Background: an optimization exercise with open tools, aiming at small area and a short achievable clock period. Do not read the settings as production practice. Where RTL was checked, it was by simulation tests only, not by an equivalence proof against the original. The series may have gaps, and a smaller design here may also do less where the tests do not look. No functional check of the RTL was part of runs 2 and 4.

`design/flow/config.mk`:
```
export PLATFORM = sky130hd
export DESIGN_NAME = mac_array
export DESIGN_NICKNAME = mac_array
export VERILOG_FILES = /design/flow/design.v
export SDC_FILE = /design/flow/constraint.sdc
export NUM_CORES = 4
export LEC_CHECK = 0
export CAP_MARGIN = 20
export CORE_MARGIN = 2
export CORE_UTILIZATION = 40
export SLEW_MARGIN = 20
```
`design/flow/run.sh`:
```
#!/bin/bash
# synth_recipe.tcl (not shown) runs the flow's synth.tcl, then flattens the netlist and writes it again
# the make line also repeats each setting of config.mk as NAME=value (left out here)
make -C /OpenROAD-flow-scripts/flow DESIGN_CONFIG=/design/flow/config.mk WORK_HOME=/design/flow/orfs CLKGATE_MAP_FILE= SYNTH_SCRIPT=/design/flow/synth_recipe.tcl finish
```
`design/flow/constraint.sdc`:
```
create_clock -name core_clock -period 15.0 [get_ports {clk}]
set_input_delay 3.0000 -clock core_clock [delete_from_list [all_inputs] [get_ports {clk}]]
set_output_delay 3.0000 -clock core_clock [all_outputs]
set_load 0.01 [all_outputs]
```
`design/flow/design.v`:
```
`timescale 1ns / 1ps
module fpmul_seq_pipeline (
    input clk,
    input  [31:0] A,
    input  [31:0] B,
    output reg [31:0] O
);
    wire [41:0] m1;
    reg  [41:0] q1;
    wire [31:0] m2;
    fpmul_st1 u1 (.A(A), .B(B), .O(m1));
    fpmul_st2 u2 (.I(q1), .O(m2));
    always @(posedge clk) begin
        q1 <= m1;
        O  <= m2;
    end
endmodule
module fpmul_st1 (
    input  [31:0] A,
    input  [31:0] B,
    output [41:0] O
);
    wire [7:0] ae = A[30:23], be = B[30:23];
    wire a_ez = (ae == 8'd0), b_ez = (be == 8'd0);
    wire a_e1 = (ae == 8'hFF), b_e1 = (be == 8'hFF);
    wire a_fz = (A[22:0] == 23'd0), b_fz = (B[22:0] == 23'd0);
    wire nan  = (a_e1 & ~a_fz) | (b_e1 & ~b_fz);
    wire inf  = a_e1 | b_e1;
    wire zero = (a_ez & a_fz) | (b_ez & b_fz);
    wire [23:0] am = {~a_ez, A[22:0]};
    wire [23:0] bm = {~b_ez, B[22:0]};
    wire [7:0]  e0 = {ae[7:1], ae[0] | a_ez} + {be[7:1], be[0] | b_ez} + 8'd129;
    wire [47:0] p  = am * bm;
    assign O = {nan, inf, zero, A[31] ^ B[31], e0, p[47:18]};
endmodule
module fpmul_st2 (
    input  [41:0] I,
    output [31:0] O
);
    wire        nan = I[41], inf = I[40], zero = I[39], s = I[38];
    wire [7:0]  e0 = I[37:30];
    wire [29:0] p  = I[29:0];    
    reg  [7:0]  e;
    reg  [22:0] f;
    always @(*) begin
        e = e0;
        f = p[27:5];                              
        if (p[29]) begin                          
            e = e0 + 8'd1;
            f = p[28:6];
        end else if (!p[28] && e0 != 8'd0) begin
            if (p[27])      begin e = e0 - 8'd1; f = p[26:4]; end
            else if (p[26]) begin e = e0 - 8'd2; f = p[25:3]; end
            else if (p[25]) begin e = e0 - 8'd3; f = p[24:2]; end
            else if (p[24]) begin e = e0 - 8'd4; f = p[23:1]; end
            else if (p[23]) begin e = e0 - 8'd5; f = p[22:0]; end
        end
    end
    assign O = nan ? 32'h7FC00000 : inf ? {s, 8'hFF, 23'd0} : zero ? {s, 31'd0} : {s, e, f};
endmodule
`timescale 1ns / 1ps
module fpadd_st1 (
    input  [31:0] A,
    input  [31:0] B,
    input  pass_a,
    input  pass_b,
    output reg [33:0] O
);
    wire [7:0] ae = A[30:23], be = B[30:23];
    wire a_fz = (A[22:0] == 23'd0), b_fz = (B[22:0] == 23'd0);
    wire a_nan  = (ae == 8'hFF) & ~a_fz;
    wire b_nan  = (be == 8'hFF) & ~b_fz;
    wire a_zero = (ae == 8'd0) & a_fz;
    wire b_zero = (be == 8'd0) & b_fz;
    wire inf    = (ae == 8'hFF) | (be == 8'hFF);
    wire a_big = (A[30:0] > B[30:0]);
    wire [30:0] bg = a_big ? A[30:0] : B[30:0];
    wire [30:0] sm = a_big ? B[30:0] : A[30:0];
    wire        s  = a_big ? A[31] : B[31];
    wire [7:0]  eg = {bg[30:24], bg[23] | (bg[30:23] == 8'd0)};
    wire [7:0]  es = {sm[30:24], sm[23] | (sm[30:23] == 8'd0)};
    wire [23:0] mg = {(bg[30:23] != 8'd0), bg[22:0]};
    wire [23:0] ms = {(sm[30:23] != 8'd0), sm[22:0]};
    wire [7:0]  d  = eg - es;
    wire [23:0] t  = ms >> d;
    wire        same = (A[31] == B[31]);
    wire [24:0] m  = same ? ({1'b0, mg} + {1'b0, t}) : ({1'b0, mg} - {1'b0, t});
    always @(*) begin
        if (pass_a || (!pass_b && (a_nan || b_zero)))
            O = {A[31], ae, 2'b01, A[22:0]};
        else if (pass_b || b_nan || a_zero)
            O = {B[31], be, 2'b01, B[22:0]};
        else if (inf)
            O = {A[31] ^ B[31], 8'hFF, 2'b01, 23'd0};
        else
            O = {s, eg, m[24] | (same && d == 8'd0), m[23:0]};
    end
endmodule
module fpadd_st2 (
    input  [33:0] I,
    output reg [31:0] O
);
    wire        s = I[33];
    wire [7:0]  e = I[32:25];
    wire [24:0] m = I[24:0];
    integer k;
    reg [4:0] sh;
    always @(*) begin
        sh = 5'd0;
        for (k = 3; k <= 22; k = k + 1)
            if (m[k]) sh = 23 - k;
        if (m[24])
            O = {s, e + 8'd1, m[23:1]};
        else if (m[23] || sh == 5'd0)
            O = {s, e, m[22:0]};
        else
            O = {s, e - {3'd0, sh}, m[22:0] << sh};
    end
endmodule
`timescale 1ns / 1ps
module PE_core (
    input clk,
    input srstn,
    input cap,
    input sel_y,
    input pass_a,
    input pass_b,
    input wr,
    input  [31:0] in_x,
    input  [31:0] in_y,
    input  [31:0] vq,
    output [31:0] res_x,
    output [31:0] res_y
);
    reg [31:0] wx, wy;
    always @(posedge clk) begin
        if (!srstn) begin
            wx <= 32'd0;
            wy <= 32'd0;
        end else if (cap) begin
            wx <= in_x;
            wy <= in_y;
        end
    end
    wire [31:0] opa = sel_y ? wy : wx;
    wire [31:0] pr;
    fpmul_seq_pipeline u_mul (.clk(clk), .A(opa), .B(vq), .O(pr));
    wire [33:0] st1;
    reg  [33:0] r1;
    reg  [31:0] r2;
    wire [31:0] st2;
    fpadd_st1 u_add1 (.A(pr), .B(r2), .pass_a(pass_a), .pass_b(pass_b), .O(st1));
    fpadd_st2 u_add2 (.I(r1), .O(st2));
    always @(posedge clk) begin
        r1 <= st1;
        r2 <= st2;
    end
    write_out u_out (.clk(clk), .srstn(srstn), .wr(wr), .dx(st2), .dy(r2), .qx(res_x), .qy(res_y));
endmodule
`timescale 1ns / 1ps
module write_out (
    input clk,
    input srstn,
    input wr,
    input  [31:0] dx,
    input  [31:0] dy,
    output reg [31:0] qx,
    output reg [31:0] qy
);
    always @(posedge clk or negedge srstn) begin
        if (!srstn) begin
            qx <= 32'd0;
            qy <= 32'd0;
        end else if (wr) begin
            qx <= dx;
            qy <= dy;
        end
    end
endmodule
`timescale 1ns / 1ps
module mac_array (
    input  clk,
    input  srstn,
    input  start_processing,
    output processing_done,
    output [5:0] sram_w_addr,
    output [5:0] sram_v_addr,
    input  [127:0] sram_rdata_w,
    input  [31:0]  sram_rdata_v,
    output result_we,
    output [127:0] result_data
);
    reg [6:0] cyc;       
    reg [5:0] addr;      
    reg       done_r;    
    always @(posedge clk or negedge srstn) begin
        if (!srstn) begin
            cyc    <= 7'd0;
            addr   <= 6'd0;
            done_r <= 1'b0;
        end else begin
            done_r <= (cyc == 7'd69);
            if (cyc == 7'd0) begin
                if (start_processing) begin
                    cyc  <= 7'd1;
                    addr <= addr + 6'd1;
                end
            end else if (cyc == 7'd70) begin
                cyc <= 7'd0;
            end else begin
                cyc <= cyc + 7'd1;
                if (cyc < 7'd64) addr <= addr + 6'd1;
            end
        end
    end
    assign sram_w_addr     = addr;
    assign sram_v_addr     = addr;
    assign processing_done = done_r;
    assign result_we       = done_r;
    wire cap    = cyc[0] | done_r;      
    wire sel_y  = cyc[0];               
    wire pass_a = (cyc < 7'd4);         
    wire pass_b = (cyc >= 7'd68);       
    wire wr     = (cyc == 7'd69);
    reg [31:0] vq;
    always @(posedge clk) begin
        if (!srstn) vq <= 32'd0;
        else if (cap) vq <= sram_rdata_v;
    end
    PE_core pair0 (
        .clk(clk), .srstn(srstn), .cap(cap), .sel_y(sel_y),
        .pass_a(pass_a), .pass_b(pass_b), .wr(wr),
        .in_x(sram_rdata_w[31:0]), .in_y(sram_rdata_w[63:32]), .vq(vq),
        .res_x(result_data[127:96]), .res_y(result_data[95:64])
    );
    PE_core pair1 (
        .clk(clk), .srstn(srstn), .cap(cap), .sel_y(sel_y),
        .pass_a(pass_a), .pass_b(pass_b), .wr(wr),
        .in_x(sram_rdata_w[95:64]), .in_y(sram_rdata_w[127:96]), .vq(vq),
        .res_x(result_data[63:32]), .res_y(result_data[31:0])
    );
endmodule
```
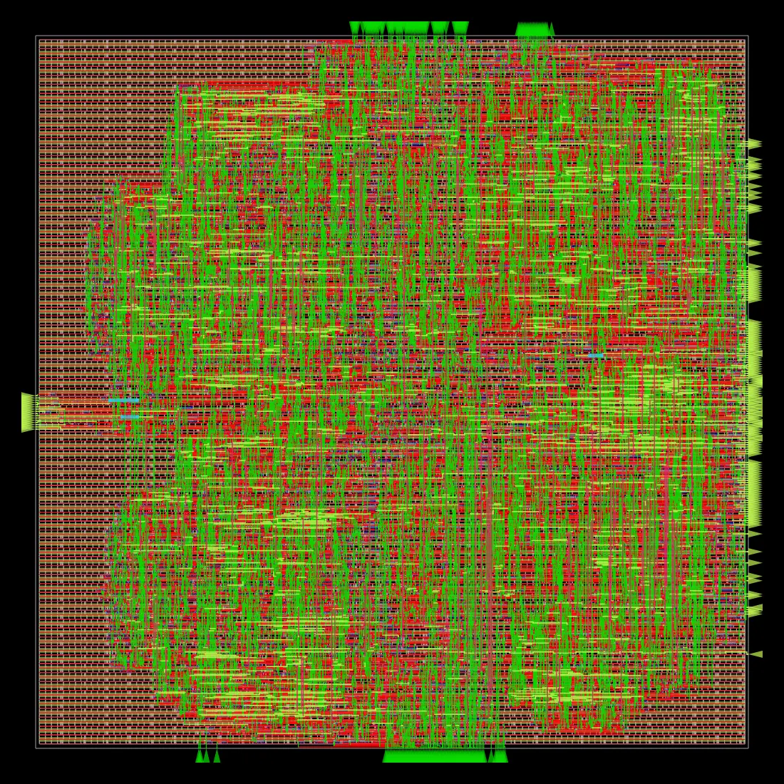
Run 1: routing view
top layer in use: met5
gr usage total: 0.2720
Met3 Routed Length: 16770 um
met2 wire len: 122000 um
drt wl/cell: 22.98 um

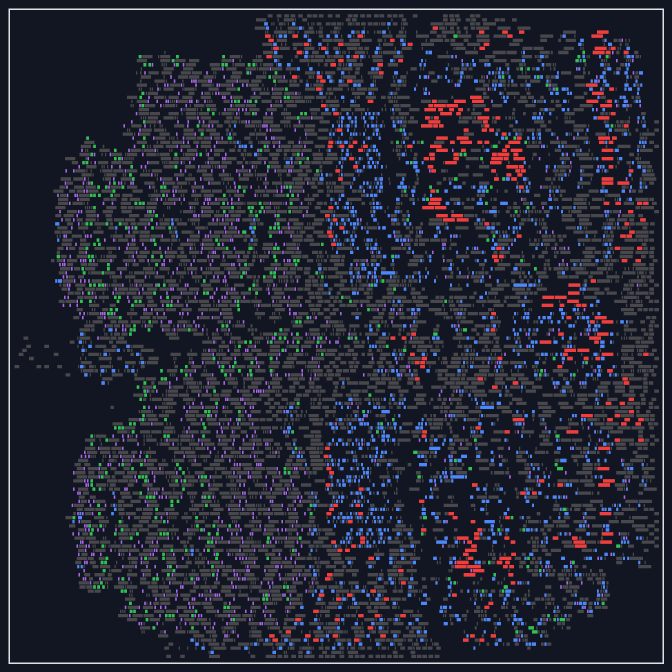
Run 1: gate families picked out
Scale: 1.5 px per um.
and/or cells: shown in green, cells 483. mux cells: shown in red, cells 337. inv cells: shown in purple, cells 1148. aoi and oai cells: shown in blue, cells 1323.
commonest non-fill, non-tap cell in the layout: nand2_1
fraction of area in multi-input gates: 0.6779

==> results.toml, run 1 <==
[clocking]
root_buffer = "clkbuf_16"
cts_setup_buffers = 0
post_cts_resized = 0
clkTransAtPathRegs_ns = 0.06
hold_buffers = 0
cts_max_level = 3
clk_latency_ns = 0.69
cts.sinks = 582
cts_buffers = 73
clockBufferDepth = 3
cts_tree = "built"

[global_route]
overflow = 0
antenna_found_initial = 16
grt_pass1_wl_um = 398500
grt_pass1_vias = 64260
met3_usage = 0.03669
grtUsageMet2 = 0.4505
use_met1 = 0.3622
grt_max_degree = 162
top_usage_layer = "met2"

[routing]
wl_met1_um = 110500
remaining_drc_errors = 0
ant_nets = 0
drt_iter0_drc = 5168
viasPerCell = 5.584
postRouteWirelength_um = 259200
vias = 62970
drt-pass1-iter-count = 6

[critical_path]
endpoint_kind = "register"
cp.required_ns = 15.58
rr_worst_depth = 42
r2r_end = "pair0.r1[24]"
max_stage_delay_ns = 0.76
crit_type = "register to register"
reg2reg_from = "pair0.r2[10]"
critPathArrivalTime_ns = 11.63
crit_end = "pair0.r1[24]"
startpoint_type = "register"
r2r_slack_ns = 3.95
crit_fanout = 65
crit_top_cell = "o21ai_0"
cp-startpoint = "pair0.r2[10]"
slowest_stage = "nor2_1"

[hold_path]
min_from = "pair1.r1[33]"
hold_class = "register to register"
worstHoldPathCells = 0
min_to = "pair1.r2[31]"

[sta]
setup_tns_ns = 0
rsz0062_at_grt = "no"
slew_violations = 0
hold_viol_final = 0
fin_crit_ns = 11.05
slew-limit-headroom = 0.2657
max_freq_mhz = 90.50
setup_viol = 0
fin_crit_sh = 0.7367
max_slew.worst_pin.slew_ns = 1.101
fin_worst_skew_ns = 0.03204
setup_ws_ns = 3.950

[finish]
area_growth_pct = 10.10
layout.nets = 10380
post-route-util = 0.4421
drive_gt1_frac = 0.06089
final_cell_mix = "nand2_1 (1542), inv_1 (1142), fa_1 (968)"

[synthesis]
yosysWarnings = 7
ys_seq_area_frac = 0.1664
synth_cells = 8815
netlist_area_um2 = 74300
ys_ff_latch = 582
syn_area_per_cell_um2 = 8.429
ys_async_sr_fraction = 0.2440
ys_top_cells_by_area = "fa_1 (26%), dfxtp_1 (12%), ha_1 (8.8%)"
synth.distinct_cells = 111
synth_edf_count = 0
yosys.area.top_type = "fa_1"
synth_ff_type = "dfxtp_1"
yosysTopAreaCellShare = 0.2608
synthesis.nets = 10470

[placed_design]
gp_congestion = 0.9655
numPortBuffers = 304
dpl.hpwl_um = 194300
pre_cts_ws_ns = 4.163

[job]
maxCapViolations = 0

[die]
die_height_um = 435.0
initial_core_util = 0.4015
core_um2 = 185000
die_x_um = 435.0

[status]
status = "complete, no violations"
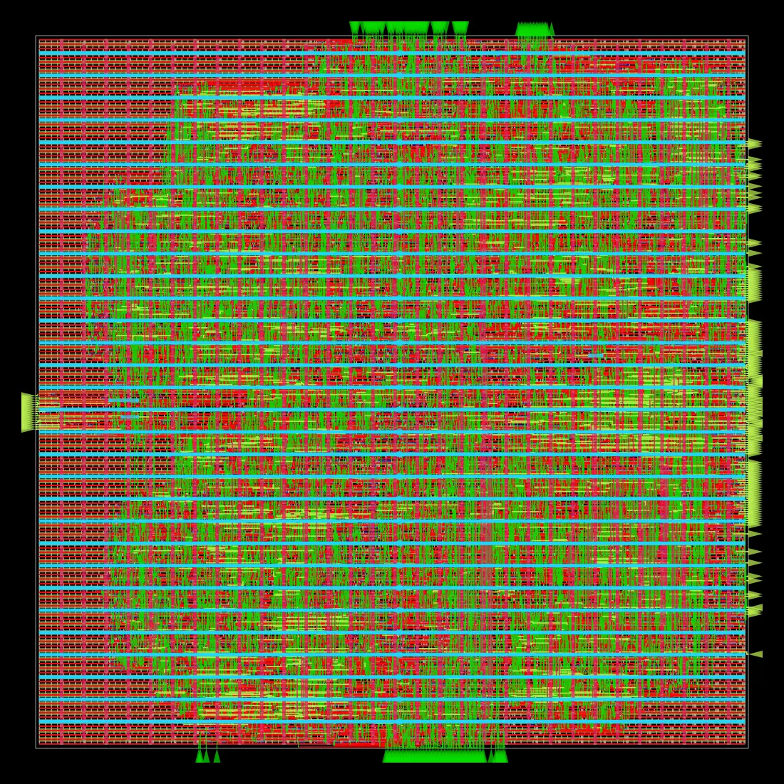
Run 1: finished layout with every layer on
Core Rows: 158
Boundary Pins: 305
DIE AREA: 189200 um^2

## run 1: metrics by stage
| stage | std cells | instance area, um^2 | hold slack [ns] |
|---|---|---|---|
| after global routing | 11270 | 81770 | 0.3708 |
| after detailed placement | 11130 | 79080 | 0.3464 |
| after global placement | 11130 | 79080 | 0.3439 |
| final | 11280 | 81800 | 0.3573 |
| after floorplan | 8815 | 74300 | 0.3306 |
| after CTS | 11260 | 81730 | 0.3593 |
## run 1: cell type report
class,count,area [um^2]
sequential,582,12400
inverter,1148,4309
clock inverter,40,609.3
fill,18260,103200
tap,2480,3103
multi-input combinational,6513,55460
timing repair buffer,407,3851
antenna,11,27.53
clock buffer,96,2043
## run 1: state kept, by name (all words and copies together) (netlist names), 34 cells and up
name            cells
pair1.r1           34
pair0.r1           34
pair1.u_mul.q1     42
pair0.u_mul.q1     42
## run 1: cell families after synthesis
group / after synthesis / synth area share
XOR/XNOR: 188 / 0.02241
buffers and inverters: 1720 / 0.08851
flip-flops: 582 / 0.1664
adder cells (fa/ha/maj): 1491 / 0.3488
AND/OR/NAND/NOR: 2987 / 0.1812
AO/OA/AOI/OAI: 1510 / 0.1317
multiplexers: 337 / 0.06095
## run 1: cell usage after synthesis (137+ instances only)
cell      number
fa_1         968
ha_1         521
and2_1       402
dfrtp_1      142
dfxtp_1      440
a21oi_1      424
nand2_1     1543
nor2_1       508
clkbuf_1     509
o21ai_0      322
a21boi_0     174
inv_1       1143
mux2i_1      137
## run 1: worst max-delay path, delay by kind of cell, from the launching register on
kind | cells | cell delay [ns]
adders and majority gates | 5 | 1.56
and+or+nand+nor | 8 | 1.92
DFF | 1 | 0.40
buffers and inverters | 3 | 0.50
AOI/OAI and AO/OA | 25 | 5.91
xor gates and xnor gates | 1 | 0.62
## Run 2: files that changed since run 1, shown whole
==> design/flow/design.v <==
`timescale 1ns / 1ps
module fpmul_seq_pipeline(
    input clk,
    input rst_n,  
    input [31:0] A,
    input [31:0] B,
    output reg [31:0] O  
);
    reg [31:0] s0_result_comb;  
    reg [31:0] s1_result_reg;   
    wire a_sign, b_sign;
    wire [7:0] a_exponent, b_exponent;
    wire [22:0] a_fraction, b_fraction;
    assign a_sign = A[31];
    assign a_exponent = A[30:23];
    assign a_fraction = A[22:0];
    assign b_sign = B[31];
    assign b_exponent = B[30:23];
    assign b_fraction = B[22:0];
    wire [31:0] multiplier_out;
    gMultiplier M1 (
        .a(A),
        .b(B),
        .out(multiplier_out)
    );
    always @(*) begin
        if ((a_exponent == 8'hFF && a_fraction != 0) || (b_exponent == 8'hFF && b_fraction != 0)) begin
            s0_result_comb = 32'h7FC00000;  
        end else if (a_exponent == 8'hFF || b_exponent == 8'hFF) begin
            s0_result_comb = {(a_sign ^ b_sign), 8'hFF, 23'd0};
        end else if ((a_exponent == 0 && a_fraction == 0) || (b_exponent == 0 && b_fraction == 0)) begin
            s0_result_comb = {(a_sign ^ b_sign), 31'd0};
        end else begin
            s0_result_comb = multiplier_out;
        end
    end
    always @(posedge clk) begin
        if (!rst_n) begin
            s1_result_reg <= 32'd0;
        end else begin
            s1_result_reg <= s0_result_comb;
        end
    end
    always @(posedge clk) begin
        if (!rst_n) begin
            O <= 32'd0;
        end else begin
            O <= s1_result_reg;
        end
    end
endmodule
module gMultiplier(a, b, out);
    input  [31:0] a, b;
    output [31:0] out;
    wire [31:0] out;
    reg a_sign;
    reg [7:0] a_exponent;
    reg [23:0] a_mantissa;
    reg b_sign;
    reg [7:0] b_exponent;
    reg [23:0] b_mantissa;
    reg o_sign;
    reg [7:0] o_exponent;
    reg [24:0] o_mantissa;
    reg [47:0] product;
    assign out[31] = o_sign;
    assign out[30:23] = o_exponent;
    assign out[22:0] = o_mantissa[22:0];	 
    reg  [7:0] i_e;
    reg  [47:0] i_m;
    wire [7:0] o_e;
    wire [47:0] o_m;
    multiplication_normaliser norm1
    (
        .in_e(i_e),
        .in_m(i_m),
        .out_e(o_e),
        .out_m(o_m)
    );
    always @ ( * ) begin
        i_e = 8'd0;
        i_m = 48'd0;
        a_sign = a[31];
        if(a[30:23] == 0) begin
            a_exponent = 8'b00000001;
            a_mantissa = {1'b0, a[22:0]};
        end else begin
            a_exponent = a[30:23];
            a_mantissa = {1'b1, a[22:0]};
        end
        b_sign = b[31];
        if(b[30:23] == 0) begin
            b_exponent = 8'b00000001;
            b_mantissa = {1'b0, b[22:0]};
        end else begin
            b_exponent = b[30:23];
            b_mantissa = {1'b1, b[22:0]};
        end
        o_sign = a_sign ^ b_sign;
        o_exponent = a_exponent + b_exponent - 127;
        product = a_mantissa * b_mantissa;
        if(product[47] == 1) begin
            o_exponent = o_exponent + 1;
            product = product >> 1;
        end else if((product[46] != 1) && (o_exponent != 0)) begin
            i_e = o_exponent;
            i_m = product;
            o_exponent = o_e;
            product = o_m;
        end
        o_mantissa = product[47:23];
    end
endmodule
module multiplication_normaliser(in_e, in_m, out_e, out_m);
    input [7:0] in_e;
    input [47:0] in_m;
    output reg [7:0] out_e;
    output reg [47:0] out_m;
    always @ ( * ) begin
        if (in_m[46:41] == 6'b000001) begin
            out_e = in_e - 5;
            out_m = in_m << 5;
        end else if (in_m[46:42] == 5'b00001) begin
            out_e = in_e - 4;
            out_m = in_m << 4;
        end else if (in_m[46:43] == 4'b0001) begin
            out_e = in_e - 3;
            out_m = in_m << 3;
        end else if (in_m[46:44] == 3'b001) begin
            out_e = in_e - 2;
            out_m = in_m << 2;
        end else if (in_m[46:45] == 2'b01) begin
            out_e = in_e - 1;
            out_m = in_m << 1;
        end else begin
            out_e = in_e;
            out_m = in_m;
        end
    end
endmodule
`timescale 1ns / 1ps
module fpadd_seq(clk, rst_n, A, B, O);
  input [31:0] A, B;
  input clk;
  input rst_n;
  output reg [31:0] O;
  wire a_sign;
  wire b_sign;
  wire [7:0] a_exponent;
  wire [7:0] b_exponent; 
  wire [23:0] a_mantissa;  
  wire [23:0] b_mantissa;  
  reg o_sign;
  reg [7:0] o_exponent;
  reg [24:0] o_mantissa;   
  wire [31:0] adder_a_in;
  wire [31:0] adder_b_in;
  wire [31:0] adder_out;
  assign a_sign = A[31];
  assign a_exponent[7:0] = A[30:23];
  assign a_mantissa[23:0] = {1'b1, A[22:0]};
  assign b_sign = B[31];
  assign b_exponent[7:0] = B[30:23];
  assign b_mantissa[23:0] = {1'b1, B[22:0]};
  generalAdder gAdder (
    .a(adder_a_in),
    .b(adder_b_in),
    .out(adder_out)
  );
  assign adder_a_in = A;
  assign adder_b_in = B;
  always @ ( posedge clk ) begin
	if (rst_n == 1'b0) begin
		O <= 32'd0;
	end else begin
		if ((a_exponent == 255 && a_mantissa[22:0] != 0) || (b_exponent == 0) && (b_mantissa[22:0] == 0)) begin
			o_sign = a_sign;
			o_exponent = a_exponent;
			o_mantissa = a_mantissa;
			O <= {o_sign, o_exponent, o_mantissa[22:0]};
		end else if ((b_exponent == 255 && b_mantissa[22:0] != 0) || (a_exponent == 0) && (a_mantissa[22:0] == 0)) begin
			o_sign = b_sign;
			o_exponent = b_exponent;
			o_mantissa = b_mantissa;
			O <= {o_sign, o_exponent, o_mantissa[22:0]};
		end else if ((a_exponent == 255) || (b_exponent == 255)) begin
			o_sign = a_sign ^ b_sign;
			o_exponent = 255;
			o_mantissa = 0;
			O <= {o_sign, o_exponent, o_mantissa[22:0]};
		end else begin  
			o_sign = adder_out[31];
			o_exponent = adder_out[30:23];
			o_mantissa = adder_out[22:0];
			O <= {o_sign, o_exponent, o_mantissa[22:0]};
		end
	end
  end  
endmodule
module generalAdder(a, b, out);
  input [31:0] a, b;
  output [31:0] out;   
  wire [31:0] out;
  reg a_sign;
  reg b_sign;
  reg [7:0] a_exponent;
  reg [7:0] b_exponent;
  reg [23:0] a_mantissa;
  reg [23:0] b_mantissa;   
  reg o_sign;
  reg [7:0] o_exponent;
  reg [24:0] o_mantissa; 
  reg [7:0] diff;
  reg [23:0] tmp_mantissa;
  reg [7:0] i_e;
  reg [24:0] i_m;
  wire [7:0] o_e;
  wire [24:0] o_m;
  addition_normaliser norm1(
    .in_e(i_e),
    .in_m(i_m),
    .out_e(o_e),
    .out_m(o_m)
  );
  assign out[31] = o_sign;
  assign out[30:23] = o_exponent;
  assign out[22:0] = o_mantissa[22:0];
  always @ (*) begin
	  diff = 8'd0;
	  tmp_mantissa = 24'd0;
	  i_e = 8'd0;
	  i_m = 25'd0;
	  o_sign = 1'b0;
	  o_exponent = 8'd0;
	  o_mantissa = 25'd0;
	  a_sign = a[31];
	  if(a[30:23] == 0) begin
		  a_exponent = 8'b00000001;
		  a_mantissa = {1'b0, a[22:0]};
	  end else begin
		  a_exponent = a[30:23];
		  a_mantissa = {1'b1, a[22:0]};
	  end
	  b_sign = b[31];
	  if(b[30:23] == 0) begin
		  b_exponent = 8'b00000001;
		  b_mantissa = {1'b0, b[22:0]};
	  end else begin
		  b_exponent = b[30:23];
		  b_mantissa = {1'b1, b[22:0]};
	  end
    if (a_exponent == b_exponent) begin  
      	o_exponent = a_exponent;
      	if (a_sign == b_sign) begin  
        	o_mantissa = a_mantissa + b_mantissa;
        	o_mantissa[24] = 1;
        	o_sign = a_sign;
      	end else begin  
        	if(a_mantissa > b_mantissa) begin
          	o_mantissa = a_mantissa - b_mantissa;
          	o_sign = a_sign;
        	end else begin
       		  o_mantissa = b_mantissa - a_mantissa;
     		    o_sign = b_sign;
        	end
      	end
    end else begin  
      	if (a_exponent > b_exponent) begin  
        	o_exponent = a_exponent;
        	o_sign = a_sign;
			    diff = a_exponent - b_exponent;
        	tmp_mantissa = b_mantissa >> diff;
        	if (a_sign == b_sign)
          		o_mantissa = a_mantissa + tmp_mantissa;
        	else
          		o_mantissa = a_mantissa - tmp_mantissa;
     		end else if (a_exponent < b_exponent) begin  
     		  o_exponent = b_exponent;
     		  o_sign = b_sign;
       		diff = b_exponent - a_exponent;
       		tmp_mantissa = a_mantissa >> diff;
        	if (a_sign == b_sign)
          		o_mantissa = b_mantissa + tmp_mantissa;
     		  else
				      o_mantissa = b_mantissa - tmp_mantissa;
      	end
    end
    if(o_mantissa[24] == 1) begin
      	o_exponent = o_exponent + 1;
      	o_mantissa = o_mantissa >> 1;
    end else if((o_mantissa[23] != 1) && (o_exponent != 0)) begin
      	i_e = o_exponent;
      	i_m = o_mantissa;
      	o_exponent = o_e;
      	o_mantissa = o_m;
    end
  end
endmodule 
module addition_normaliser(in_e, in_m, out_e, out_m);
  input [7:0] in_e;
  input [24:0] in_m;
  output [7:0] out_e;
  output [24:0] out_m;
  wire [7:0] in_e;
  wire [24:0] in_m;
  reg [7:0] out_e;
  reg [24:0] out_m;
  always @ ( * ) begin
    out_e = in_e;
    out_m = in_m;
    if (in_m[23:3] == 21'b000000000000000000001) begin
	  out_e = in_e - 20;
	  out_m = in_m << 20;
	end else if (in_m[23:4] == 20'b00000000000000000001) begin
	  out_e = in_e - 19;
	  out_m = in_m << 19;
	end else if (in_m[23:5] == 19'b0000000000000000001) begin
	  out_e = in_e - 18;
	  out_m = in_m << 18;
	end else if (in_m[23:6] == 18'b000000000000000001) begin
	  out_e = in_e - 17;
	  out_m = in_m << 17;
	end else if (in_m[23:7] == 17'b00000000000000001) begin
	  out_e = in_e - 16;
	  out_m = in_m << 16;
	end else if (in_m[23:8] == 16'b0000000000000001) begin
	  out_e = in_e - 15;
	  out_m = in_m << 15;
	end else if (in_m[23:9] == 15'b000000000000001) begin
	  out_e = in_e - 14;
	  out_m = in_m << 14;
	end else if (in_m[23:10] == 14'b00000000000001) begin
	  out_e = in_e - 13;
	  out_m = in_m << 13;
	end else if (in_m[23:11] == 13'b0000000000001) begin
	  out_e = in_e - 12;
	  out_m = in_m << 12;
	end else if (in_m[23:12] == 12'b000000000001) begin
	  out_e = in_e - 11;
	  out_m = in_m << 11;
	end else if (in_m[23:13] == 11'b00000000001) begin
	  out_e = in_e - 10;
      out_m = in_m << 10;
	end else if (in_m[23:14] == 10'b0000000001) begin
	  out_e = in_e - 9;
	  out_m = in_m << 9;
	end else if (in_m[23:15] == 9'b000000001) begin
	  out_e = in_e - 8;
	  out_m = in_m << 8;
	end else if (in_m[23:16] == 8'b00000001) begin
	  out_e = in_e - 7;
	  out_m = in_m << 7;
	end else if (in_m[23:17] == 7'b0000001) begin
	  out_e = in_e - 6;
      out_m = in_m << 6;
	end else if (in_m[23:18] == 6'b000001) begin
	  out_e = in_e - 5;
	  out_m = in_m << 5;
	end else if (in_m[23:19] == 5'b00001) begin
	  out_e = in_e - 4;
	  out_m = in_m << 4;
	end else if (in_m[23:20] == 4'b0001) begin
	  out_e = in_e - 3;
	  out_m = in_m << 3;
	end else if (in_m[23:21] == 3'b001) begin
	  out_e = in_e - 2;
	  out_m = in_m << 2;
	end else if (in_m[23:22] == 2'b01) begin
	  out_e = in_e - 1;
	  out_m = in_m << 1;
	end
  end
endmodule
`timescale 1ns / 1ps
module PE_core#(
    parameter ARRAY_SIZE = 32,
    parameter SRAM_DATA_WIDTH = 1024,
    parameter DATA_WIDTH = 32,
    parameter K_ACCUM_DEPTH = 64,
    parameter OUTCOME_WIDTH = 32,
    parameter MAC_LATENCY = 4
)
(
    input clk,
    input srstn,  
    input alu_start,
    input [8:0] cycle_num,
    input [SRAM_DATA_WIDTH-1:0] sram_rdata_w,
    input [DATA_WIDTH-1:0] sram_rdata_v,
    output [(ARRAY_SIZE * OUTCOME_WIDTH) - 1:0] mul_outcome
);
    reg [DATA_WIDTH-1:0] weight_queue [0:ARRAY_SIZE-1];
    reg [DATA_WIDTH-1:0] vec_reg;
    integer i;
    always @(posedge clk) begin
        if (~srstn) begin
            for (i = 0; i < ARRAY_SIZE; i = i + 1) begin
                weight_queue[i] <= 32'b0;
            end
            vec_reg <= 32'b0;
        end else if (alu_start) begin
            for (i = 0; i < ARRAY_SIZE; i = i + 1) begin
                weight_queue[i] <= sram_rdata_w[i*DATA_WIDTH +: DATA_WIDTH];
            end
            vec_reg <= sram_rdata_v;
        end
    end
    reg rst_acc_pulse;
    always @(posedge clk) begin
        if (~srstn) begin
            rst_acc_pulse <= 1'b0;
        end else begin
            rst_acc_pulse <= (cycle_num == 0);
        end
    end
    wire [OUTCOME_WIDTH-1:0] mac_results_wire [0:ARRAY_SIZE-1];
    genvar gi;
    generate
        for (gi = 0; gi < ARRAY_SIZE; gi = gi + 1) begin: MAC_PIPE_INST
            fp_mac_pipelined_acc u_fp_mac_acc (
                .clk(clk),
                .rstn(srstn),
                .en(alu_start),
                .rst_acc(rst_acc_pulse),
                .a(weight_queue[gi]),
                .b(vec_reg),
                .result(mac_results_wire[gi])
            );
        end
    endgenerate
    reg [(ARRAY_SIZE * OUTCOME_WIDTH) - 1:0] mul_outcome_reg;
    always @(posedge clk) begin
        if (~srstn) begin
            mul_outcome_reg <= 0;
        end else if (cycle_num == K_ACCUM_DEPTH + MAC_LATENCY) begin
            for(i=0; i<ARRAY_SIZE; i=i+1) begin
                mul_outcome_reg[((ARRAY_SIZE-i) * OUTCOME_WIDTH) - 1 -: OUTCOME_WIDTH] <= mac_results_wire[i];
            end
        end
    end
    assign mul_outcome = mul_outcome_reg;
endmodule
module fp_mac_pipelined_acc (
    input clk,
    input rstn,       
    input en,         
    input rst_acc,    
    input [31:0] a,
    input [31:0] b,
    output [31:0] result
);
    wire [31:0] mul_out_wire;
    wire [31:0] add_out_wire;
    reg [31:0] acc_reg;
    fpmul_seq_pipeline u_multiplier (
        .clk(clk),
        .rst_n(rstn),  
        .A(a),
        .B(b),
        .O(mul_out_wire)
    );
    fpadd_seq u_adder (
        .clk(clk),
        .rst_n(rstn),
        .A(mul_out_wire),  
        .B(acc_reg),       
        .O(add_out_wire)   
    );
    always @(posedge clk) begin
        if (!rstn) begin
            acc_reg <= 32'b0;
        end else if (rst_acc) begin
            acc_reg <= 32'b0;
        end else if (en) begin
            acc_reg <= add_out_wire;
        end
    end
    assign result = acc_reg;
endmodule
module write_out#(
    parameter ARRAY_SIZE = 32,
    parameter DATA_WIDTH = 32,  
    parameter K_ACCUM_DEPTH = 64,
    parameter MAC_LATENCY = 4
)
(
    input clk,
    input srstn,
    input sram_write_enable,  
    input [8:0] cycle_num,    
    input [(ARRAY_SIZE*DATA_WIDTH)-1:0] parallel_data_in, 
    output reg sram_we,
    output reg [(ARRAY_SIZE*DATA_WIDTH)-1:0] sram_wdata,
    output reg [$clog2(ARRAY_SIZE)-1:0] sram_waddr
);
    always @(posedge clk or negedge srstn) begin
        if (~srstn) begin
            sram_we    <= 1'b0;
            sram_wdata <= 0;
            sram_waddr <= 0;
        end else begin
            sram_we <= 1'b0;
            if (sram_write_enable && (cycle_num == K_ACCUM_DEPTH + MAC_LATENCY + 1)) begin
                sram_we <= 1'b1;
                sram_waddr <=  0;
                sram_wdata <= parallel_data_in;
            end
        end
    end
endmodule
`timescale 1ns / 1ps
module mac_array #(
    parameter ARRAY_SIZE      = 4,
    parameter DATA_WIDTH      = 32,            
    parameter SRAM_DATA_WIDTH = ARRAY_SIZE*DATA_WIDTH,
    parameter K_ACCUM_DEPTH   = 64,            
    parameter OUTCOME_WIDTH   = 32,            
    parameter SRAM_W_DEPTH    = K_ACCUM_DEPTH, 
    parameter SRAM_V_DEPTH    = K_ACCUM_DEPTH,  
    parameter MAC_LATENCY = 4
)
(
    input  clk,
    input  srstn,
    input  start_processing,  
    output processing_done,
    output reg [$clog2(SRAM_W_DEPTH)-1:0] sram_w_addr,
    output reg [$clog2(SRAM_V_DEPTH)-1:0] sram_v_addr,
    input  [SRAM_DATA_WIDTH-1:0] sram_rdata_w,
    input  [DATA_WIDTH-1:0]      sram_rdata_v,
    output result_we,
    output [(ARRAY_SIZE * OUTCOME_WIDTH) - 1:0] result_data
);
    reg         alu_start_reg;
    reg  [8:0]  cycle_num_reg;
    wire [(ARRAY_SIZE * OUTCOME_WIDTH) - 1:0] final_result_wire;
    wire [$clog2(ARRAY_SIZE)-1:0] sram_waddr_wire;
    PE_core #(
        .ARRAY_SIZE(ARRAY_SIZE),
        .SRAM_DATA_WIDTH(SRAM_DATA_WIDTH),
        .DATA_WIDTH(DATA_WIDTH),
        .K_ACCUM_DEPTH(K_ACCUM_DEPTH),
        .OUTCOME_WIDTH(OUTCOME_WIDTH),
        .MAC_LATENCY(MAC_LATENCY)
    ) PE_core_inst (
        .clk(clk),
        .srstn(srstn),
        .alu_start(alu_start_reg),
        .cycle_num(cycle_num_reg),
        .sram_rdata_w(sram_rdata_w),
        .sram_rdata_v(sram_rdata_v),
        .mul_outcome(final_result_wire)
    );
    write_out #(
        .ARRAY_SIZE(ARRAY_SIZE),
        .DATA_WIDTH(DATA_WIDTH),
        .K_ACCUM_DEPTH(K_ACCUM_DEPTH),
        .MAC_LATENCY(MAC_LATENCY)
    ) write_out_inst (
        .clk(clk),
        .srstn(srstn),
        .sram_write_enable(alu_start_reg),
        .cycle_num(cycle_num_reg),
        .parallel_data_in(final_result_wire),
        .sram_we(result_we),
        .sram_wdata(result_data),
        .sram_waddr(sram_waddr_wire)
    );
    localparam ACCUM_DONE_CYCLE = K_ACCUM_DEPTH;
    localparam WRITE_DONE_CYCLE = K_ACCUM_DEPTH + MAC_LATENCY + 2;
    assign processing_done = (cycle_num_reg == WRITE_DONE_CYCLE);
    always @(posedge clk or negedge srstn) begin
        if (!srstn) begin
            cycle_num_reg <= 0;
            alu_start_reg <= 0;
            sram_w_addr   <= 0;
            sram_v_addr   <= 0;
        end else begin
            if (start_processing && cycle_num_reg == 0) begin
                alu_start_reg <= 1'b1;
                cycle_num_reg <= cycle_num_reg + 1;
                sram_w_addr   <= sram_w_addr + 1;
                sram_v_addr   <= sram_v_addr + 1;
            end else if (alu_start_reg) begin
                if (cycle_num_reg == WRITE_DONE_CYCLE) begin
                    alu_start_reg <= 1'b0;
                    cycle_num_reg <= 0;
                end else if (cycle_num_reg < ACCUM_DONE_CYCLE) begin
                    cycle_num_reg <= cycle_num_reg + 1;
                    sram_w_addr   <= sram_w_addr + 1;
                    sram_v_addr   <= sram_v_addr + 1;
                end else begin
                    cycle_num_reg <= cycle_num_reg + 1;
                end
            end
        end
    end
endmodule
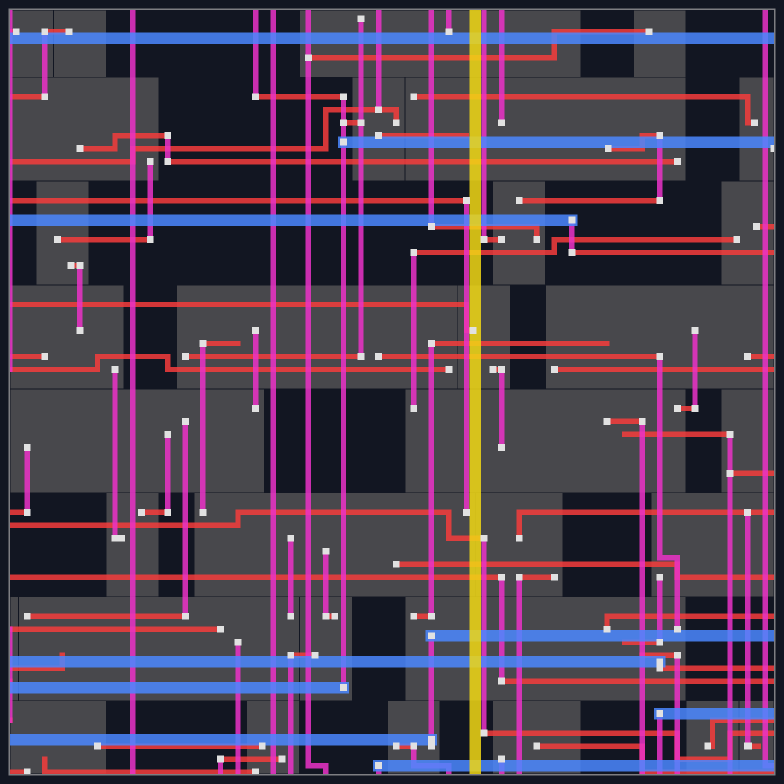
Run 2: a small window of the routed layout
Window x 164 to 184, y 164 to 184 um. Cells in gray, sequential cells in the stronger gray; small squares are vias.
M1: shown in red. M3: shown in blue. M4: shown in yellow. M2: shown in magenta.
Most frequent: inv_1 (11), fa_1 (10), nand2_1 (4). 27 logic cells have their middle in the window. Sequential cells in the window: 0.

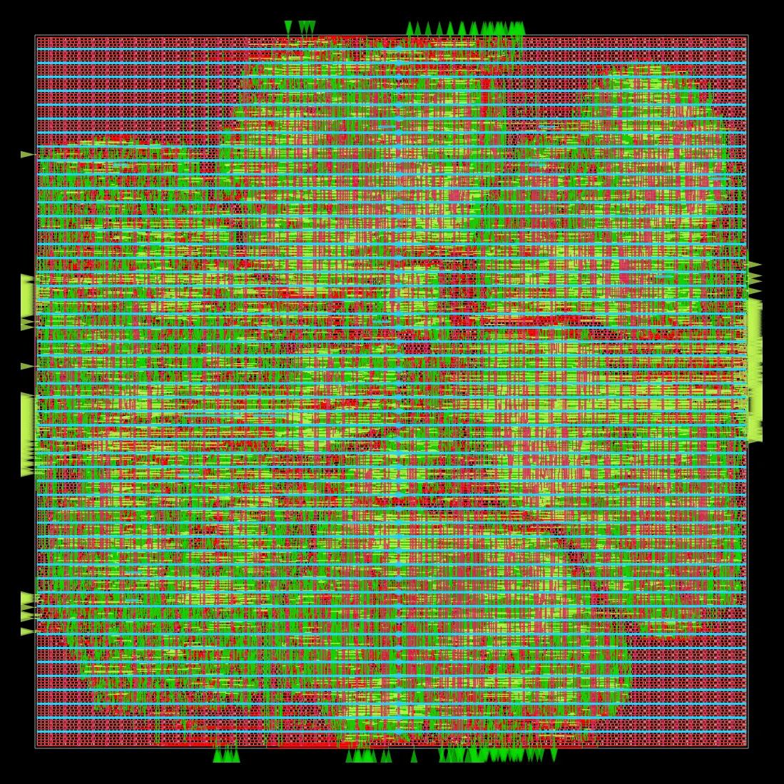
Run 2: finished layout with every layer on
Core Rows: 254
DIE AREA: 485000 um^2

==> results.toml, run 2 <==
[status]
status = "complete, no violations"

[clocking]
clockBufferDepth = 4
cts_max_level = 3
clk_latency_ns = 1.00
cts_setup_buffers = 0
post_cts_resized = 0
hold_buffers = 0
cts_tree = "built"
root_buffer = "clkbuf_16"
cts.sinks = 952
cts_buffers = 124
clkTransAtPathRegs_ns = 0.07

[sta]
slew_violations = 0
rsz0062_at_grt = "no"
setup_viol = 0
max_slew.worst_pin.slew_ns = 1.327
setup_tns_ns = 0
hold_viol_final = 0
fin_crit_sh = 0.9085
max_freq_mhz = 73.38
setup_ws_ns = 1.373
slew-limit-headroom = 0.1088
fin_crit_ns = 13.63
fin_worst_skew_ns = 0.1578

[finish]
final_cell_mix = "nand2_1 (3410), inv_1 (2573), fa_1 (1954)"
layout.nets = 27980
postLayoutCellArea_um2 = 207200
layout_commonest_cell = "nand2_1"
drive_gt1_frac = 0.07466
nFillCells = 48980
finalNonFillerCells = 31010
area_growth_pct = 8.061

[routing]
drt_iter0_drc = 25150
ant_nets = 0
drt-pass1-iter-count = 10
viasPerCell = 6.359
postRouteWirelength_um = 904400
remaining_drc_errors = 0

[global_route]
grt_pass1_vias = 190500
grt_max_degree = 98
grt_pass1_wl_um = 1317000
overflow = 0
antenna_found_initial = 45

[critical_path]
slowest_stage = "xor2_2"
endpoint_kind = "register"
cp.required_ns = 15.83
r2r_slack_ns = 1.37
crit_type = "register to register"
max_stage_delay_ns = 0.69
crit_fanout = 17
critPathArrivalTime_ns = 14.46
crit_top_cell = "inv_1"
startpoint_type = "register"
rr_worst_depth = 49

[placed_design]
gp_congestion = 1.064
dp.cells = 30750
dpl.hpwl_um = 675800
numPortBuffers = 304
placed_area_um2 = 202700
pre_cts_ws_ns = 1.764

[synthesis]
synth.distinct_cells = 141
synth_common_cells = "nand2_1 (3413), inv_1 (2574), fa_1 (1956), nor2_1 (1653), clkbuf_1 (1588)"
ys_seq_area_frac = 0.1033
syn_area_per_cell_um2 = 7.649
synthesis.nets = 28580
yosysTopAreaCellShare = 0.2042
netlist_area_um2 = 191800
yosys.cell_count.top_type = "nand2_1"
ys_async_sr_fraction = 0.1586
synth_edf_count = 0
synth_cells = 25070
synth_ff_type = "dfxtp_1"
ys_top_cells_by_area = "fa_1 (20%), ha_1 (9.1%), dfxtp_1 (8.4%)"
yosys.area.top_type = "fa_1"
ys_ff_latch = 952
yosysWarnings = 12

[die]
io_pins = 305
core_um2 = 478000
initial_core_util = 0.4012
die_height_um = 696.4
die_x_um = 696.4

[job]
maxCapViolations = 0

[hold_path]
hold_class = "register to register"
worstHoldPathCells = 1
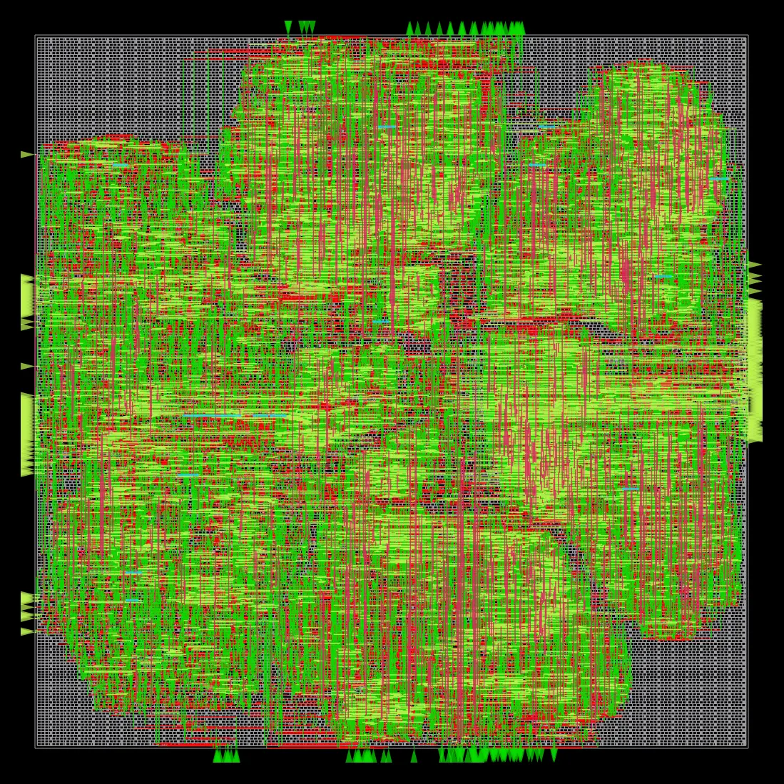
Run 2: routing view
Met3 Routed Length: 108100 um
routed via count: 197200
gr usage total: 0.3600
drt wl/cell: 29.16 um
Post-Route M1 WL: 370200 um

[run 2: changes by cell type in the layout (fill, tap and decap cells not counted), sizes merged, moves of 576 or more]
cell / change
buf: +759
o21ai: +931
nor2: +1149
and2: +576
ha: +869
inv: +1453
a21oi: +1155
fa: +988
nand2: +1871
[run 2: through the flow]
stage          hold slack [ns]  utilization
2_1_floorplan           0.4119            -
3_3_place_gp            0.4168       0.4241
3_5_place_dp            0.4177       0.4241
4_1_cts                 0.3863       0.4333
5_1_grt                 0.3976       0.4335
6_report                0.3687       0.4336
[run 2: cells by family (layout without fill, tap and decap cells)]
kind of cell,after synthesis,in the layout,synth area share
simple gates,8397,8397,0.2065
fa+ha+maj,3346,3346,0.2949
mux,915,915,0.05410
buf+inv,4481,3987,0.08983
compound gates,6183,6183,0.2143
other cells,0,35,0
flops,952,952,0.1033
xor+xnor,798,798,0.03715
[run 2: final cells by class]
class                   instances  area (um^2)  area share
multi-input cells           19640       155600      0.7507
flip-flops and latches        952        19920     0.09612
inverters                    2591         9733     0.04696
repair buffers               1167         9540     0.04603
well taps                    6400         8008     0.03864
clock buffers                 161         3546     0.01711
clock inverters                68        829.5    0.004003
diodes                         35        87.58   0.0004226
[run 2: worst max-delay path: cells and delay by family, from the launching register on]
| family | cells | cell delay, ns |
|---|---|---|
| AOI/OAI and AO/OA | 14 | 3.84 |
| muxes | 2 | 1.11 |
| adders and majority gates | 4 | 1.16 |
| DFF | 1 | 0.37 |
| and+or+nand+nor | 19 | 4.77 |
| xor gates and xnor gates | 2 | 0.84 |
| buffers and inverters | 8 | 1.39 |
[run 2: worst max path at each step]
stage	endpoint	cells after the start
floorplan	register	54
global placement	register	49
detailed placement	register	49
CTS	register	49
global route	register	49
finish	register	49
[run 2: routing by layer]
metal  track usage  share of wire  vias to the layer above
li1              -              -                    85230
met1        0.4868           0.41                    96890
met2        0.5256           0.41                    12450
met3        0.1003           0.12                     2615
met4        0.1762          0.060                       28
met5             0        0.00026                        -
## Run 3: large edit since run 2, in outline
design/flow/design.v: 598 -> 1324 lines; modules unchanged: 0
  fpmul_seq_pipeline: edited, 50 -> 16 lines
  fpmul_st1: new, 19 lines
  fpmul_st2: new, 26 lines
  mul24_rows: new, 1073 lines
  fpadd_st1: new, 39 lines
  fpadd_st2: new, 25 lines
  PE_core: edited, 68 -> 40 lines
  write_out: edited, 31 -> 19 lines
  mac_array: edited, 87 -> 62 lines
  removed: gMultiplier, multiplication_normaliser, fpadd_seq, generalAdder, addition_normaliser, fp_mac_pipelined_acc
==> module PE_core as of run 3 <==
module PE_core (
    input clk,
    input srstn,
    input cap,
    input adv,
    input pass_a,
    input pass_b,
    input wr,
    input  [31:0] in_x,
    input  [31:0] in_y,
    input  [31:0] vq,
    output [31:0] res_x,
    output [31:0] res_y
);
    reg [31:0] wa, wy;
    always @(posedge clk) begin
        if (!srstn) begin
            wa <= 32'd0;
            wy <= 32'd0;
        end else if (cap) begin
            wa <= in_x;
            wy <= in_y;
        end else if (adv) begin
            wa <= wy;
        end
    end
    wire [31:0] pr;
    fpmul_seq_pipeline u_mul (.clk(clk), .A(wa), .B(vq), .O(pr));
    wire [58:0] st1;
    reg  [58:0] r1;
    reg  [31:0] r2;
    wire [31:0] st2;
    fpadd_st1 u_add1 (.A(pr), .B(r2), .pass_a(pass_a), .pass_b(pass_b), .O(st1));
    fpadd_st2 u_add2 (.I(r1), .O(st2));
    always @(posedge clk) begin
        r1 <= st1;
        r2 <= st2;
    end
    write_out u_out (.clk(clk), .srstn(srstn), .wr(wr), .dx(st2), .dy(r2), .qx(res_x), .qy(res_y));
endmodule
==> module fpmul_st1 as of run 3 <==
module fpmul_st1 (
    input  [31:0] A,
    input  [31:0] B,
    output [107:0] O
);
    wire [7:0] ae = A[30:23], be = B[30:23];
    wire a_ez = (ae == 8'd0), b_ez = (be == 8'd0);
    wire a_e1 = (ae == 8'hFF), b_e1 = (be == 8'hFF);
    wire a_fz = (A[22:0] == 23'd0), b_fz = (B[22:0] == 23'd0);
    wire nan  = (a_e1 & ~a_fz) | (b_e1 & ~b_fz);
    wire inf  = a_e1 | b_e1;
    wire zero = (a_ez & a_fz) | (b_ez & b_fz);
    wire [23:0] am = {~a_ez, A[22:0]};
    wire [23:0] bm = {~b_ez, B[22:0]};
    wire [7:0]  e0 = {ae[7:1], ae[0] | a_ez} + {be[7:1], be[0] | b_ez} + 8'd129;
    wire [47:0] ps, pc;
    mul24_rows u_rows (.a(am), .b(bm), .s(ps), .c(pc));
    assign O = {nan, inf, zero, A[31] ^ B[31], e0, ps, pc};
endmodule
==> module mac_array as of run 3 <==
module mac_array (
    input  clk,
    input  srstn,
    input  start_processing,
    output processing_done,
    output [5:0] sram_w_addr,
    output [5:0] sram_v_addr,
    input  [127:0] sram_rdata_w,
    input  [31:0]  sram_rdata_v,
    output result_we,
    output [127:0] result_data
);
    reg [6:0] cyc;       
    reg [5:0] addr;      
    reg       done_r;    
    always @(posedge clk or negedge srstn) begin
        if (!srstn) begin
            cyc    <= 7'd0;
            addr   <= 6'd0;
            done_r <= 1'b0;
        end else begin
            done_r <= (cyc == 7'd69);
            if (cyc == 7'd0) begin
                if (start_processing) begin
                    cyc  <= 7'd1;
                    addr <= addr + 6'd1;
                end
            end else if (cyc == 7'd70) begin
                cyc <= 7'd0;
            end else begin
                cyc <= cyc + 7'd1;
                if (cyc < 7'd64) addr <= addr + 6'd1;
            end
        end
    end
    assign sram_w_addr     = addr;
    assign sram_v_addr     = addr;
    assign processing_done = done_r;
    assign result_we       = done_r;
    wire cap    = cyc[0] | done_r;                  
    wire adv    = (cyc != 7'd0) | start_processing;  
    wire pass_a = (cyc < 7'd4);                     
    wire pass_b = (cyc >= 7'd68);                   
    wire wr     = (cyc == 7'd69);
    reg [31:0] vq;
    always @(posedge clk) begin
        if (!srstn) vq <= 32'd0;
        else if (cap) vq <= sram_rdata_v;
    end
    PE_core pair0 (
        .clk(clk), .srstn(srstn), .cap(cap), .adv(adv),
        .pass_a(pass_a), .pass_b(pass_b), .wr(wr),
        .in_x(sram_rdata_w[31:0]), .in_y(sram_rdata_w[63:32]), .vq(vq),
        .res_x(result_data[127:96]), .res_y(result_data[95:64])
    );
    PE_core pair1 (
        .clk(clk), .srstn(srstn), .cap(cap), .adv(adv),
        .pass_a(pass_a), .pass_b(pass_b), .wr(wr),
        .in_x(sram_rdata_w[95:64]), .in_y(sram_rdata_w[127:96]), .vq(vq),
        .res_x(result_data[63:32]), .res_y(result_data[31:0])
    );
endmodule
==> module fpmul_seq_pipeline as of run 3 <==
module fpmul_seq_pipeline (
    input clk,
    input  [31:0] A,
    input  [31:0] B,
    output reg [31:0] O
);
    wire [107:0] m1;
    reg  [107:0] q1;
    wire [31:0]  m2;
    fpmul_st1 u1 (.A(A), .B(B), .O(m1));
    fpmul_st2 u2 (.I(q1), .O(m2));
    always @(posedge clk) begin
        q1 <= m1;
        O  <= m2;
    end
endmodule
==> module fpmul_st2 as of run 3 <==
module fpmul_st2 (
    input  [107:0] I,
    output [31:0] O
);
    wire        nan = I[107], inf = I[106], zero = I[105], s = I[104];
    wire [7:0]  e0  = I[103:96];
    wire [47:0] pf  = I[95:48] + I[47:0];
    wire [29:0] p   = pf[47:18];
    reg  [7:0]  e;
    reg  [22:0] f;
    always @(*) begin
        e = e0;
        f = p[27:5];                              
        if (p[29]) begin                          
            e = e0 + 8'd1;
            f = p[28:6];
        end else if (!p[28] && e0 != 8'd0) begin
            if (p[27])      begin e = e0 - 8'd1; f = p[26:4]; end
            else if (p[26]) begin e = e0 - 8'd2; f = p[25:3]; end
            else if (p[25]) begin e = e0 - 8'd3; f = p[24:2]; end
            else if (p[24]) begin e = e0 - 8'd4; f = p[23:1]; end
            else if (p[23]) begin e = e0 - 8'd5; f = p[22:0]; end
        end
    end
    assign O = nan ? 32'h7FC00000 : inf ? {s, 8'hFF, 23'd0} : zero ? {s, 31'd0} : {s, e, f};
endmodule
==> module fpadd_st1 as of run 3 <==
module fpadd_st1 (
    input  [31:0] A,
    input  [31:0] B,
    input  pass_a,
    input  pass_b,
    output [58:0] O
);
    wire [7:0] ae = A[30:23], be = B[30:23];
    wire a_ez = (ae == 8'd0), b_ez = (be == 8'd0);
    wire a_fz = (A[22:0] == 23'd0), b_fz = (B[22:0] == 23'd0);
    wire a_nan  = (ae == 8'hFF) & ~a_fz;
    wire b_nan  = (be == 8'hFF) & ~b_fz;
    wire a_zero = a_ez & a_fz;
    wire b_zero = b_ez & b_fz;
    wire inf    = (ae == 8'hFF) | (be == 8'hFF);
    wire sel_a = pass_a | (~pass_b & (a_nan | b_zero));
    wire sel_b = ~sel_a & (pass_b | b_nan | a_zero);
    wire spec  = sel_a | sel_b | inf;
    wire [7:0]  ea = {ae[7:1], ae[0] | a_ez};
    wire [7:0]  eb = {be[7:1], be[0] | b_ez};
    wire [23:0] ma = {~a_ez, A[22:0]};
    wire [23:0] mb = {~b_ez, B[22:0]};
    wire        a_gt = (A[30:0] > B[30:0]);
    wire [8:0]  dab  = {1'b0, ea} - {1'b0, eb};
    wire [7:0]  dba  = eb - ea;
    wire [7:0]  d    = dab[8] ? dba : dab[7:0];
    wire [23:0] mg   = a_gt ? ma : mb;
    wire [23:0] ms   = a_gt ? mb : ma;
    wire [7:0]  eg   = a_gt ? ea : eb;
    wire        sg   = a_gt ? A[31] : B[31];
    wire        same = (A[31] == B[31]);
    wire [23:0] t = (spec || d[7:5] != 3'd0) ? 24'd0 : (ms >> d[4:0]);
    wire [22:0] fx = sel_a ? A[22:0] : sel_b ? B[22:0] : 23'd0;
    wire [7:0]  ex = sel_a ? ae : sel_b ? be : 8'hFF;
    wire        sx = sel_a ? A[31] : sel_b ? B[31] : (A[31] ^ B[31]);
    wire        sub   = ~spec & ~same;
    wire        frc = ~spec & same & (d == 8'd0);
    assign O = {sub, frc, spec ? sx : sg, spec ? ex : eg, spec ? {1'b1, fx} : mg, t};
endmodule
==> module fpadd_st2 as of run 3 <==
module fpadd_st2 (
    input  [58:0] I,
    output reg [31:0] O
);
    wire        sub   = I[58];
    wire        frc = I[57];
    wire        s     = I[56];
    wire [7:0]  e     = I[55:48];
    wire [23:0] x     = I[47:24];
    wire [23:0] y     = I[23:0];
    wire [24:0] m     = sub ? ({1'b0, x} - {1'b0, y}) : ({1'b0, x} + {1'b0, y});
    integer k;
    reg [4:0] sh;
    always @(*) begin
        sh = 5'd0;
        for (k = 3; k <= 22; k = k + 1)
            if (m[k]) sh = 23 - k;
        if (m[24] | frc)
            O = {s, e + 8'd1, m[23:1]};
        else if (m[23] || sh == 5'd0)
            O = {s, e, m[22:0]};
        else
            O = {s, e - {3'd0, sh}, m[22:0] << sh};
    end
endmodule
==> module write_out as of run 3 <==
module write_out (
    input clk,
    input srstn,
    input wr,
    input  [31:0] dx,
    input  [31:0] dy,
    output reg [31:0] qx,
    output reg [31:0] qy
);
    always @(posedge clk or negedge srstn) begin
        if (!srstn) begin
            qx <= 32'd0;
            qy <= 32'd0;
        end else if (wr) begin
            qx <= dx;
            qy <= dy;
        end
    end
endmodule
--- a/design/flow/config.mk
+++ b/design/flow/config.mk
@@ -6,4 +6,5 @@
 export NUM_CORES = 4
 export LEC_CHECK = 0
+export ABC_AREA = 1
 export CAP_MARGIN = 20
 export CORE_MARGIN = 2
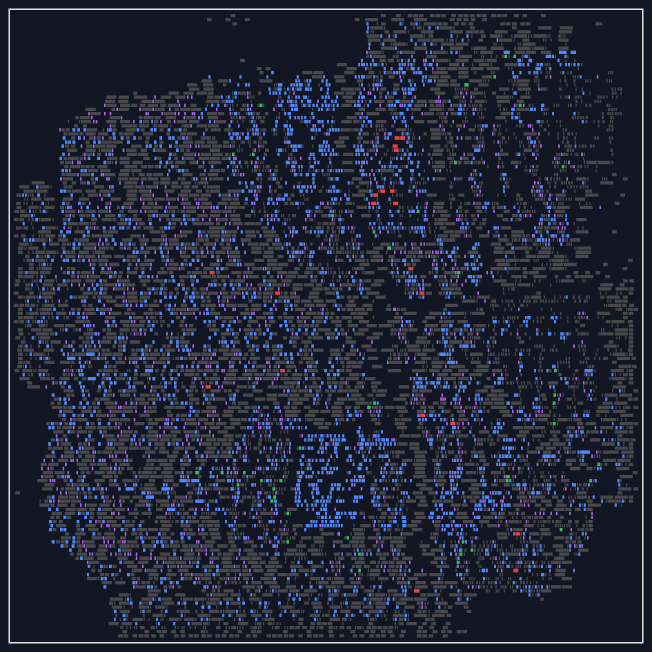
Run 3: gate families picked out
Scale: 1.5 px per um.
aoi and oai cells: shown in blue, cells 2197, where spread over the die. mux cells: shown in red, cells 20. and/or cells: shown in green, cells 45. inv cells: shown in purple, cells 1233, where spread over the die.
fin cells: 11730
fraction of area in multi-input gates: 0.6055

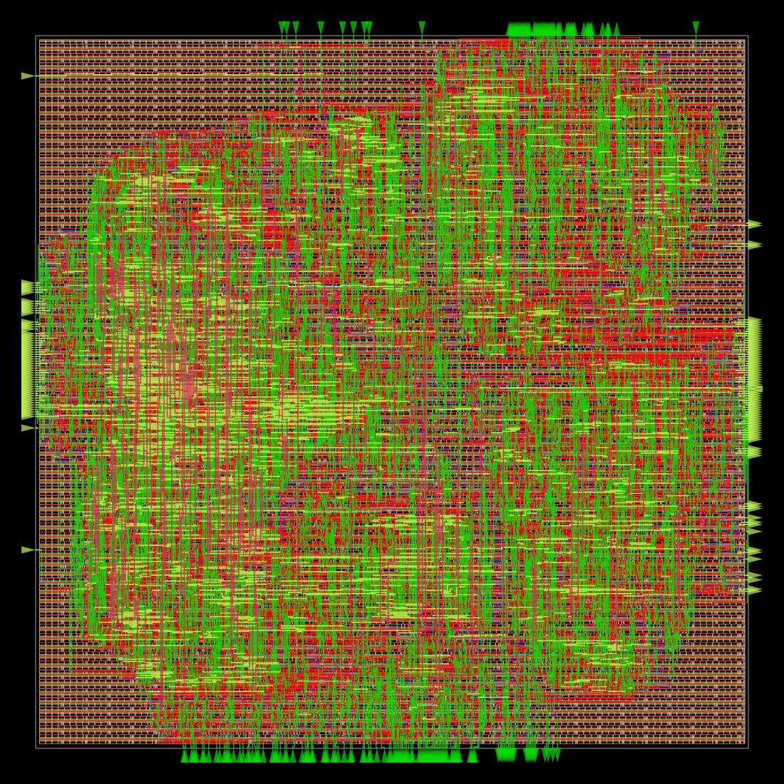
Run 3: routing view
WL final: 265800 um
routed via count: 67160
Post-Route M1 WL: 109600 um
Met3 Routed Length: 22060 um

==> results.toml, run 3 <==
[synthesis]
synth_ff_type = "dfxtp_1"
ys_ff_latch = 760
synth_cells = 9371
ys_top_cells_by_area = "dfxtp_1 (18%), fa_1 (14%), nand2_1 (9.4%)"
ys_async_sr_fraction = 0.1868
ys_seq_area_frac = 0.2287
synth_edf_count = 0
yosys.cell_count.top_type = "nand2_1"
syn_area_per_cell_um2 = 7.432
synthesis.nets = 10400
synth_common_cells = "nand2_1 (1751), inv_1 (1170), xor2_1 (688), o21ai_0 (649), dfxtp_1 (618)"
netlist_area_um2 = 69640
yosysTopAreaCellShare = 0.1776
synth.distinct_cells = 77
yosysWarnings = 6
yosys.area.top_type = "dfxtp_1"

[global_route]
grt_max_degree = 105
grt_pass1_vias = 66310
grt_pass1_wl_um = 403000
grt_usage = 0.2910
antenna_found_initial = 1
overflow = 0

[critical_path]
reg2reg_from = "pair1.r1[1]"
r2r_end = "pair1.u_out.qx[29]"
r2r_slack_ns = 7.96
rr_worst_depth = 33
startpoint_type = "register"
max_stage_delay_ns = 0.73
crit_top_cell = "nand2_1"
slowest_stage = "nand2_1"
endpoint_kind = "register"
critPathArrivalTime_ns = 7.65
crit_fanout = 23
cp.required_ns = 15.62
crit_type = "register to register"

[hold_path]
min_from = "pair1.r1[56]"
hold_class = "register to register"
worstHoldPathCells = 0
min_to = "pair1.r2[31]"

[clocking]
post_cts_resized = 0
cts_buffers = 93
cts_tree = "built"
cts_setup_buffers = 0
root_buffer = "clkbuf_16"
cts_max_level = 3
clk_latency_ns = 0.75
clockBufferDepth = 3
cts.sinks = 760
clkTransAtPathRegs_ns = 0.06
hold_buffers = 0

[sta]
setup_tns_ns = 0
rsz0062_at_grt = "no"
setup_viol = 0
hold_viol_final = 0
max_freq_mhz = 142.1
hold_slack_ns = 0.3635
fin_crit_sh = 0.4691
max_slew.worst_pin.slew_ns = 1.163
fin_crit_ns = 7.036
slew_violations = 0
fin_worst_skew_ns = 0.03716
slew-limit-headroom = 0.2196

[routing]
remaining_drc_errors = 0
ant_nets = 0
drt-pass1-iter-count = 8
wl_per_cell_um = 22.66
drt_iter0_drc = 6601
viasPerCell = 5.727

[die]
initial_core_util = 0.4015
io_pins = 305
die_x_um = 421.3
core_um2 = 173400

[finish]
largest_reg_flops = 107
seqCellArea_um2 = 15930
layout_commonest_cell = "nand2_1"
area_growth_pct = 11.58
largest_register = "pair1.u_mul.q1"
layout.nets = 10360
drive_gt1_frac = 0.04511
top_regs = "pair1.u_mul.q1 x107, pair0.u_mul.q1 x105"
final_cell_mix = "nand2_1 (1748), inv_1 (1164), xor2_1 (686)"
nFillCells = 17720
multi_input_area_um2 = 47050

[status]
status = "complete, no violations"

[placed_design]
placed_area_um2 = 74500
numPortBuffers = 304
gp_congestion = 0.9722
dpl.hpwl_um = 194000

[job]
maxCapViolations = 0
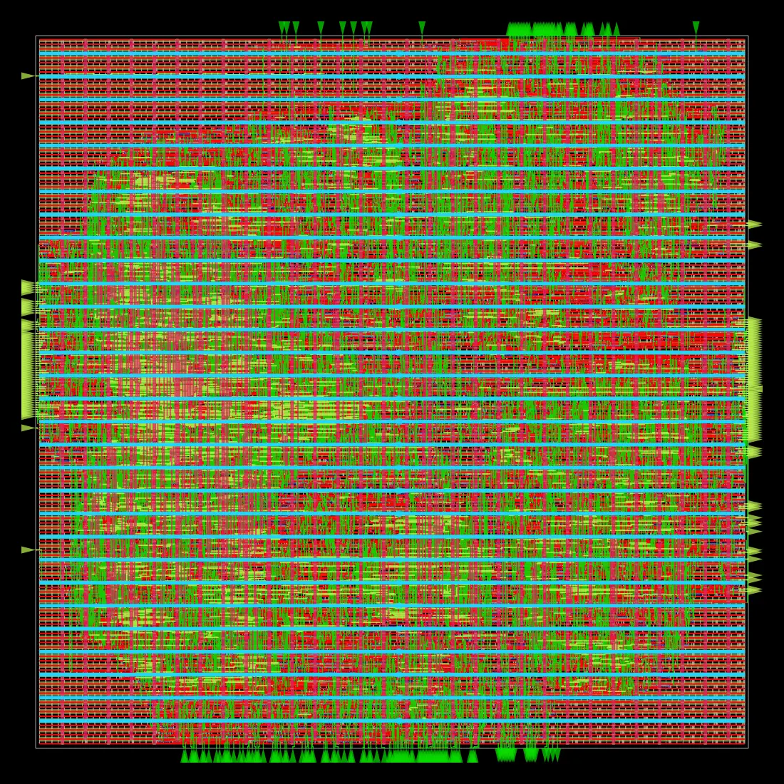
Run 3: finished layout with every layer on
DIE AREA: 177500 um^2
Core Rows: 153
post-route cell area: 77710 um^2
Die Ht: 421.3 um
post-layout util: 0.4480

==> run 3: how the worst max path moves through the flow <==
stage                      startpoint                 end  slack (ns)
after global routing      pair1.r1[2]  pair1.u_out.qx[29]        7.30
after floorplan           pair0.r1[2]  pair0.u_out.qx[28]        9.85
after detailed placement  pair1.r1[1]  pair1.u_out.qx[29]        8.03
after CTS                 pair1.r1[1]  pair1.u_out.qx[29]        7.98
after global placement    pair1.r1[2]  pair1.u_out.qx[29]        7.98
final                     pair1.r1[1]  pair1.u_out.qx[29]        7.96
==> run 3: critical path, delay by kind of cell (launching register included) <==
kind / cells / cell delay [ns]
flip-flops: 1 / 0.30
XOR/XNOR: 2 / 0.33
AND/OR/NAND/NOR: 21 / 3.94
adder cells (fa/ha/maj): 4 / 1.53
buffers and inverters: 3 / 0.28
AO/OA/AOI/OAI: 3 / 0.51
==> run 3: cell type report <==
| type | count | area share |
|---|---|---|
| diodes | 3 | 0.00009661 |
| flip-flops and latches | 760 | 0.2050 |
| multi-input cells | 6807 | 0.6055 |
| clock buffers | 130 | 0.03394 |
| clock inverters | 41 | 0.006811 |
| inverters | 1233 | 0.05969 |
| repair buffers | 429 | 0.05154 |
| well taps | 2325 | 0.03744 |
==> run 3: stage by stage <==
| step | cells | setup WS [ns] |
|---|---|---|
| after global placement | 11550 | 7.976 |
| after floorplan | 9371 | 9.847 |
| after global routing | 11730 | 7.300 |
| final | 11730 | 7.964 |
| after detailed placement | 11550 | 8.032 |
| after CTS | 11720 | 7.981 |
==> run 3: cells by family (layout without fill, tap and decap cells) <==
group                    after synthesis  after routing  synth area share
flip-flops                           760            760            0.2287
XOR/XNOR                             754            754           0.09558
AND/OR/NAND/NOR                     2931           2931            0.1762
AO/OA/AOI/OAI                       2233           2233            0.1880
multiplexers                          20             20          0.002892
adder cells (fa/ha/maj)              869            869            0.2102
buffers and inverters               1804           1833           0.09847
other                                  0              3                 0
==> run 3: routing by layer <==
metal  GRT usage  wire length (um)
met5           0                 0
met4      0.1547             16080
met3     0.05166             22060
met2      0.4613            118100
met1      0.3772            109600
## Run 4: large edit since run 3, in outline
design/flow/design.v: 1324 -> 1619 lines; modules unchanged: 2
  fpmul_seq_pipeline: edited, 16 -> 16 lines
  fpmul_st1: edited, 19 -> 26 lines
  mul24_rows: edited, 1073 -> 1301 lines
  fpadd_st1: edited, 39 -> 39 lines
  fpadd_st2: edited, 25 -> 68 lines
  PE_core: edited, 40 -> 40 lines
  mac_array: edited, 62 -> 79 lines
==> module PE_core as of run 4 <==
module PE_core (
    input clk,
    input srstn,
    input cap,
    input adv,
    input pass_a,
    input pass_b,
    input wr,
    input  [31:0] in_x,
    input  [31:0] in_y,
    input  [47:0] vq,
    output [31:0] res_x,
    output [31:0] res_y
);
    reg [31:0] wa, wy;
    always @(posedge clk) begin
        if (!srstn) begin
            wa <= 32'd0;
            wy <= 32'd0;
        end else if (cap) begin
            wa <= in_x;
            wy <= in_y;
        end else if (adv) begin
            wa <= wy;
        end
    end
    wire [31:0] pr;
    fpmul_seq_pipeline u_mul (.clk(clk), .A(wa), .B(vq), .O(pr));
    wire [58:0] st1;
    reg  [58:0] r1;
    reg  [31:0] r2;
    wire [31:0] st2;
    fpadd_st1 u_add1 (.A(pr), .B(r2), .pass_a(pass_a), .pass_b(pass_b), .O(st1));
    fpadd_st2 u_add2 (.I(r1), .O(st2));
    always @(posedge clk) begin
        r1 <= st1;
        r2 <= st2;
    end
    write_out u_out (.clk(clk), .srstn(srstn), .wr(wr), .dx(st2), .dy(r2), .qx(res_x), .qy(res_y));
endmodule
==> module fpmul_st1 as of run 4 <==
module fpmul_st1 (
    input  [31:0] A,
    input  [47:0] B,
    output [107:0] O
);
    wire        bs   = B[47];
    wire [7:0]  beff = B[46:39];
    wire        b_h  = B[38];           
    wire        b_e1 = B[37];
    wire        b_nf = B[36];           
    wire [11:0] bneg = B[35:24];
    wire [11:0] btwo = B[23:12];
    wire [11:0] bone = B[11:0];
    wire [7:0] ae = A[30:23];
    wire a_ez = (ae == 8'd0);
    wire a_e1 = (ae == 8'hFF);
    wire a_fz = (A[22:0] == 23'd0);
    wire nan  = (a_e1 & ~a_fz) | (b_e1 & b_nf);
    wire inf  = a_e1 | b_e1;
    wire zero = (a_ez & a_fz) | (~b_h & ~b_nf);
    wire [23:0] am = {~a_ez, A[22:0]};
    wire [7:0]  e0 = {ae[7:1], ae[0] | a_ez} + beff + 8'd129;
    wire [47:0] ps, pc;
    mul24_rows u_rows (.a(am), .bone({b_h, bone}), .btwo({1'b0, btwo}), .bneg(bneg), .s(ps), .c(pc));
    assign O = {nan, inf, zero, A[31] ^ bs, e0, ps, pc};
endmodule
==> module fpadd_st2 as of run 4 <==
module fpadd_st2 (
    input  [58:0] I,
    output [31:0] O
);
    wire        sub   = I[58];
    wire        frc   = I[57];
    wire        s     = I[56];
    wire [7:0]  e     = I[55:48];
    wire [23:0] x     = I[47:24];
    wire [23:0] y     = I[23:0];
    wire [23:0] yy = y;
    wire [23:0] g0 = x & yy, p0 = x ^ yy;
    wire [24:0] c;           
    assign c[0] = sub;
    wire [23:0] g1, p1, g2, p2, g3, p3, g4, p4, g5, p5;
    genvar k;
    generate
        for (k = 0; k < 24; k = k + 1) begin : l1
            wire gk = (k == 0) ? (g0[0] | (p0[0] & sub)) : g0[k];
            if (k >= 1) begin
                assign g1[k] = gk | (p0[k] & ((k == 1) ? (g0[0] | (p0[0] & sub)) : g0[k-1]));
                assign p1[k] = p0[k] & p0[k-1];
            end else begin
                assign g1[k] = gk;
                assign p1[k] = p0[k];
            end
        end
        for (k = 0; k < 24; k = k + 1) begin : l2
            if (k >= 2) begin assign g2[k] = g1[k] | (p1[k] & g1[k-2]); assign p2[k] = p1[k] & p1[k-2]; end
            else begin assign g2[k] = g1[k]; assign p2[k] = p1[k]; end
        end
        for (k = 0; k < 24; k = k + 1) begin : l3
            if (k >= 4) begin assign g3[k] = g2[k] | (p2[k] & g2[k-4]); assign p3[k] = p2[k] & p2[k-4]; end
            else begin assign g3[k] = g2[k]; assign p3[k] = p2[k]; end
        end
        for (k = 0; k < 24; k = k + 1) begin : l4
            if (k >= 8) begin assign g4[k] = g3[k] | (p3[k] & g3[k-8]); assign p4[k] = p3[k] & p3[k-8]; end
            else begin assign g4[k] = g3[k]; assign p4[k] = p3[k]; end
        end
        for (k = 0; k < 24; k = k + 1) begin : l5
            if (k >= 16) begin assign g5[k] = g4[k] | (p4[k] & g4[k-16]); assign p5[k] = p4[k] & p4[k-16]; end
            else begin assign g5[k] = g4[k]; assign p5[k] = p4[k]; end
        end
        for (k = 1; k < 25; k = k + 1) begin : cc
            assign c[k] = g5[k-1];
        end
    endgenerate
    wire [23:0] sm = p0 ^ c[23:0];
    wire        m24 = ~sub & c[24];
    wire [22:0] v = sm[22:0];
    wire z16 = ~|v[22:7];
    wire [22:0] v1 = z16 ? {v[6:0], 16'd0} : v;
    wire z8  = ~|v1[22:15];
    wire [22:0] v2 = z8 ? {v1[14:0], 8'd0} : v1;
    wire z4  = ~|v2[22:19];
    wire [22:0] v3 = z4 ? {v2[18:0], 4'd0} : v2;
    wire z2  = ~|v3[22:21];
    wire [22:0] v4 = z2 ? {v3[20:0], 2'd0} : v3;
    wire z1  = ~v4[22];
    wire [22:0] v5 = z1 ? {v4[21:0], 1'b0} : v4;
    wire [4:0] sh = {z16, z8, z4, z2, z1};
    wire nz = |v[22:3];
    wire [7:0] ep = e + 8'd1;
    wire [7:0] em = e - 8'd1 - {3'd0, sh};
    assign O = (m24 | frc) ? {s, ep, sm[23:1]} :
               (sm[23] | ~nz) ? {s, e, sm[22:0]} :
               {s, em, v5[21:0], 1'b0};
endmodule
==> module mac_array as of run 4 <==
module mac_array (
    input  clk,
    input  srstn,
    input  start_processing,
    output processing_done,
    output [5:0] sram_w_addr,
    output [5:0] sram_v_addr,
    input  [127:0] sram_rdata_w,
    input  [31:0]  sram_rdata_v,
    output result_we,
    output [127:0] result_data
);
    reg [6:0] cyc;       
    reg [5:0] addr;      
    reg       done_r;    
    always @(posedge clk or negedge srstn) begin
        if (!srstn) begin
            cyc    <= 7'd0;
            addr   <= 6'd0;
            done_r <= 1'b0;
        end else begin
            done_r <= (cyc == 7'd69);
            if (cyc == 7'd0) begin
                if (start_processing) begin
                    cyc  <= 7'd1;
                    addr <= addr + 6'd1;
                end
            end else if (cyc == 7'd70) begin
                cyc <= 7'd0;
            end else begin
                cyc <= cyc + 7'd1;
                if (cyc < 7'd64) addr <= addr + 6'd1;
            end
        end
    end
    assign sram_w_addr     = addr;
    assign sram_v_addr     = addr;
    assign processing_done = done_r;
    assign result_we       = done_r;
    wire cap    = cyc[0] | done_r;                  
    wire adv    = (cyc != 7'd0) | start_processing;  
    wire pass_a = (cyc < 7'd4);                     
    wire pass_b = (cyc >= 7'd68);                   
    wire wr     = (cyc == 7'd69);
    wire [7:0]  ve   = sram_rdata_v[30:23];
    wire        v_ez = (ve == 8'd0);
    wire [25:0] vm   = {2'b00, ~v_ez, sram_rdata_v[22:0]};
    wire [11:0] b_one, b_two, b_neg;
    genvar gi;
    generate
        for (gi = 0; gi < 12; gi = gi + 1) begin : benc
            wire b2 = vm[2*gi+1];
            wire b1 = vm[2*gi];
            wire b0 = (gi == 0) ? 1'b0 : vm[2*gi-1];
            assign b_one[gi] = b1 ^ b0;
            assign b_two[gi] = (b2 & ~b1 & ~b0) | (~b2 & b1 & b0);
            assign b_neg[gi] = b2;
        end
    endgenerate
    wire [47:0] vq_d = {sram_rdata_v[31], ve[7:1], ve[0] | v_ez, ~v_ez, (ve == 8'hFF),
                        (sram_rdata_v[22:0] != 23'd0), b_neg, b_two, b_one};
    reg [47:0] vq;
    always @(posedge clk) begin
        if (!srstn) vq <= 48'd0;
        else if (cap) vq <= vq_d;
    end
    PE_core pair0 (
        .clk(clk), .srstn(srstn), .cap(cap), .adv(adv),
        .pass_a(pass_a), .pass_b(pass_b), .wr(wr),
        .in_x(sram_rdata_w[31:0]), .in_y(sram_rdata_w[63:32]), .vq(vq),
        .res_x(result_data[127:96]), .res_y(result_data[95:64])
    );
    PE_core pair1 (
        .clk(clk), .srstn(srstn), .cap(cap), .adv(adv),
        .pass_a(pass_a), .pass_b(pass_b), .wr(wr),
        .in_x(sram_rdata_w[95:64]), .in_y(sram_rdata_w[127:96]), .vq(vq),
        .res_x(result_data[63:32]), .res_y(result_data[31:0])
    );
endmodule
==> module fpadd_st1 as of run 4 <==
module fpadd_st1 (
    input  [31:0] A,
    input  [31:0] B,
    input  pass_a,
    input  pass_b,
    output [58:0] O
);
    wire [7:0] ae = A[30:23], be = B[30:23];
    wire a_ez = (ae == 8'd0), b_ez = (be == 8'd0);
    wire a_fz = (A[22:0] == 23'd0), b_fz = (B[22:0] == 23'd0);
    wire a_nan  = (ae == 8'hFF) & ~a_fz;
    wire b_nan  = (be == 8'hFF) & ~b_fz;
    wire a_zero = a_ez & a_fz;
    wire b_zero = b_ez & b_fz;
    wire inf    = (ae == 8'hFF) | (be == 8'hFF);
    wire sel_a = pass_a | (~pass_b & (a_nan | b_zero));
    wire sel_b = ~sel_a & (pass_b | b_nan | a_zero);
    wire spec  = sel_a | sel_b | inf;
    wire [7:0]  ea = {ae[7:1], ae[0] | a_ez};
    wire [7:0]  eb = {be[7:1], be[0] | b_ez};
    wire [23:0] ma = {~a_ez, A[22:0]};
    wire [23:0] mb = {~b_ez, B[22:0]};
    wire        a_gt = (A[30:0] > B[30:0]);
    wire [8:0]  dab  = {1'b0, ea} - {1'b0, eb};
    wire [7:0]  dba  = eb - ea;
    wire [7:0]  d    = dab[8] ? dba : dab[7:0];
    wire [23:0] mg   = a_gt ? ma : mb;
    wire [23:0] ms   = a_gt ? mb : ma;
    wire [7:0]  eg   = a_gt ? ea : eb;
    wire        sg   = a_gt ? A[31] : B[31];
    wire        same = (A[31] == B[31]);
    wire [23:0] t = (spec || d[7:5] != 3'd0) ? 24'd0 : (ms >> d[4:0]);
    wire [22:0] fx = sel_a ? A[22:0] : sel_b ? B[22:0] : 23'd0;
    wire [7:0]  ex = sel_a ? ae : sel_b ? be : 8'hFF;
    wire        sx = sel_a ? A[31] : sel_b ? B[31] : (A[31] ^ B[31]);
    wire        sub   = ~spec & ~same;
    wire        frc = ~spec & same & (d == 8'd0);
    assign O = {sub, frc, spec ? sx : sg, spec ? ex : eg, spec ? {1'b1, fx} : mg, t ^ {24{sub}}};
endmodule
==> module fpmul_seq_pipeline as of run 4 <==
module fpmul_seq_pipeline (
    input clk,
    input  [31:0] A,
    input  [47:0] B,
    output reg [31:0] O
);
    wire [107:0] m1;
    reg  [107:0] q1;
    wire [31:0]  m2;
    fpmul_st1 u1 (.A(A), .B(B), .O(m1));
    fpmul_st2 u2 (.I(q1), .O(m2));
    always @(posedge clk) begin
        q1 <= m1;
        O  <= m2;
    end
endmodule
--- a/design/flow/config.mk
+++ b/design/flow/config.mk
@@ -7,6 +7,6 @@
 export LEC_CHECK = 0
 export ABC_AREA = 1
-export CAP_MARGIN = 20
+export CAP_MARGIN = 60
 export CORE_MARGIN = 2
 export CORE_UTILIZATION = 40
-export SLEW_MARGIN = 20
+export SLEW_MARGIN = 60
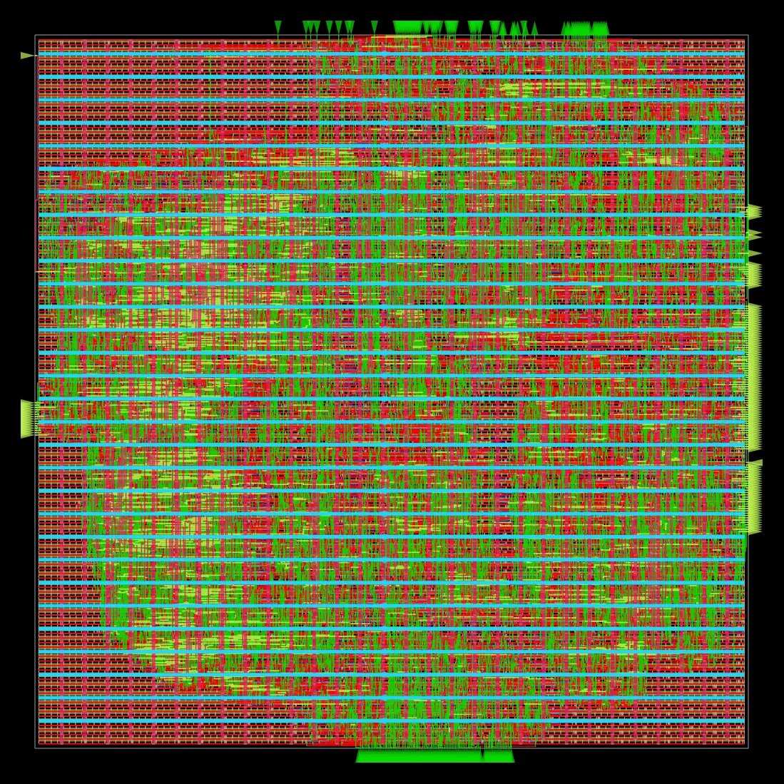
Run 4: finished layout with every layer on
post-route cell area: 78800 um^2
Die Ht: 421.9 um
fin cells: 11800

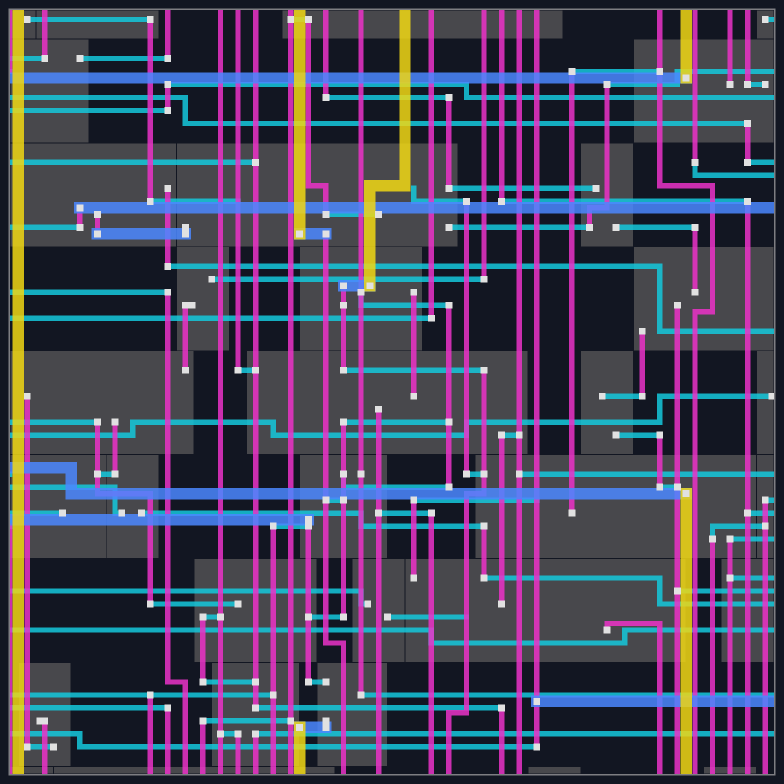
Run 4: a small window of the routed layout
Window x 95 to 115, y 95 to 115 um. Cells in gray, sequential cells in the stronger gray; small squares are vias.
M3: shown in blue. M2: shown in magenta. M1: shown in cyan. M4: shown in yellow.
Sequential cells in the window: 0. Most frequent: inv_1 (6), fa_1 (6), xor2_1 (3). 20 logic cells have their middle in the window.

==> results.toml, run 4 <==
[sta]
max_slew.worst_pin.slew_ns = 0.6510
hold_viol_final = 0
hold_slack_ns = 0.3658
fin_worst_skew_ns = 0.05221
fin_crit_sh = 0.3817
max_freq_mhz = 174.7
rsz0062_at_grt = "no"
setup_viol = 0
slew-limit-headroom = 0.5614
setup_tns_ns = 0
fin_crit_ns = 5.725
slew_violations = 0

[synthesis]
muxShareOfSynthArea = 0.002400
yosys.area.top_type = "dfxtp_1"
syn_area_per_cell_um2 = 7.403
ys_ff_latch = 775
synth_top_family_by_area = "adder cells"
netlist_area_um2 = 69850
synth_edf_count = 0
synth.distinct_cells = 73
synth-xor-area-share = 0.09466
ys_async_sr_fraction = 0.1832
synth_cells = 9436
yosysWarnings = 5
synth-compound-area-share = 0.1800
yosysTopAreaCellShare = 0.1814
synth_ff_type = "dfxtp_1"
synth_common_cells = "nand2_1 (1857), inv_1 (1189), xor2_1 (716), dfxtp_1 (633), o21ai_0 (581)"
ys_top_cells_by_area = "dfxtp_1 (18%), fa_1 (14%), nand2_1 (10%)"
synth_fa_ha_area_frac = 0.2085
synthSimpleGateAreaFrac = 0.1818
yosys.cell_count.top_type = "nand2_1"
ys_seq_area_frac = 0.2323
synthesis.nets = 10460

[job]
maxCapViolations = 0

[routing]
wl_per_cell_um = 22.85
maxUsedRoutingLayer = "met4"
ant_nets = 0
drt_iter0_drc = 6856
wl_met3_um = 19920
wl_met2_um = 122900
drt-pass1-iter-count = 6
remaining_drc_errors = 0
postRouteWirelength_um = 269700
vias = 67370
wl_met1_um = 110400
viasPerCell = 5.708

[global_route]
overflow = 0
antenna_found_initial = 3
grt_pass1_vias = 66260
grt_max_degree = 108
grt_usage = 0.2952
grt_pass1_wl_um = 408700

[clocking]
cts_buffers = 95
cts_setup_buffers = 0
cts_max_level = 3
clockBufferDepth = 3
cts.sinks = 775
root_buffer = "clkbuf_16"
clk_latency_ns = 0.76
post_cts_resized = 0
cts_tree = "built"
clkTransAtPathRegs_ns = 0.06
hold_buffers = 0

[hold_path]
min_from = "pair1.r1[56]"
hold_class = "register to register"

[finish]
layout.nets = 10420
nFillCells = 17490
post-route-util = 0.4539
largest_reg_flops = 107
top_regs = "pair1.u_mul.q1 x107, pair0.u_mul.q1 x105"
area_growth_pct = 12.81
layout_commonest_cell = "nand2_1"
final_cell_mix = "nand2_1 (1847), inv_1 (1159), xor2_1 (700)"
largest_register = "pair1.u_mul.q1"
drive_gt1_frac = 0.05836

[critical_path]
r2r_end = "pair1.u_out.qx[27]"
max_stage_delay_ns = 0.50
cp.required_ns = 15.65
crit_type = "register to register"
endpoint_kind = "register"
path_depth = 36
cp-startpoint = "pair1.r1[0]"
rr_worst_depth = 36
path_buf_inv = 2
crit_fanout = 23
slowest_stage = "fa_1"
critPathArrivalTime_ns = 6.38
reg2reg_from = "pair1.r1[0]"
r2r_slack_ns = 9.27
startpoint_type = "register"
path_delay_family = "simple AND/OR/NAND/NOR gates"
crit_end = "pair1.u_out.qx[27]"
crit_top_cell = "nand2_1"

[placed_design]
gp_congestion = 0.9561
dp.cells = 11620
numPortBuffers = 304
dpl.hpwl_um = 199000

[die]
core_um2 = 173600
io_pins = 305
rows = 153
die_area_um2 = 178000
initial_core_util = 0.4023
die_x_um = 421.9

[status]
status = "complete, no violations"
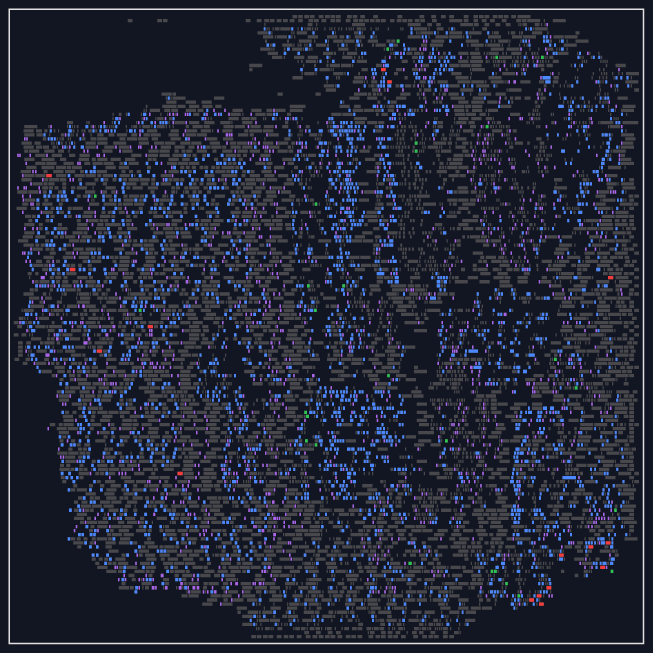
Run 4: gate families picked out
Scale: 1.5 px per um.
mux cells: shown in red, cells 16, where spread over the die. and/or cells: shown in green, cells 28. aoi and oai cells: shown in blue, cells 2145, where spread over the die. inv cells: shown in purple, cells 1255, where spread over the die.
fraction of area in multi-input gates: 0.5974

-- run 4: cell count changes after synthesis, sizes merged, moves of 21 or more --
cell,before,now
xnor2,61,39
nand2,1767,1878
inv,1199,1239
buf,94,128
xor2,693,716
clkbuf,477,450
o221ai,85,53
nand4,76,97
-- run 4: layout make-up --
type,count,area (um^2),share of cell area
Antenna cell,2,5.005,0.00006351
Multi-Input combinational cell,6828,47080,0.5974
Sequential cell,775,16230,0.2060
Inverter,1255,4813,0.06108
Tap cell,2325,2909,0.03691
Timing Repair Buffer,441,4362,0.05535
Clock buffer,118,2614,0.03317
Clock inverter,59,794.5,0.01008
-- run 4: per-stage QoR --
step	instance area, um^2	worst slack, ns
after floorplan	69850	10.44
after global placement	74500	8.989
after detailed placement	75200	9.319
after CTS	78610	9.293
after global routing	78800	8.655
final	78800	9.275
-- run 4: kinds of logic (layout without fill, tap and decap cells) --
kind of cell               Yosys count  after routing
AOI/OAI and AO/OA                 2173           2173
xor gates and xnor gates           755            755
adders and majority gates          863            863
buffers and inverters             1833           1873
DFF                                775            775
muxes                               16             16
other                                0              2
and+or+nand+nor                   3021           3021
-- run 4: worst min path at each step --
stage	endpoint	cells past startpoint
2_1_floorplan	pair1.u_mul.q1[0]	0
3_3_place_gp	pair1.r2[31]	0
3_5_place_dp	pair1.r2[31]	0
4_1_cts	pair1.r2[31]	0
5_1_grt	pair1.r2[31]	0
6_report	pair1.r2[31]	0
-- run 4: routing by layer --
metal  up-vias  GRT usage
met1     32450     0.3774
met4         0     0.1572
met2      3162     0.4776
li1      30970          -
met5         -          0
met3       787    0.04778
==> run 5, diff against run 4 <==
--- a/design/flow/design.v
+++ b/design/flow/design.v
@@ -1,14 +1,15 @@
 `timescale 1ns / 1ps
 module fpmul_seq_pipeline (
     input clk,
-    input  [31:0] A,
+    input  [32:0] A,
     input  [47:0] B,
+    input  Z,
     output reg [31:0] O
 );
     wire [107:0] m1;
     reg  [107:0] q1;
     wire [31:0]  m2;
-    fpmul_st1 u1 (.A(A), .B(B), .O(m1));
+    fpmul_st1 u1 (.A(A), .B(B), .Z(Z), .O(m1));
     fpmul_st2 u2 (.I(q1), .O(m2));
     always @(posedge clk) begin
         q1 <= m1;
@@ -16,8 +17,9 @@
     end
 endmodule
 module fpmul_st1 (
-    input  [31:0] A,
+    input  [32:0] A,
     input  [47:0] B,
+    input  Z,
     output [107:0] O
 );
     wire        bs   = B[47];
@@ -29,7 +31,7 @@
     wire [11:0] btwo = B[23:12];
     wire [11:0] bone = B[11:0];
     wire [7:0] ae = A[30:23];
-    wire a_ez = (ae == 8'd0);
+    wire a_ez = ~A[32];
     wire a_e1 = (ae == 8'hFF);
     wire a_fz = (A[22:0] == 23'd0);
     wire nan  = (a_e1 & ~a_fz) | (b_e1 & b_nf);
@@ -39,7 +41,7 @@
     wire [7:0]  e0 = {ae[7:1], ae[0] | a_ez} + beff + 8'd129;
     wire [47:0] ps, pc;
     mul24_rows u_rows (.a(am), .bone({b_h, bone}), .btwo({1'b0, btwo}), .bneg(bneg), .s(ps), .c(pc));
-    assign O = {nan, inf, zero, A[31] ^ bs, e0, ps, pc};
+    assign O = {nan & ~Z, inf & ~Z, zero | Z, (A[31] ^ bs) & ~Z, e0, ps, pc};
 endmodule
 module fpmul_st2 (
     input  [107:0] I,
@@ -1406,7 +1408,9 @@
     wire        sx = sel_a ? A[31] : sel_b ? B[31] : (A[31] ^ B[31]);
     wire        sub   = ~spec & ~same;
     wire        frc = ~spec & same & (d == 8'd0);
-    assign O = {sub, frc, spec ? sx : sg, spec ? ex : eg, spec ? {1'b1, fx} : mg, t ^ {24{sub}}};
+    wire [23:0] x = spec ? {1'b1, fx} : mg;
+    wire [23:0] y = t ^ {24{sub}};
+    assign O = {sub, frc, spec ? sx : sg, spec ? ex : eg, x & y, x ^ y};
 endmodule
 module fpadd_st2 (
     input  [58:0] I,
@@ -1416,10 +1420,8 @@
     wire        frc   = I[57];
     wire        s     = I[56];
     wire [7:0]  e     = I[55:48];
-    wire [23:0] x     = I[47:24];
-    wire [23:0] y     = I[23:0];
-    wire [23:0] yy = y;
-    wire [23:0] g0 = x & yy, p0 = x ^ yy;
+    wire [23:0] g0    = I[47:24];    
+    wire [23:0] p0    = I[23:0];     
     wire [24:0] c;           
     assign c[0] = sub;
     wire [23:0] g1, p1, g2, p2, g3, p3, g4, p4, g5, p5;
@@ -1482,6 +1484,7 @@
     input srstn,
     input cap,
     input adv,
+    input z0,
     input pass_a,
     input pass_b,
     input wr,
@@ -1491,20 +1494,17 @@
     output [31:0] res_x,
     output [31:0] res_y
 );
-    reg [31:0] wa, wy;
+    reg [32:0] wa, wy;
     always @(posedge clk) begin
-        if (!srstn) begin
-            wa <= 32'd0;
-            wy <= 32'd0;
-        end else if (cap) begin
-            wa <= in_x;
-            wy <= in_y;
+        if (cap) begin
+            wa <= {(in_x[30:23] != 8'd0), in_x};
+            wy <= {(in_y[30:23] != 8'd0), in_y};
         end else if (adv) begin
             wa <= wy;
         end
     end
     wire [31:0] pr;
-    fpmul_seq_pipeline u_mul (.clk(clk), .A(wa), .B(vq), .O(pr));
+    fpmul_seq_pipeline u_mul (.clk(clk), .A(wa), .B(vq), .Z(z0), .O(pr));
     wire [58:0] st1;
     reg  [58:0] r1;
     reg  [31:0] r2;
@@ -1601,18 +1601,22 @@
                         (sram_rdata_v[22:0] != 23'd0), b_neg, b_two, b_one};
     reg [47:0] vq;
     always @(posedge clk) begin
-        if (!srstn) vq <= 48'd0;
-        else if (cap) vq <= vq_d;
+        if (cap) vq <= vq_d;
+    end
+    reg z0;
+    always @(posedge clk) begin
+        if (!srstn) z0 <= 1'b1;
+        else if (cap) z0 <= 1'b0;
     end
     PE_core pair0 (
         .clk(clk), .srstn(srstn), .cap(cap), .adv(adv),
-        .pass_a(pass_a), .pass_b(pass_b), .wr(wr),
+        .z0(z0), .pass_a(pass_a), .pass_b(pass_b), .wr(wr),
         .in_x(sram_rdata_w[31:0]), .in_y(sram_rdata_w[63:32]), .vq(vq),
         .res_x(result_data[127:96]), .res_y(result_data[95:64])
     );
     PE_core pair1 (
         .clk(clk), .srstn(srstn), .cap(cap), .adv(adv),
-        .pass_a(pass_a), .pass_b(pass_b), .wr(wr),
+        .z0(z0), .pass_a(pass_a), .pass_b(pass_b), .wr(wr),
         .in_x(sram_rdata_w[95:64]), .in_y(sram_rdata_w[127:96]), .vq(vq),
         .res_x(result_data[63:32]), .res_y(result_data[31:0])
     );
==> design/flow/flow/run.sh (new file) <==
#!/bin/bash
# Layout flow: the standard layout (standard.sh: ORFS synthesis, floorplan,
# placement, CTS, routing, finish) with the timing repair of the floorplan,
# CTS and global-route steps aimed at a setup slack margin, so that repair
# sizes and buffers the paths to a short clock period.  The SDC, clock period
# and I/O constraints are the standard flow's, unchanged.  Gate cloning is off so that
# every register stays as the standard synthesis made it.
set -euo pipefail
MARGIN=$(cat "$(dirname "$0")/margin.txt")
bash standard.sh SETUP_SLACK_MARGIN="$MARGIN" SKIP_GATE_CLONING=1 finish > flow_make.log 2>&1
==> design/flow/flow/margin.txt (new file) <==
10.6
==> design/flow/standard.sh (new file) <==
#!/bin/bash
# synth_recipe.tcl (not shown) runs the flow's synth.tcl, then flattens the netlist and writes it again
# the make line also repeats each setting of config.mk as NAME=value (left out here)
make -C /OpenROAD-flow-scripts/flow DESIGN_CONFIG=/design/flow/config.mk WORK_HOME=/design/flow/orfs CLKGATE_MAP_FILE= SYNTH_SCRIPT=/design/flow/synth_recipe.tcl "${@:-finish}"
--- a/design/flow/config.mk
+++ b/design/flow/config.mk
@@ -6,7 +6,7 @@
 export NUM_CORES = 4
 export LEC_CHECK = 0
 export ABC_AREA = 1
-export CAP_MARGIN = 60
+export CAP_MARGIN = 20
 export CORE_MARGIN = 2
 export CORE_UTILIZATION = 40
-export SLEW_MARGIN = 60
+export SLEW_MARGIN = 20
removed: design/flow/run.sh
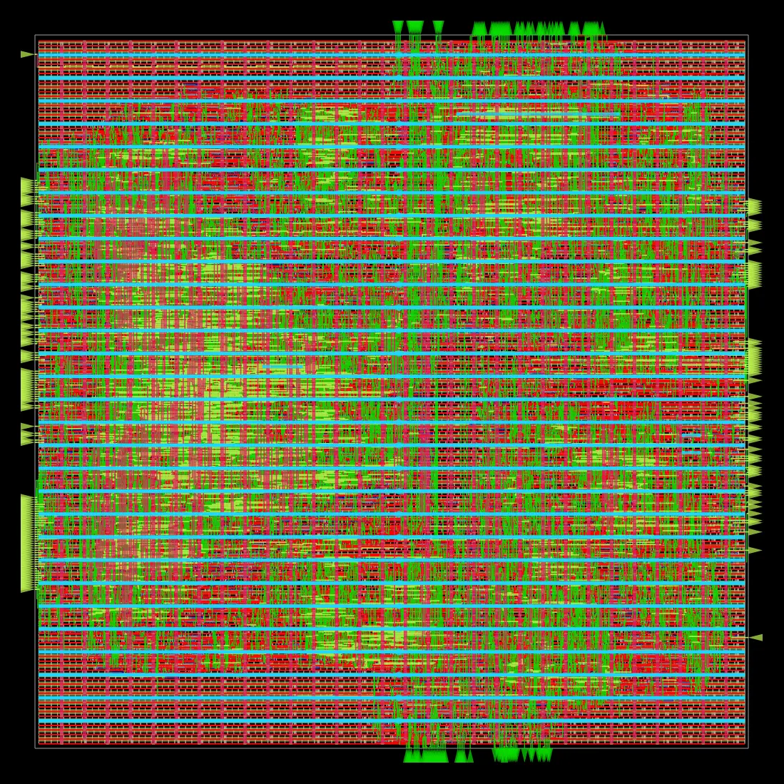
Run 5: finished layout with every layer on
Die Width: 422.6 um
post-route cell area: 81700 um^2
fin cells: 11730
DIE AREA: 178600 um^2
WL final: 268700 um

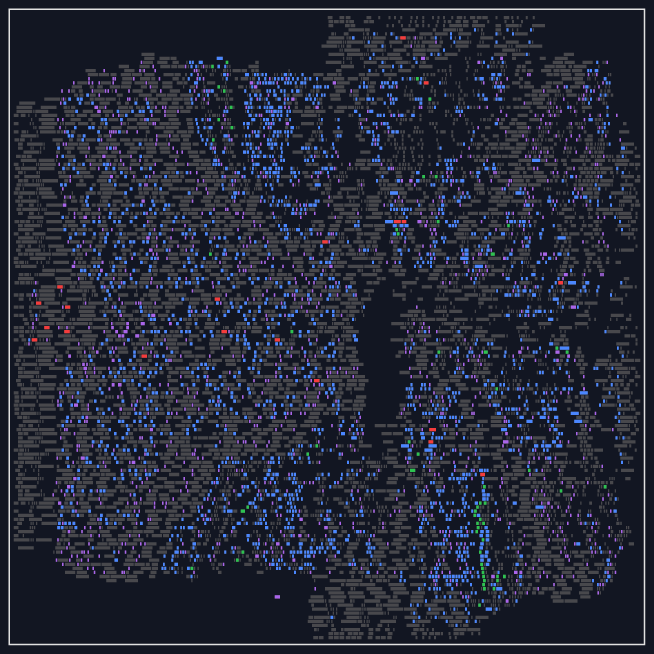
Run 5: gate families picked out
Scale: 1.5 px per um.
mux cells: shown in red, cells 20. and/or cells: shown in green, cells 62. inv cells: shown in purple, cells 1269, where spread over the die. aoi and oai cells: shown in blue, cells 1963, where spread over the die.
fraction of area in multi-input gates: 0.5724

==> results.toml, run 5 <==
[clocking]
clkTransAtPathRegs_ns = 0.06
clk_latency_ns = 0.75
cts_buffers = 92
clockBufferDepth = 3
root_buffer = "clkbuf_16"
cts_max_level = 3
cts_tree = "built"
cts.sinks = 780
hold_buffers = 0

[synthesis]
netlist_area_um2 = 70070
ys_ff_latch = 780
synth.distinct_cells = 73
syn_area_per_cell_um2 = 7.702
synth_ff_type = "dfxtp_1"
yosysTopAreaCellShare = 0.1423
yosys.area.top_type = "fa_1"
yosysWarnings = 5
ys_top_cells_by_area = "fa_1 (14%), dfxtp_1 (13%), nand2_1 (9.8%)"
synth_cells = 9098
ys_async_sr_fraction = 0.1821
synth_common_cells = "nand2_1 (1838), inv_1 (1185), xor2_1 (718), o22ai_1 (608), o21ai_0 (549)"
yosys.cell_count.top_type = "nand2_1"
synth_edf_count = 179
ys_seq_area_frac = 0.2585
synthesis.nets = 10130

[global_route]
grt_pass1_vias = 65240
grt_usage = 0.2903
grt_pass1_wl_um = 400600
overflow = 0
antenna_found_initial = 4
grt_max_degree = 112

[finish]
drive_gt1_frac = 0.1289
area_growth_pct = 16.58
largest_register = "pair1.u_mul.q1"
largest_reg_flops = 107
top_regs = "pair1.u_mul.q1 x107, pair0.u_mul.q1 x105"
multi_input_area_um2 = 46760
layout.nets = 10360
layout_commonest_cell = "nand2_1"
final_cell_mix = "nand2_1 (1727), inv_1 (1131), xor2_1 (713)"
nFillCells = 17320
seqCellArea_um2 = 18190

[routing]
wl_per_cell_um = 22.90
ant_nets = 0
maxUsedRoutingLayer = "met5"
vias = 66660
viasPerCell = 5.682
drt_iter0_drc = 6572
drt-pass1-iter-count = 7
wl_met1_um = 105900
remaining_drc_errors = 0
wl_met2_um = 119800
wl_met3_um = 25240

[critical_path]
slowest_stage = "dfrtp_4"
crit_type = "register to output port"
startpoint_type = "register"
crit_fanout = 3
path_cells = "buf_6"
max_stage_delay_ns = 0.56
critPathArrivalTime_ns = 1.46
path_buf_inv = 1
cp.required_ns = 12.00
path_delay_family = "flip-flops"
endpoint_kind = "output port"

[sta]
rsz0062_at_grt = "yes"
setup_tns_ns = 0
max_slew.worst_pin.slew_ns = 1.066
hold_viol_final = 0
slew-limit-headroom = 0.2896
max_freq_mhz = 224.1
slew_violations = 0
fin_crit_sh = 0.2975
fin_crit_ns = 4.463
setup_viol = 0
fin_worst_skew_ns = 0.03828

[placed_design]
numPortBuffers = 304
placed_area_um2 = 74880
gp_congestion = 0.9539
dpl.hpwl_um = 191100

[die]
core_um2 = 174000
initial_core_util = 0.4027
rows = 153
io_pins = 305

[hold_path]
hold_class = "register to register"

[job]
maxCapViolations = 0

[status]
status = "complete, no violations"
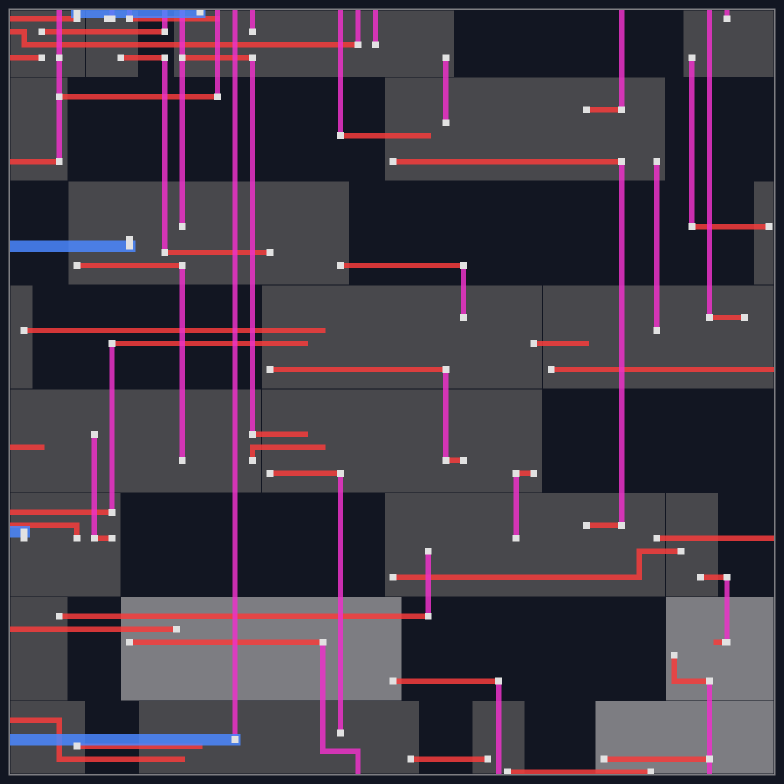
Run 5: a small window of the routed layout
Window x 96 to 116, y 96 to 116 um. Cells in gray, sequential cells in the stronger gray; small squares are vias.
M2: shown in magenta. M3: shown in blue. M1: shown in red.
Netlist names of flops here include pair1.u_mul.q1 (2). 16 logic cells have their middle in the window. Sequential cells in the window: 2. Most frequent: fa_1 (9), inv_1 (3), dfxtp_1 (2).

## run 5: timing repair
action                     in CTS  in global routing
setup endpoints to repair     495                349
cloned                          0                  0
gates resized for setup       815                398
pin swaps                      67                142
buffers inserted              145                 79
## run 5: metrics by stage
stage,hold WS (ns),utilization,std cells,worst slack [ns]
finish,0.3503,0.4695,11730,10.54
global route,0.3610,0.4694,11730,10.42
CTS,0.3521,0.4576,11650,10.47
global placement,0.3411,0.4303,11330,9.345
floorplan,0.3311,-,9098,10.63
detailed placement,0.3407,0.4303,11330,9.307
## run 5: layout make-up
class,instances,area share
Antenna cell,4,0.0001225
Clock buffer,120,0.03120
Clock inverter,51,0.007397
Inverter,1269,0.06175
Multi-Input combinational cell,6551,0.5724
Sequential cell,780,0.2227
Tap cell,2325,0.03561
Timing Repair Buffer,633,0.06886
## run 5: kinds of logic (layout without fill, tap and decap cells)
group | Yosys count | in the layout | synth area share
flops | 780 | 780 | 0.2585
mux | 20 | 20 | 0.003089
other cells | 0 | 4 | 0
xor+xnor | 760 | 760 | 0.09499
fa+ha+maj | 865 | 865 | 0.2078
simple gates | 2907 | 2907 | 0.1754
compound gates | 1999 | 1999 | 0.1640
buf+inv | 1767 | 2073 | 0.09617
## run 5: path summary, 6_finish.rpt
kind                                    from                  to  slack (ns)  cells past startpoint
worst min-delay path            pair0.r1[56]        pair0.r2[31]        0.35                      0
worst max-delay path                 addr[0]      sram_w_addr[0]       10.54                      1
min in group asynchronous              srstn  pair1.u_out.qx[21]        2.20                      1
worst max register to register   pair1.wa[0]  pair1.u_mul.q1[22]       10.61                      8
max in group asynchronous              srstn             addr[2]       11.00                      3
worst min register to register  pair0.r1[56]        pair0.r2[31]        0.35                      0
## run 5: routing by layer
metal,vias to the layer above,global-route usage
li1,30440,-
met1,31760,0.3672
met2,3554,0.4602
met3,901,0.06357
met4,8,0.1586
met5,-,0.003763
==> run 6, diff against run 5 <==
--- a/design/flow/design.v
+++ b/design/flow/design.v
@@ -1515,7 +1515,8 @@
         r1 <= st1;
         r2 <= st2;
     end
-    write_out u_out (.clk(clk), .srstn(srstn), .wr(wr), .dx(st2), .dy(r2), .qx(res_x), .qy(res_y));
+    write_out u_out (.clk(clk), .srstn(srstn), .wr(wr), .dx({r1[56:48], r1[22:0]}), .dy(r2),
+                     .qx(res_x), .qy(res_y));
 endmodule
 `timescale 1ns / 1ps
 module write_out (
@@ -1551,33 +1552,46 @@
     output [127:0] result_data
 );
     reg [6:0] cyc;       
-    reg [5:0] addr;      
-    reg       done_r;    
+    reg       busy;      
+    reg [5:0] waddr;     
+    reg [5:0] vaddr;     
+    reg       done_q;    
+    reg       we_q;      
     always @(posedge clk or negedge srstn) begin
         if (!srstn) begin
             cyc    <= 7'd0;
-            addr   <= 6'd0;
-            done_r <= 1'b0;
+            busy   <= 1'b0;
+            waddr  <= 6'd0;
+            vaddr  <= 6'd0;
+            done_q <= 1'b0;
+            we_q   <= 1'b0;
         end else begin
-            done_r <= (cyc == 7'd69);
+            done_q <= (cyc == 7'd69);
+            we_q   <= busy & (cyc == 7'd69);
             if (cyc == 7'd0) begin
                 if (start_processing) begin
-                    cyc  <= 7'd1;
-                    addr <= addr + 6'd1;
+                    cyc   <= 7'd1;
+                    busy  <= 1'b1;
+                    waddr <= waddr + 6'd1;
+                    vaddr <= vaddr + 6'd1;
                 end
             end else if (cyc == 7'd70) begin
-                cyc <= 7'd0;
+                cyc  <= 7'd0;
+                busy <= 1'b0;
             end else begin
                 cyc <= cyc + 7'd1;
-                if (cyc < 7'd64) addr <= addr + 6'd1;
+                if (cyc < 7'd64) begin
+                    waddr <= waddr + 6'd1;
+                    vaddr <= vaddr + 6'd1;
+                end
             end
         end
     end
-    assign sram_w_addr     = addr;
-    assign sram_v_addr     = addr;
-    assign processing_done = done_r;
-    assign result_we       = done_r;
-    wire cap    = cyc[0] | done_r;                  
+    assign sram_w_addr     = waddr;
+    assign sram_v_addr     = vaddr;
+    assign processing_done = done_q;
+    assign result_we       = we_q;
+    wire cap    = cyc[0] | (cyc == 7'd70);          
     wire adv    = (cyc != 7'd0) | start_processing;  
     wire pass_a = (cyc < 7'd4);                     
     wire pass_b = (cyc >= 7'd68);                   
==> design/flow/flow/run.sh (replaced) <==
#!/bin/bash
# Layout flow: the standard layout (standard.sh: ORFS synthesis, floorplan,
# placement, CTS, routing, finish) with the timing repair of the floorplan,
# CTS and global-route steps aimed at a setup slack margin, so that repair
# sizes and buffers the paths to a short clock period.  The SDC, clock period
# and I/O constraints are the standard flow's, unchanged; every port still gets a buffer
# (a plain buf_1, which repair resizes where timing needs it).  Gate cloning
# is off so that every register stays as the standard synthesis made it.
set -euo pipefail
MARGIN=$(cat "$(dirname "$0")/margin.txt")
bash standard.sh SETUP_SLACK_MARGIN="$MARGIN" SKIP_GATE_CLONING=1 \
    "BUFFER_PORTS_ARGS=-buffer_cell sky130_fd_sc_hd__buf_1" finish > flow_make.log 2>&1
==> design/flow/flow/margin.txt (replaced) <==
10.7
--- a/design/flow/config.mk
+++ b/design/flow/config.mk
@@ -8,5 +8,5 @@
 export ABC_AREA = 1
 export CAP_MARGIN = 20
 export CORE_MARGIN = 2
-export CORE_UTILIZATION = 40
+export CORE_UTILIZATION = 60
 export SLEW_MARGIN = 20
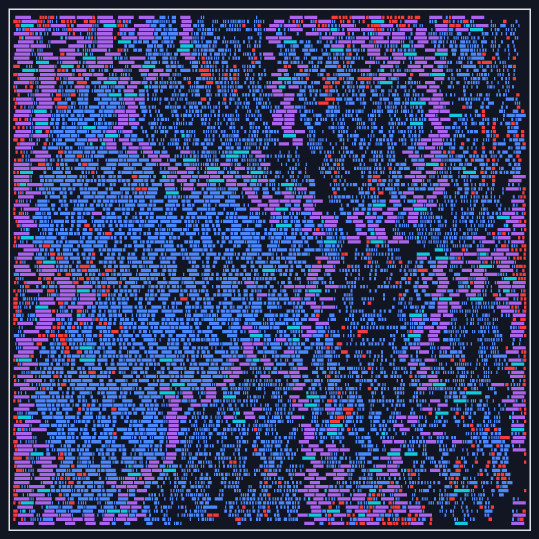
Run 6: placed cells, one color a class
Scale: 1.5 px per um.
registers: shown in purple, cells 788. clock drivers and dummy loads: shown in cyan, cells 160. remaining buffers and delay cells: shown in red, cells 622. remaining logic cells: shown in blue, cells 7788.
post-layout util: 0.6816
Core ar.: 116200 um^2
post-route cell area: 79210 um^2
Seq/total area: 0.2322
Core Rows: 125

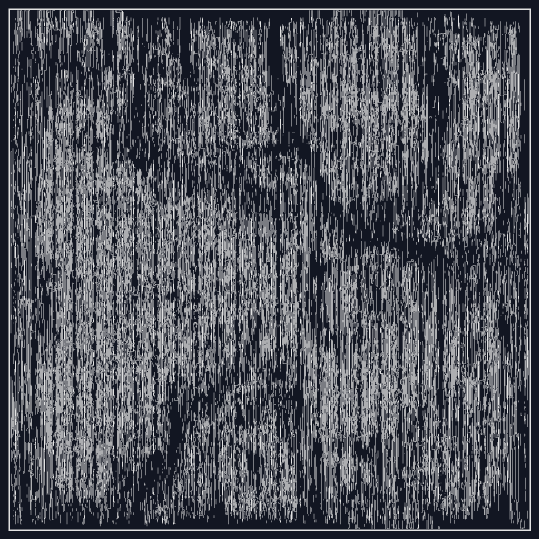
Run 6: the metal 2 layer
Scale: 1.5 px per um.
The wires run mostly vertical. 8455 nets have wire on it. The layer carries 110 mm of wire.
WL final: 254200 um
routed via count: 68420
met2 Use GR: 0.6191

==> results.toml, run 6 <==
[routing]
wl_met2_um = 109600
drt_iter0_drc = 8491
remaining_drc_errors = 0
wl_per_cell_um = 23.36
drt-pass1-iter-count = 9
ant_nets = 0
wl_met1_um = 93630
viasPerCell = 6.286
maxUsedRoutingLayer = "met5"
wl_met3_um = 30570

[placed_design]
dpl.hpwl_um = 175000
dp.cells = 10490
placed_area_um2 = 72100
numPortBuffers = 304
gp_congestion = 1.010

[critical_path]
max_stage_delay_ns = 0.47
critPathArrivalTime_ns = 1.38
slowest_stage = "dfrtp_2"
crit_type = "register to output port"
path_cells = "buf_6"
path_delay_family = "flip-flops"
reg2reg_from = "vq[3]"
r2r_end = "pair0.u_mul.q1[21]"
endpoint_kind = "output port"
crit_fanout = 2
startpoint_type = "register"
cp.required_ns = 12.00
rr_worst_depth = 9
path_buf_inv = 1
r2r_slack_ns = 10.70

[synthesis]
synth_cells = 9079
ys_async_sr_fraction = 0.1904
yosys.area.top_type = "fa_1"
ys_ff_latch = 788
synth_edf_count = 179
yosysTopAreaCellShare = 0.1418
synth_ff_type = "dfxtp_1"
netlist_area_um2 = 70300
synth.distinct_cells = 70
ys_top_cells_by_area = "fa_1 (14%), dfxtp_1 (13%), nand2_1 (9.4%)"
ys_seq_area_frac = 0.2605
synthesis.nets = 10110
synth_common_cells = "nand2_1 (1756), inv_1 (1189), xor2_1 (722), o22ai_1 (622), o21ai_0 (588)"
yosysWarnings = 5
syn_area_per_cell_um2 = 7.744
yosys.cell_count.top_type = "nand2_1"

[global_route]
antenna_found_initial = 12
grt_usage = 0.4052
grt_pass1_wl_um = 379700
overflow = 0
grt_max_degree = 114
grt_pass1_vias = 65640

[clocking]
clockBufferDepth = 3
hold_buffers = 0
cts_max_level = 3
cts_buffers = 86
clkTransAtPathRegs_ns = 0.06
root_buffer = "clkbuf_16"
clk_latency_ns = 0.76
cts_tree = "built"
cts.sinks = 788

[sta]
setup_tns_ns = 0
fin_worst_skew_ns = 0.04203
fin_crit_ns = 4.382
slew_violations = 0
max_freq_mhz = 228.2
rsz0062_at_grt = "yes"
hold_slack_ns = 0.3580
slew-limit-headroom = 0.2848
setup_viol = 0
max_slew.worst_pin.slew_ns = 1.069
fin_crit_sh = 0.2922
hold_viol_final = 0

[hold_path]
hold_class = "register to register"
min_to = "pair0.r2[31]"
worstHoldPathCells = 0
min_from = "pair0.r1[56]"

[finish]
layout.nets = 10320
area_growth_pct = 12.67
largest_register = "pair1.u_mul.q1"
final_cell_mix = "nand2_1 (1664), inv_1 (1133), xor2_1 (713)"
finalNonFillerCells = 10890
layout_commonest_cell = "nand2_1"
largest_reg_flops = 107
top_regs = "pair1.u_mul.q1 x107, pair0.u_mul.q1 x105"
drive_gt1_frac = 0.1147

[job]
maxCapViolations = 0

[die]
io_pins = 305
initial_core_util = 0.6050

[status]
status = "complete, no violations"
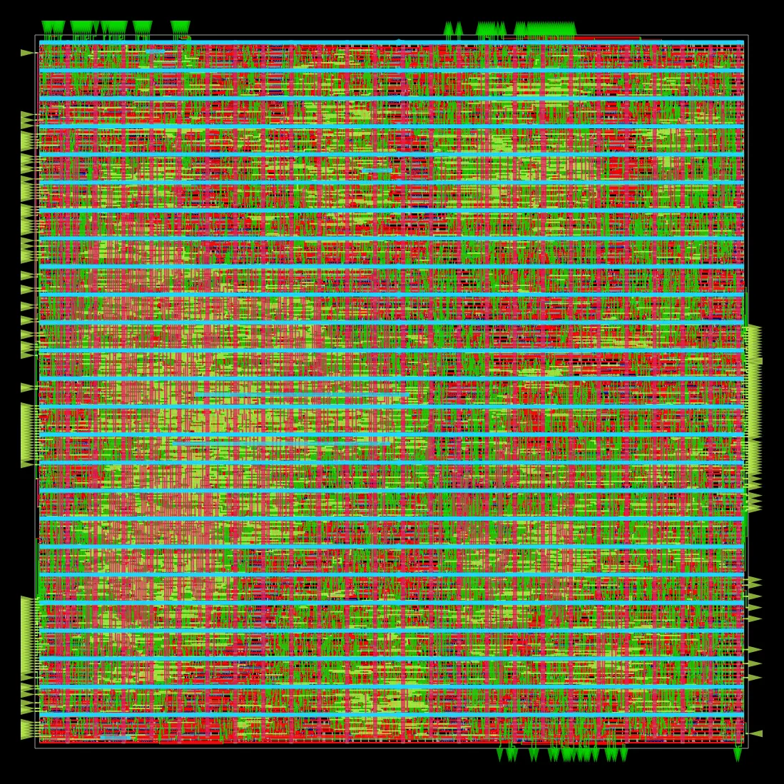
Run 6: finished layout with every layer on
DIE AREA: 119900 um^2
Die Ht: 346.3 um
Die Width: 346.3 um

[run 6: worst max path at each step]
| stage | start | endpoint | cells after the start | slack [ns] |
|---|---|---|---|---|
| detailed placement | pair1.r1[0] | pair1.r2[27] | 37 | 9.45 |
| global route | pair1.r1[58] | pair1.r2[27] | 37 | 10.51 |
| CTS | pair1.u_out.qy[29] | result_data[29] | 1 | 10.62 |
| global placement | pair1.r1[0] | pair1.r2[27] | 37 | 9.47 |
| floorplan | start_processing | pair0.wa[0] | 2 | 10.71 |
| finish | pair1.u_out.qy[29] | result_data[29] | 1 | 10.62 |
[run 6: stage by stage]
stage,setup WS (ns),util
global route,10.51,0.6816
CTS,10.62,0.6606
finish,10.62,0.6816
detailed placement,9.452,0.6205
global placement,9.469,0.6204
floorplan,10.71,-
[run 6: cells by family after synthesis]
kind of cell / count (synthesis) / share of synthesized area
xor+xnor: 766 / 0.09553
mux: 20 / 0.003132
buf+inv: 1775 / 0.09607
fa+ha+maj: 866 / 0.2073
flops: 788 / 0.2605
compound gates: 2028 / 0.1674
simple gates: 2836 / 0.1701
[run 6: final cells by class]
type                            count  area, um^2
Clock buffer                      119        2470
Tap cell                         1524        1907
Timing Repair Buffer              622        4208
Sequential cell                   788       18390
Fill cell                        9739       37000
Multi-Input combinational cell   6516       46620
Antenna cell                        3       7.507
Clock inverter                     41       474.2
Inverter                         1272        5136
[run 6: what timing repair did]
action | CTS | global route
setup endpoints to repair | 330 | 337
resized for setup | 289 | 434
hold endpoints to repair | 0 | 0
pin swaps | 64 | 129
buffers inserted | 98 | 131
[run 6: metal layers]
layer  GRT usage  up-vias
li1            -    30430
met1      0.5140    31840
met2      0.6191     4830
met3      0.1008     1310
met4      0.2565       10
met5    0.006002        -
==> run 7, diff against run 6 <==
==> design/flow/flow/margin.txt (replaced) <==
10.55
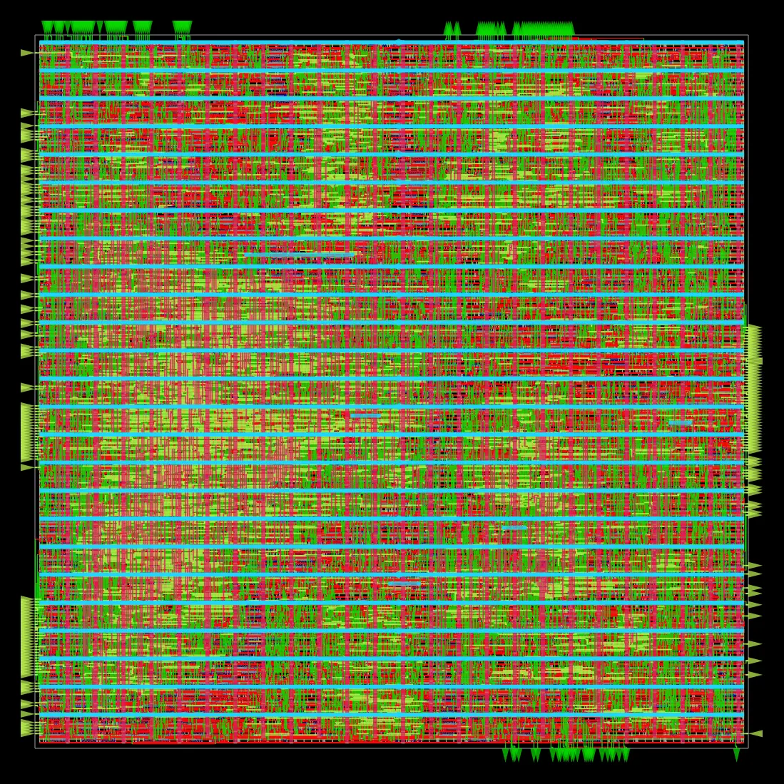
Run 7: finished layout with every layer on
post-layout util: 0.6680
WL final: 251200 um

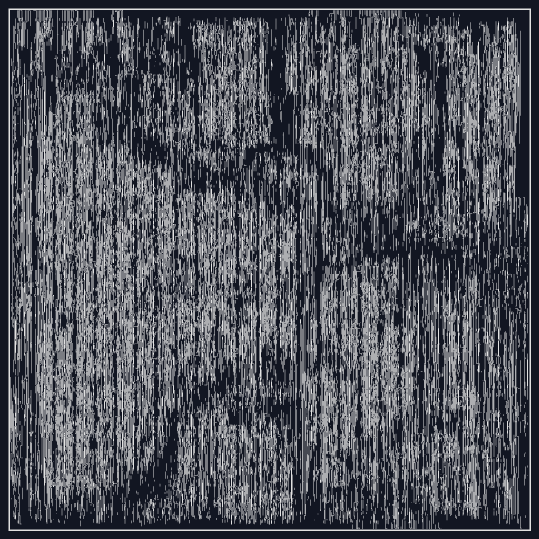
Run 7: the metal 2 layer
Scale: 1.5 px per um.
The wires run mostly vertical. 8349 nets have wire on it. The layer carries 109 mm of wire.
routed via count: 67590
met2 Use GR: 0.6226

==> results.toml, run 7 <==
[finish]
postLayoutCellArea_um2 = 77620
nFillCells = 10010
seqCellArea_um2 = 18350
final_cell_mix = "nand2_1 (1680), inv_1 (1148), xor2_1 (720)"
layout_commonest_cell = "nand2_1"
largest_register = "pair1.u_mul.q1"
layout.nets = 10230
largest_reg_flops = 107
top_regs = "pair1.u_mul.q1 x107, pair0.u_mul.q1 x105"
area_growth_pct = 10.41
drive_gt1_frac = 0.08760
multi_input_area_um2 = 46170

[synthesis]
syn_area_per_cell_um2 = 7.744
yosys.cell_count.top_type = "nand2_1"
yosysWarnings = 5
ys_ff_latch = 788
ys_top_cells_by_area = "fa_1 (14%), dfxtp_1 (13%), nand2_1 (9.4%)"
synth_edf_count = 179
netlist_area_um2 = 70300
synth_common_cells = "nand2_1 (1756), inv_1 (1189), xor2_1 (722), o22ai_1 (622), o21ai_0 (588)"
synth_cells = 9079
synth_ff_type = "dfxtp_1"
synthesis.nets = 10110
yosys.area.top_type = "fa_1"
synth.distinct_cells = 70

[routing]
wl_per_cell_um = 23.27
drt_iter0_drc = 8643
remaining_drc_errors = 0
viasPerCell = 6.260
drt-pass1-iter-count = 8
ant_nets = 0

[clocking]
hold_buffers = 0
cts_tree = "built"
cts_setup_buffers = 49
clockBufferDepth = 3
cts.sinks = 788
clkTransAtPathRegs_ns = 0.07
root_buffer = "clkbuf_16"
cts_max_level = 3
post_cts_resized = 126
clk_latency_ns = 0.75

[sta]
max_slew.worst_pin.slew_ns = 1.143
setup_tns_ns = 0
setup_viol = 0
fin_worst_skew_ns = 0.04294
fin_crit_sh = 0.2977
max_freq_mhz = 223.9
hold_viol_final = 0
slew_violations = 0
rsz0062_at_grt = "yes"

[critical_path]
endpoint_kind = "register"
slowest_stage = "inv_4"
crit_top_cell = "fa_1"
crit_fanout = 46
path_buf_inv = 2
path_cells = "inv_4 -> o22ai_1 -> xor2_1 -> fa_1 -> fa_1 -> fa_1 -> fa_1 -> fa_1 -> inv_1"
crit_type = "register to register"
startpoint_type = "register"
path_delay_family = "adder cells"
cp.required_ns = 15.60

[placed_design]
dp.cells = 10500
placed_area_um2 = 72110
gp_congestion = 1.018
dpl.hpwl_um = 176500
numPortBuffers = 304

[job]
maxCapViolations = 0

[global_route]
grt_pass1_vias = 65380
grt_usage = 0.4040
antenna_found_initial = 7
grt_max_degree = 119
overflow = 0

[die]
initial_core_util = 0.6050
die_area_um2 = 119900
die_height_um = 346.3
io_pins = 305
rows = 125
die_x_um = 346.3

[status]
status = "complete, no violations"

[hold_path]
hold_class = "register to register"
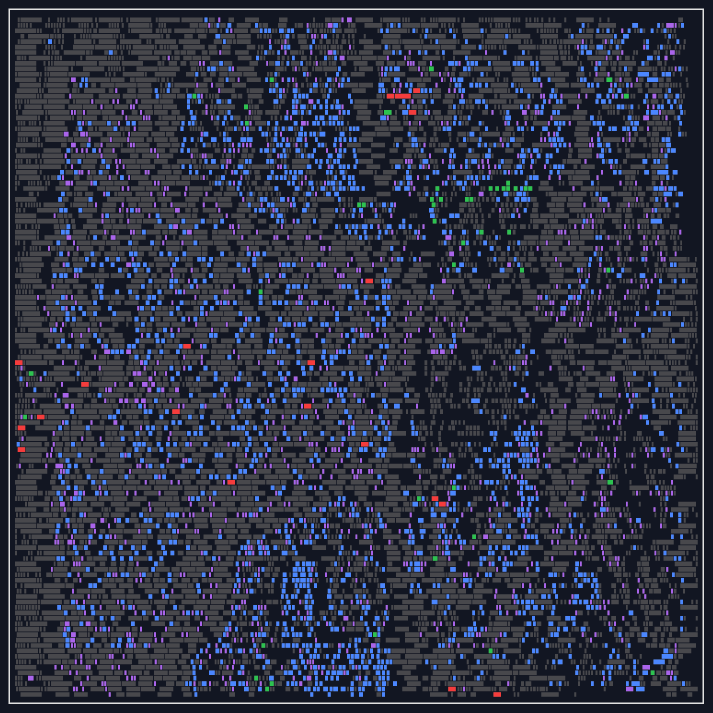
Run 7: gate families picked out
Scale: 2 px per um.
aoi and oai cells: shown in blue, cells 2001, where spread over the die. and/or cells: shown in green, cells 46. inv cells: shown in purple, cells 1272, where spread over the die. mux cells: shown in red, cells 20, where spread over the die.
fin cells: 10800
fraction of area in multi-input gates: 0.5948

-- run 7: cell counts after synthesis --
Identical to the previous run, type by type.
-- run 7: through the flow --
stage / hold WS, ns / worst slack [ns] / util
2_1_floorplan: 0.3311 / 10.64 / -
3_3_place_gp: 0.3408 / 9.580 / 0.6205
3_5_place_dp: 0.3420 / 9.500 / 0.6205
4_1_cts: 0.3539 / 10.45 / 0.6530
5_1_grt: 0.3713 / 10.39 / 0.6680
6_report: 0.3537 / 10.53 / 0.6680
-- run 7: final timing paths --
kind	startpoint	to	slack, ns	cells past startpoint
max in group asynchronous	srstn	pair0.u_out.qy[11]	11.24	3
setup reg to reg	vq[4]	pair1.u_mul.q1[28]	10.53	9
hold / removal	pair0.r1[56]	pair0.r2[31]	0.35	0
setup / recovery	vq[4]	pair1.u_mul.q1[28]	10.53	9
min in group asynchronous	srstn	pair1.u_out.qx[20]	2.31	1
hold reg to reg	pair0.r1[56]	pair0.r2[31]	0.35	0
-- run 7: worst reg2reg max path: stages (launching register included) --
cell and delay (ns):
edfxtp_1 0.60, inv_4 0.62, o22ai_1 0.24, xor2_1 0.21, fa_1 0.53, fa_1 0.46, fa_1 0.49, fa_1 0.53
fa_1 0.58, inv_1 0.05
-- run 7: kinds of logic (layout without fill, tap and decap cells) --
family	count (synthesis)	count (layout)	synth area share
muxes	20	20	0.003132
xor gates and xnor gates	766	766	0.09553
buffers and inverters	1775	1965	0.09607
DFF	788	788	0.2605
AOI/OAI and AO/OA	2028	2028	0.1674
other	0	4	0
and+or+nand+nor	2836	2836	0.1701
adders and majority gates	866	866	0.2073
-- run 7: layout make-up --
| class | instances | area share |
|---|---|---|
| Multi-Input combinational cell | 6516 | 0.5948 |
| Clock buffer | 112 | 0.03053 |
| Timing Repair Buffer | 537 | 0.04172 |
| Clock inverter | 44 | 0.007124 |
| Antenna cell | 4 | 0.0001289 |
| Sequential cell | 788 | 0.2364 |
| Tap cell | 1524 | 0.02456 |
| Inverter | 1272 | 0.06478 |
-- run 7: per-layer routing --
metal	up-vias	track usage	share of wire
met3	1205	0.09943	0.11
met2	4453	0.6226	0.43
met1	31640	0.5132	0.38
li1	30280	-	-
met4	10	0.2449	0.075
met5	-	0	0.00039

-- afterwards: timing with drivers on the ports --
No port has a modelled driver above. Below, the same layouts with a new extraction and two added sets of constraints.
Step 1 assumes that a clkbuf_16 drives the clock port and a buf_2 every other input.
Step 2, shift: input delay + t, output delay - t, t = (earliest + latest rising clock arrival at the registers) / 2. This alone moves slack from input paths to output paths.
Three values: no drivers, after step 1, after step 2; two values: the first two.
| run | t, ns | slack for setup (ns) | worst register clock-pin slew, ns | worst data-port slew with drivers (ns) |
|---|---|---|---|---|
| run 1 | 0.768 | 3.950 / 3.950 / 3.950 | 0.07 / 0.07 | 0.17 |
| run 2 | 1.045 | 1.373 / 1.373 / 1.373 | 0.08 / 0.08 | 0.15 |
| run 3 | 0.817 | 7.964 / 7.964 / 7.964 | 0.07 / 0.07 | 0.14 |
| run 4 | 0.821 | 9.275 / 9.275 / 9.275 | 0.07 / 0.07 | 0.15 |
| run 5 | 0.815 | 10.538 / 10.457 / 10.014 | 0.07 / 0.07 | 0.18 |
| run 6 | 0.826 | 10.618 / 10.532 / 10.345 | 0.08 / 0.08 | 0.11 |
| run 7 | 0.817 | 10.534 / 10.532 / 10.067 | 0.08 / 0.08 | 0.06 |
After both steps setup and hold are still met in every run listed. The setup slack of run 5, which loses most, moves by -0.081 ns with the drivers and by -0.524 ns with both steps.
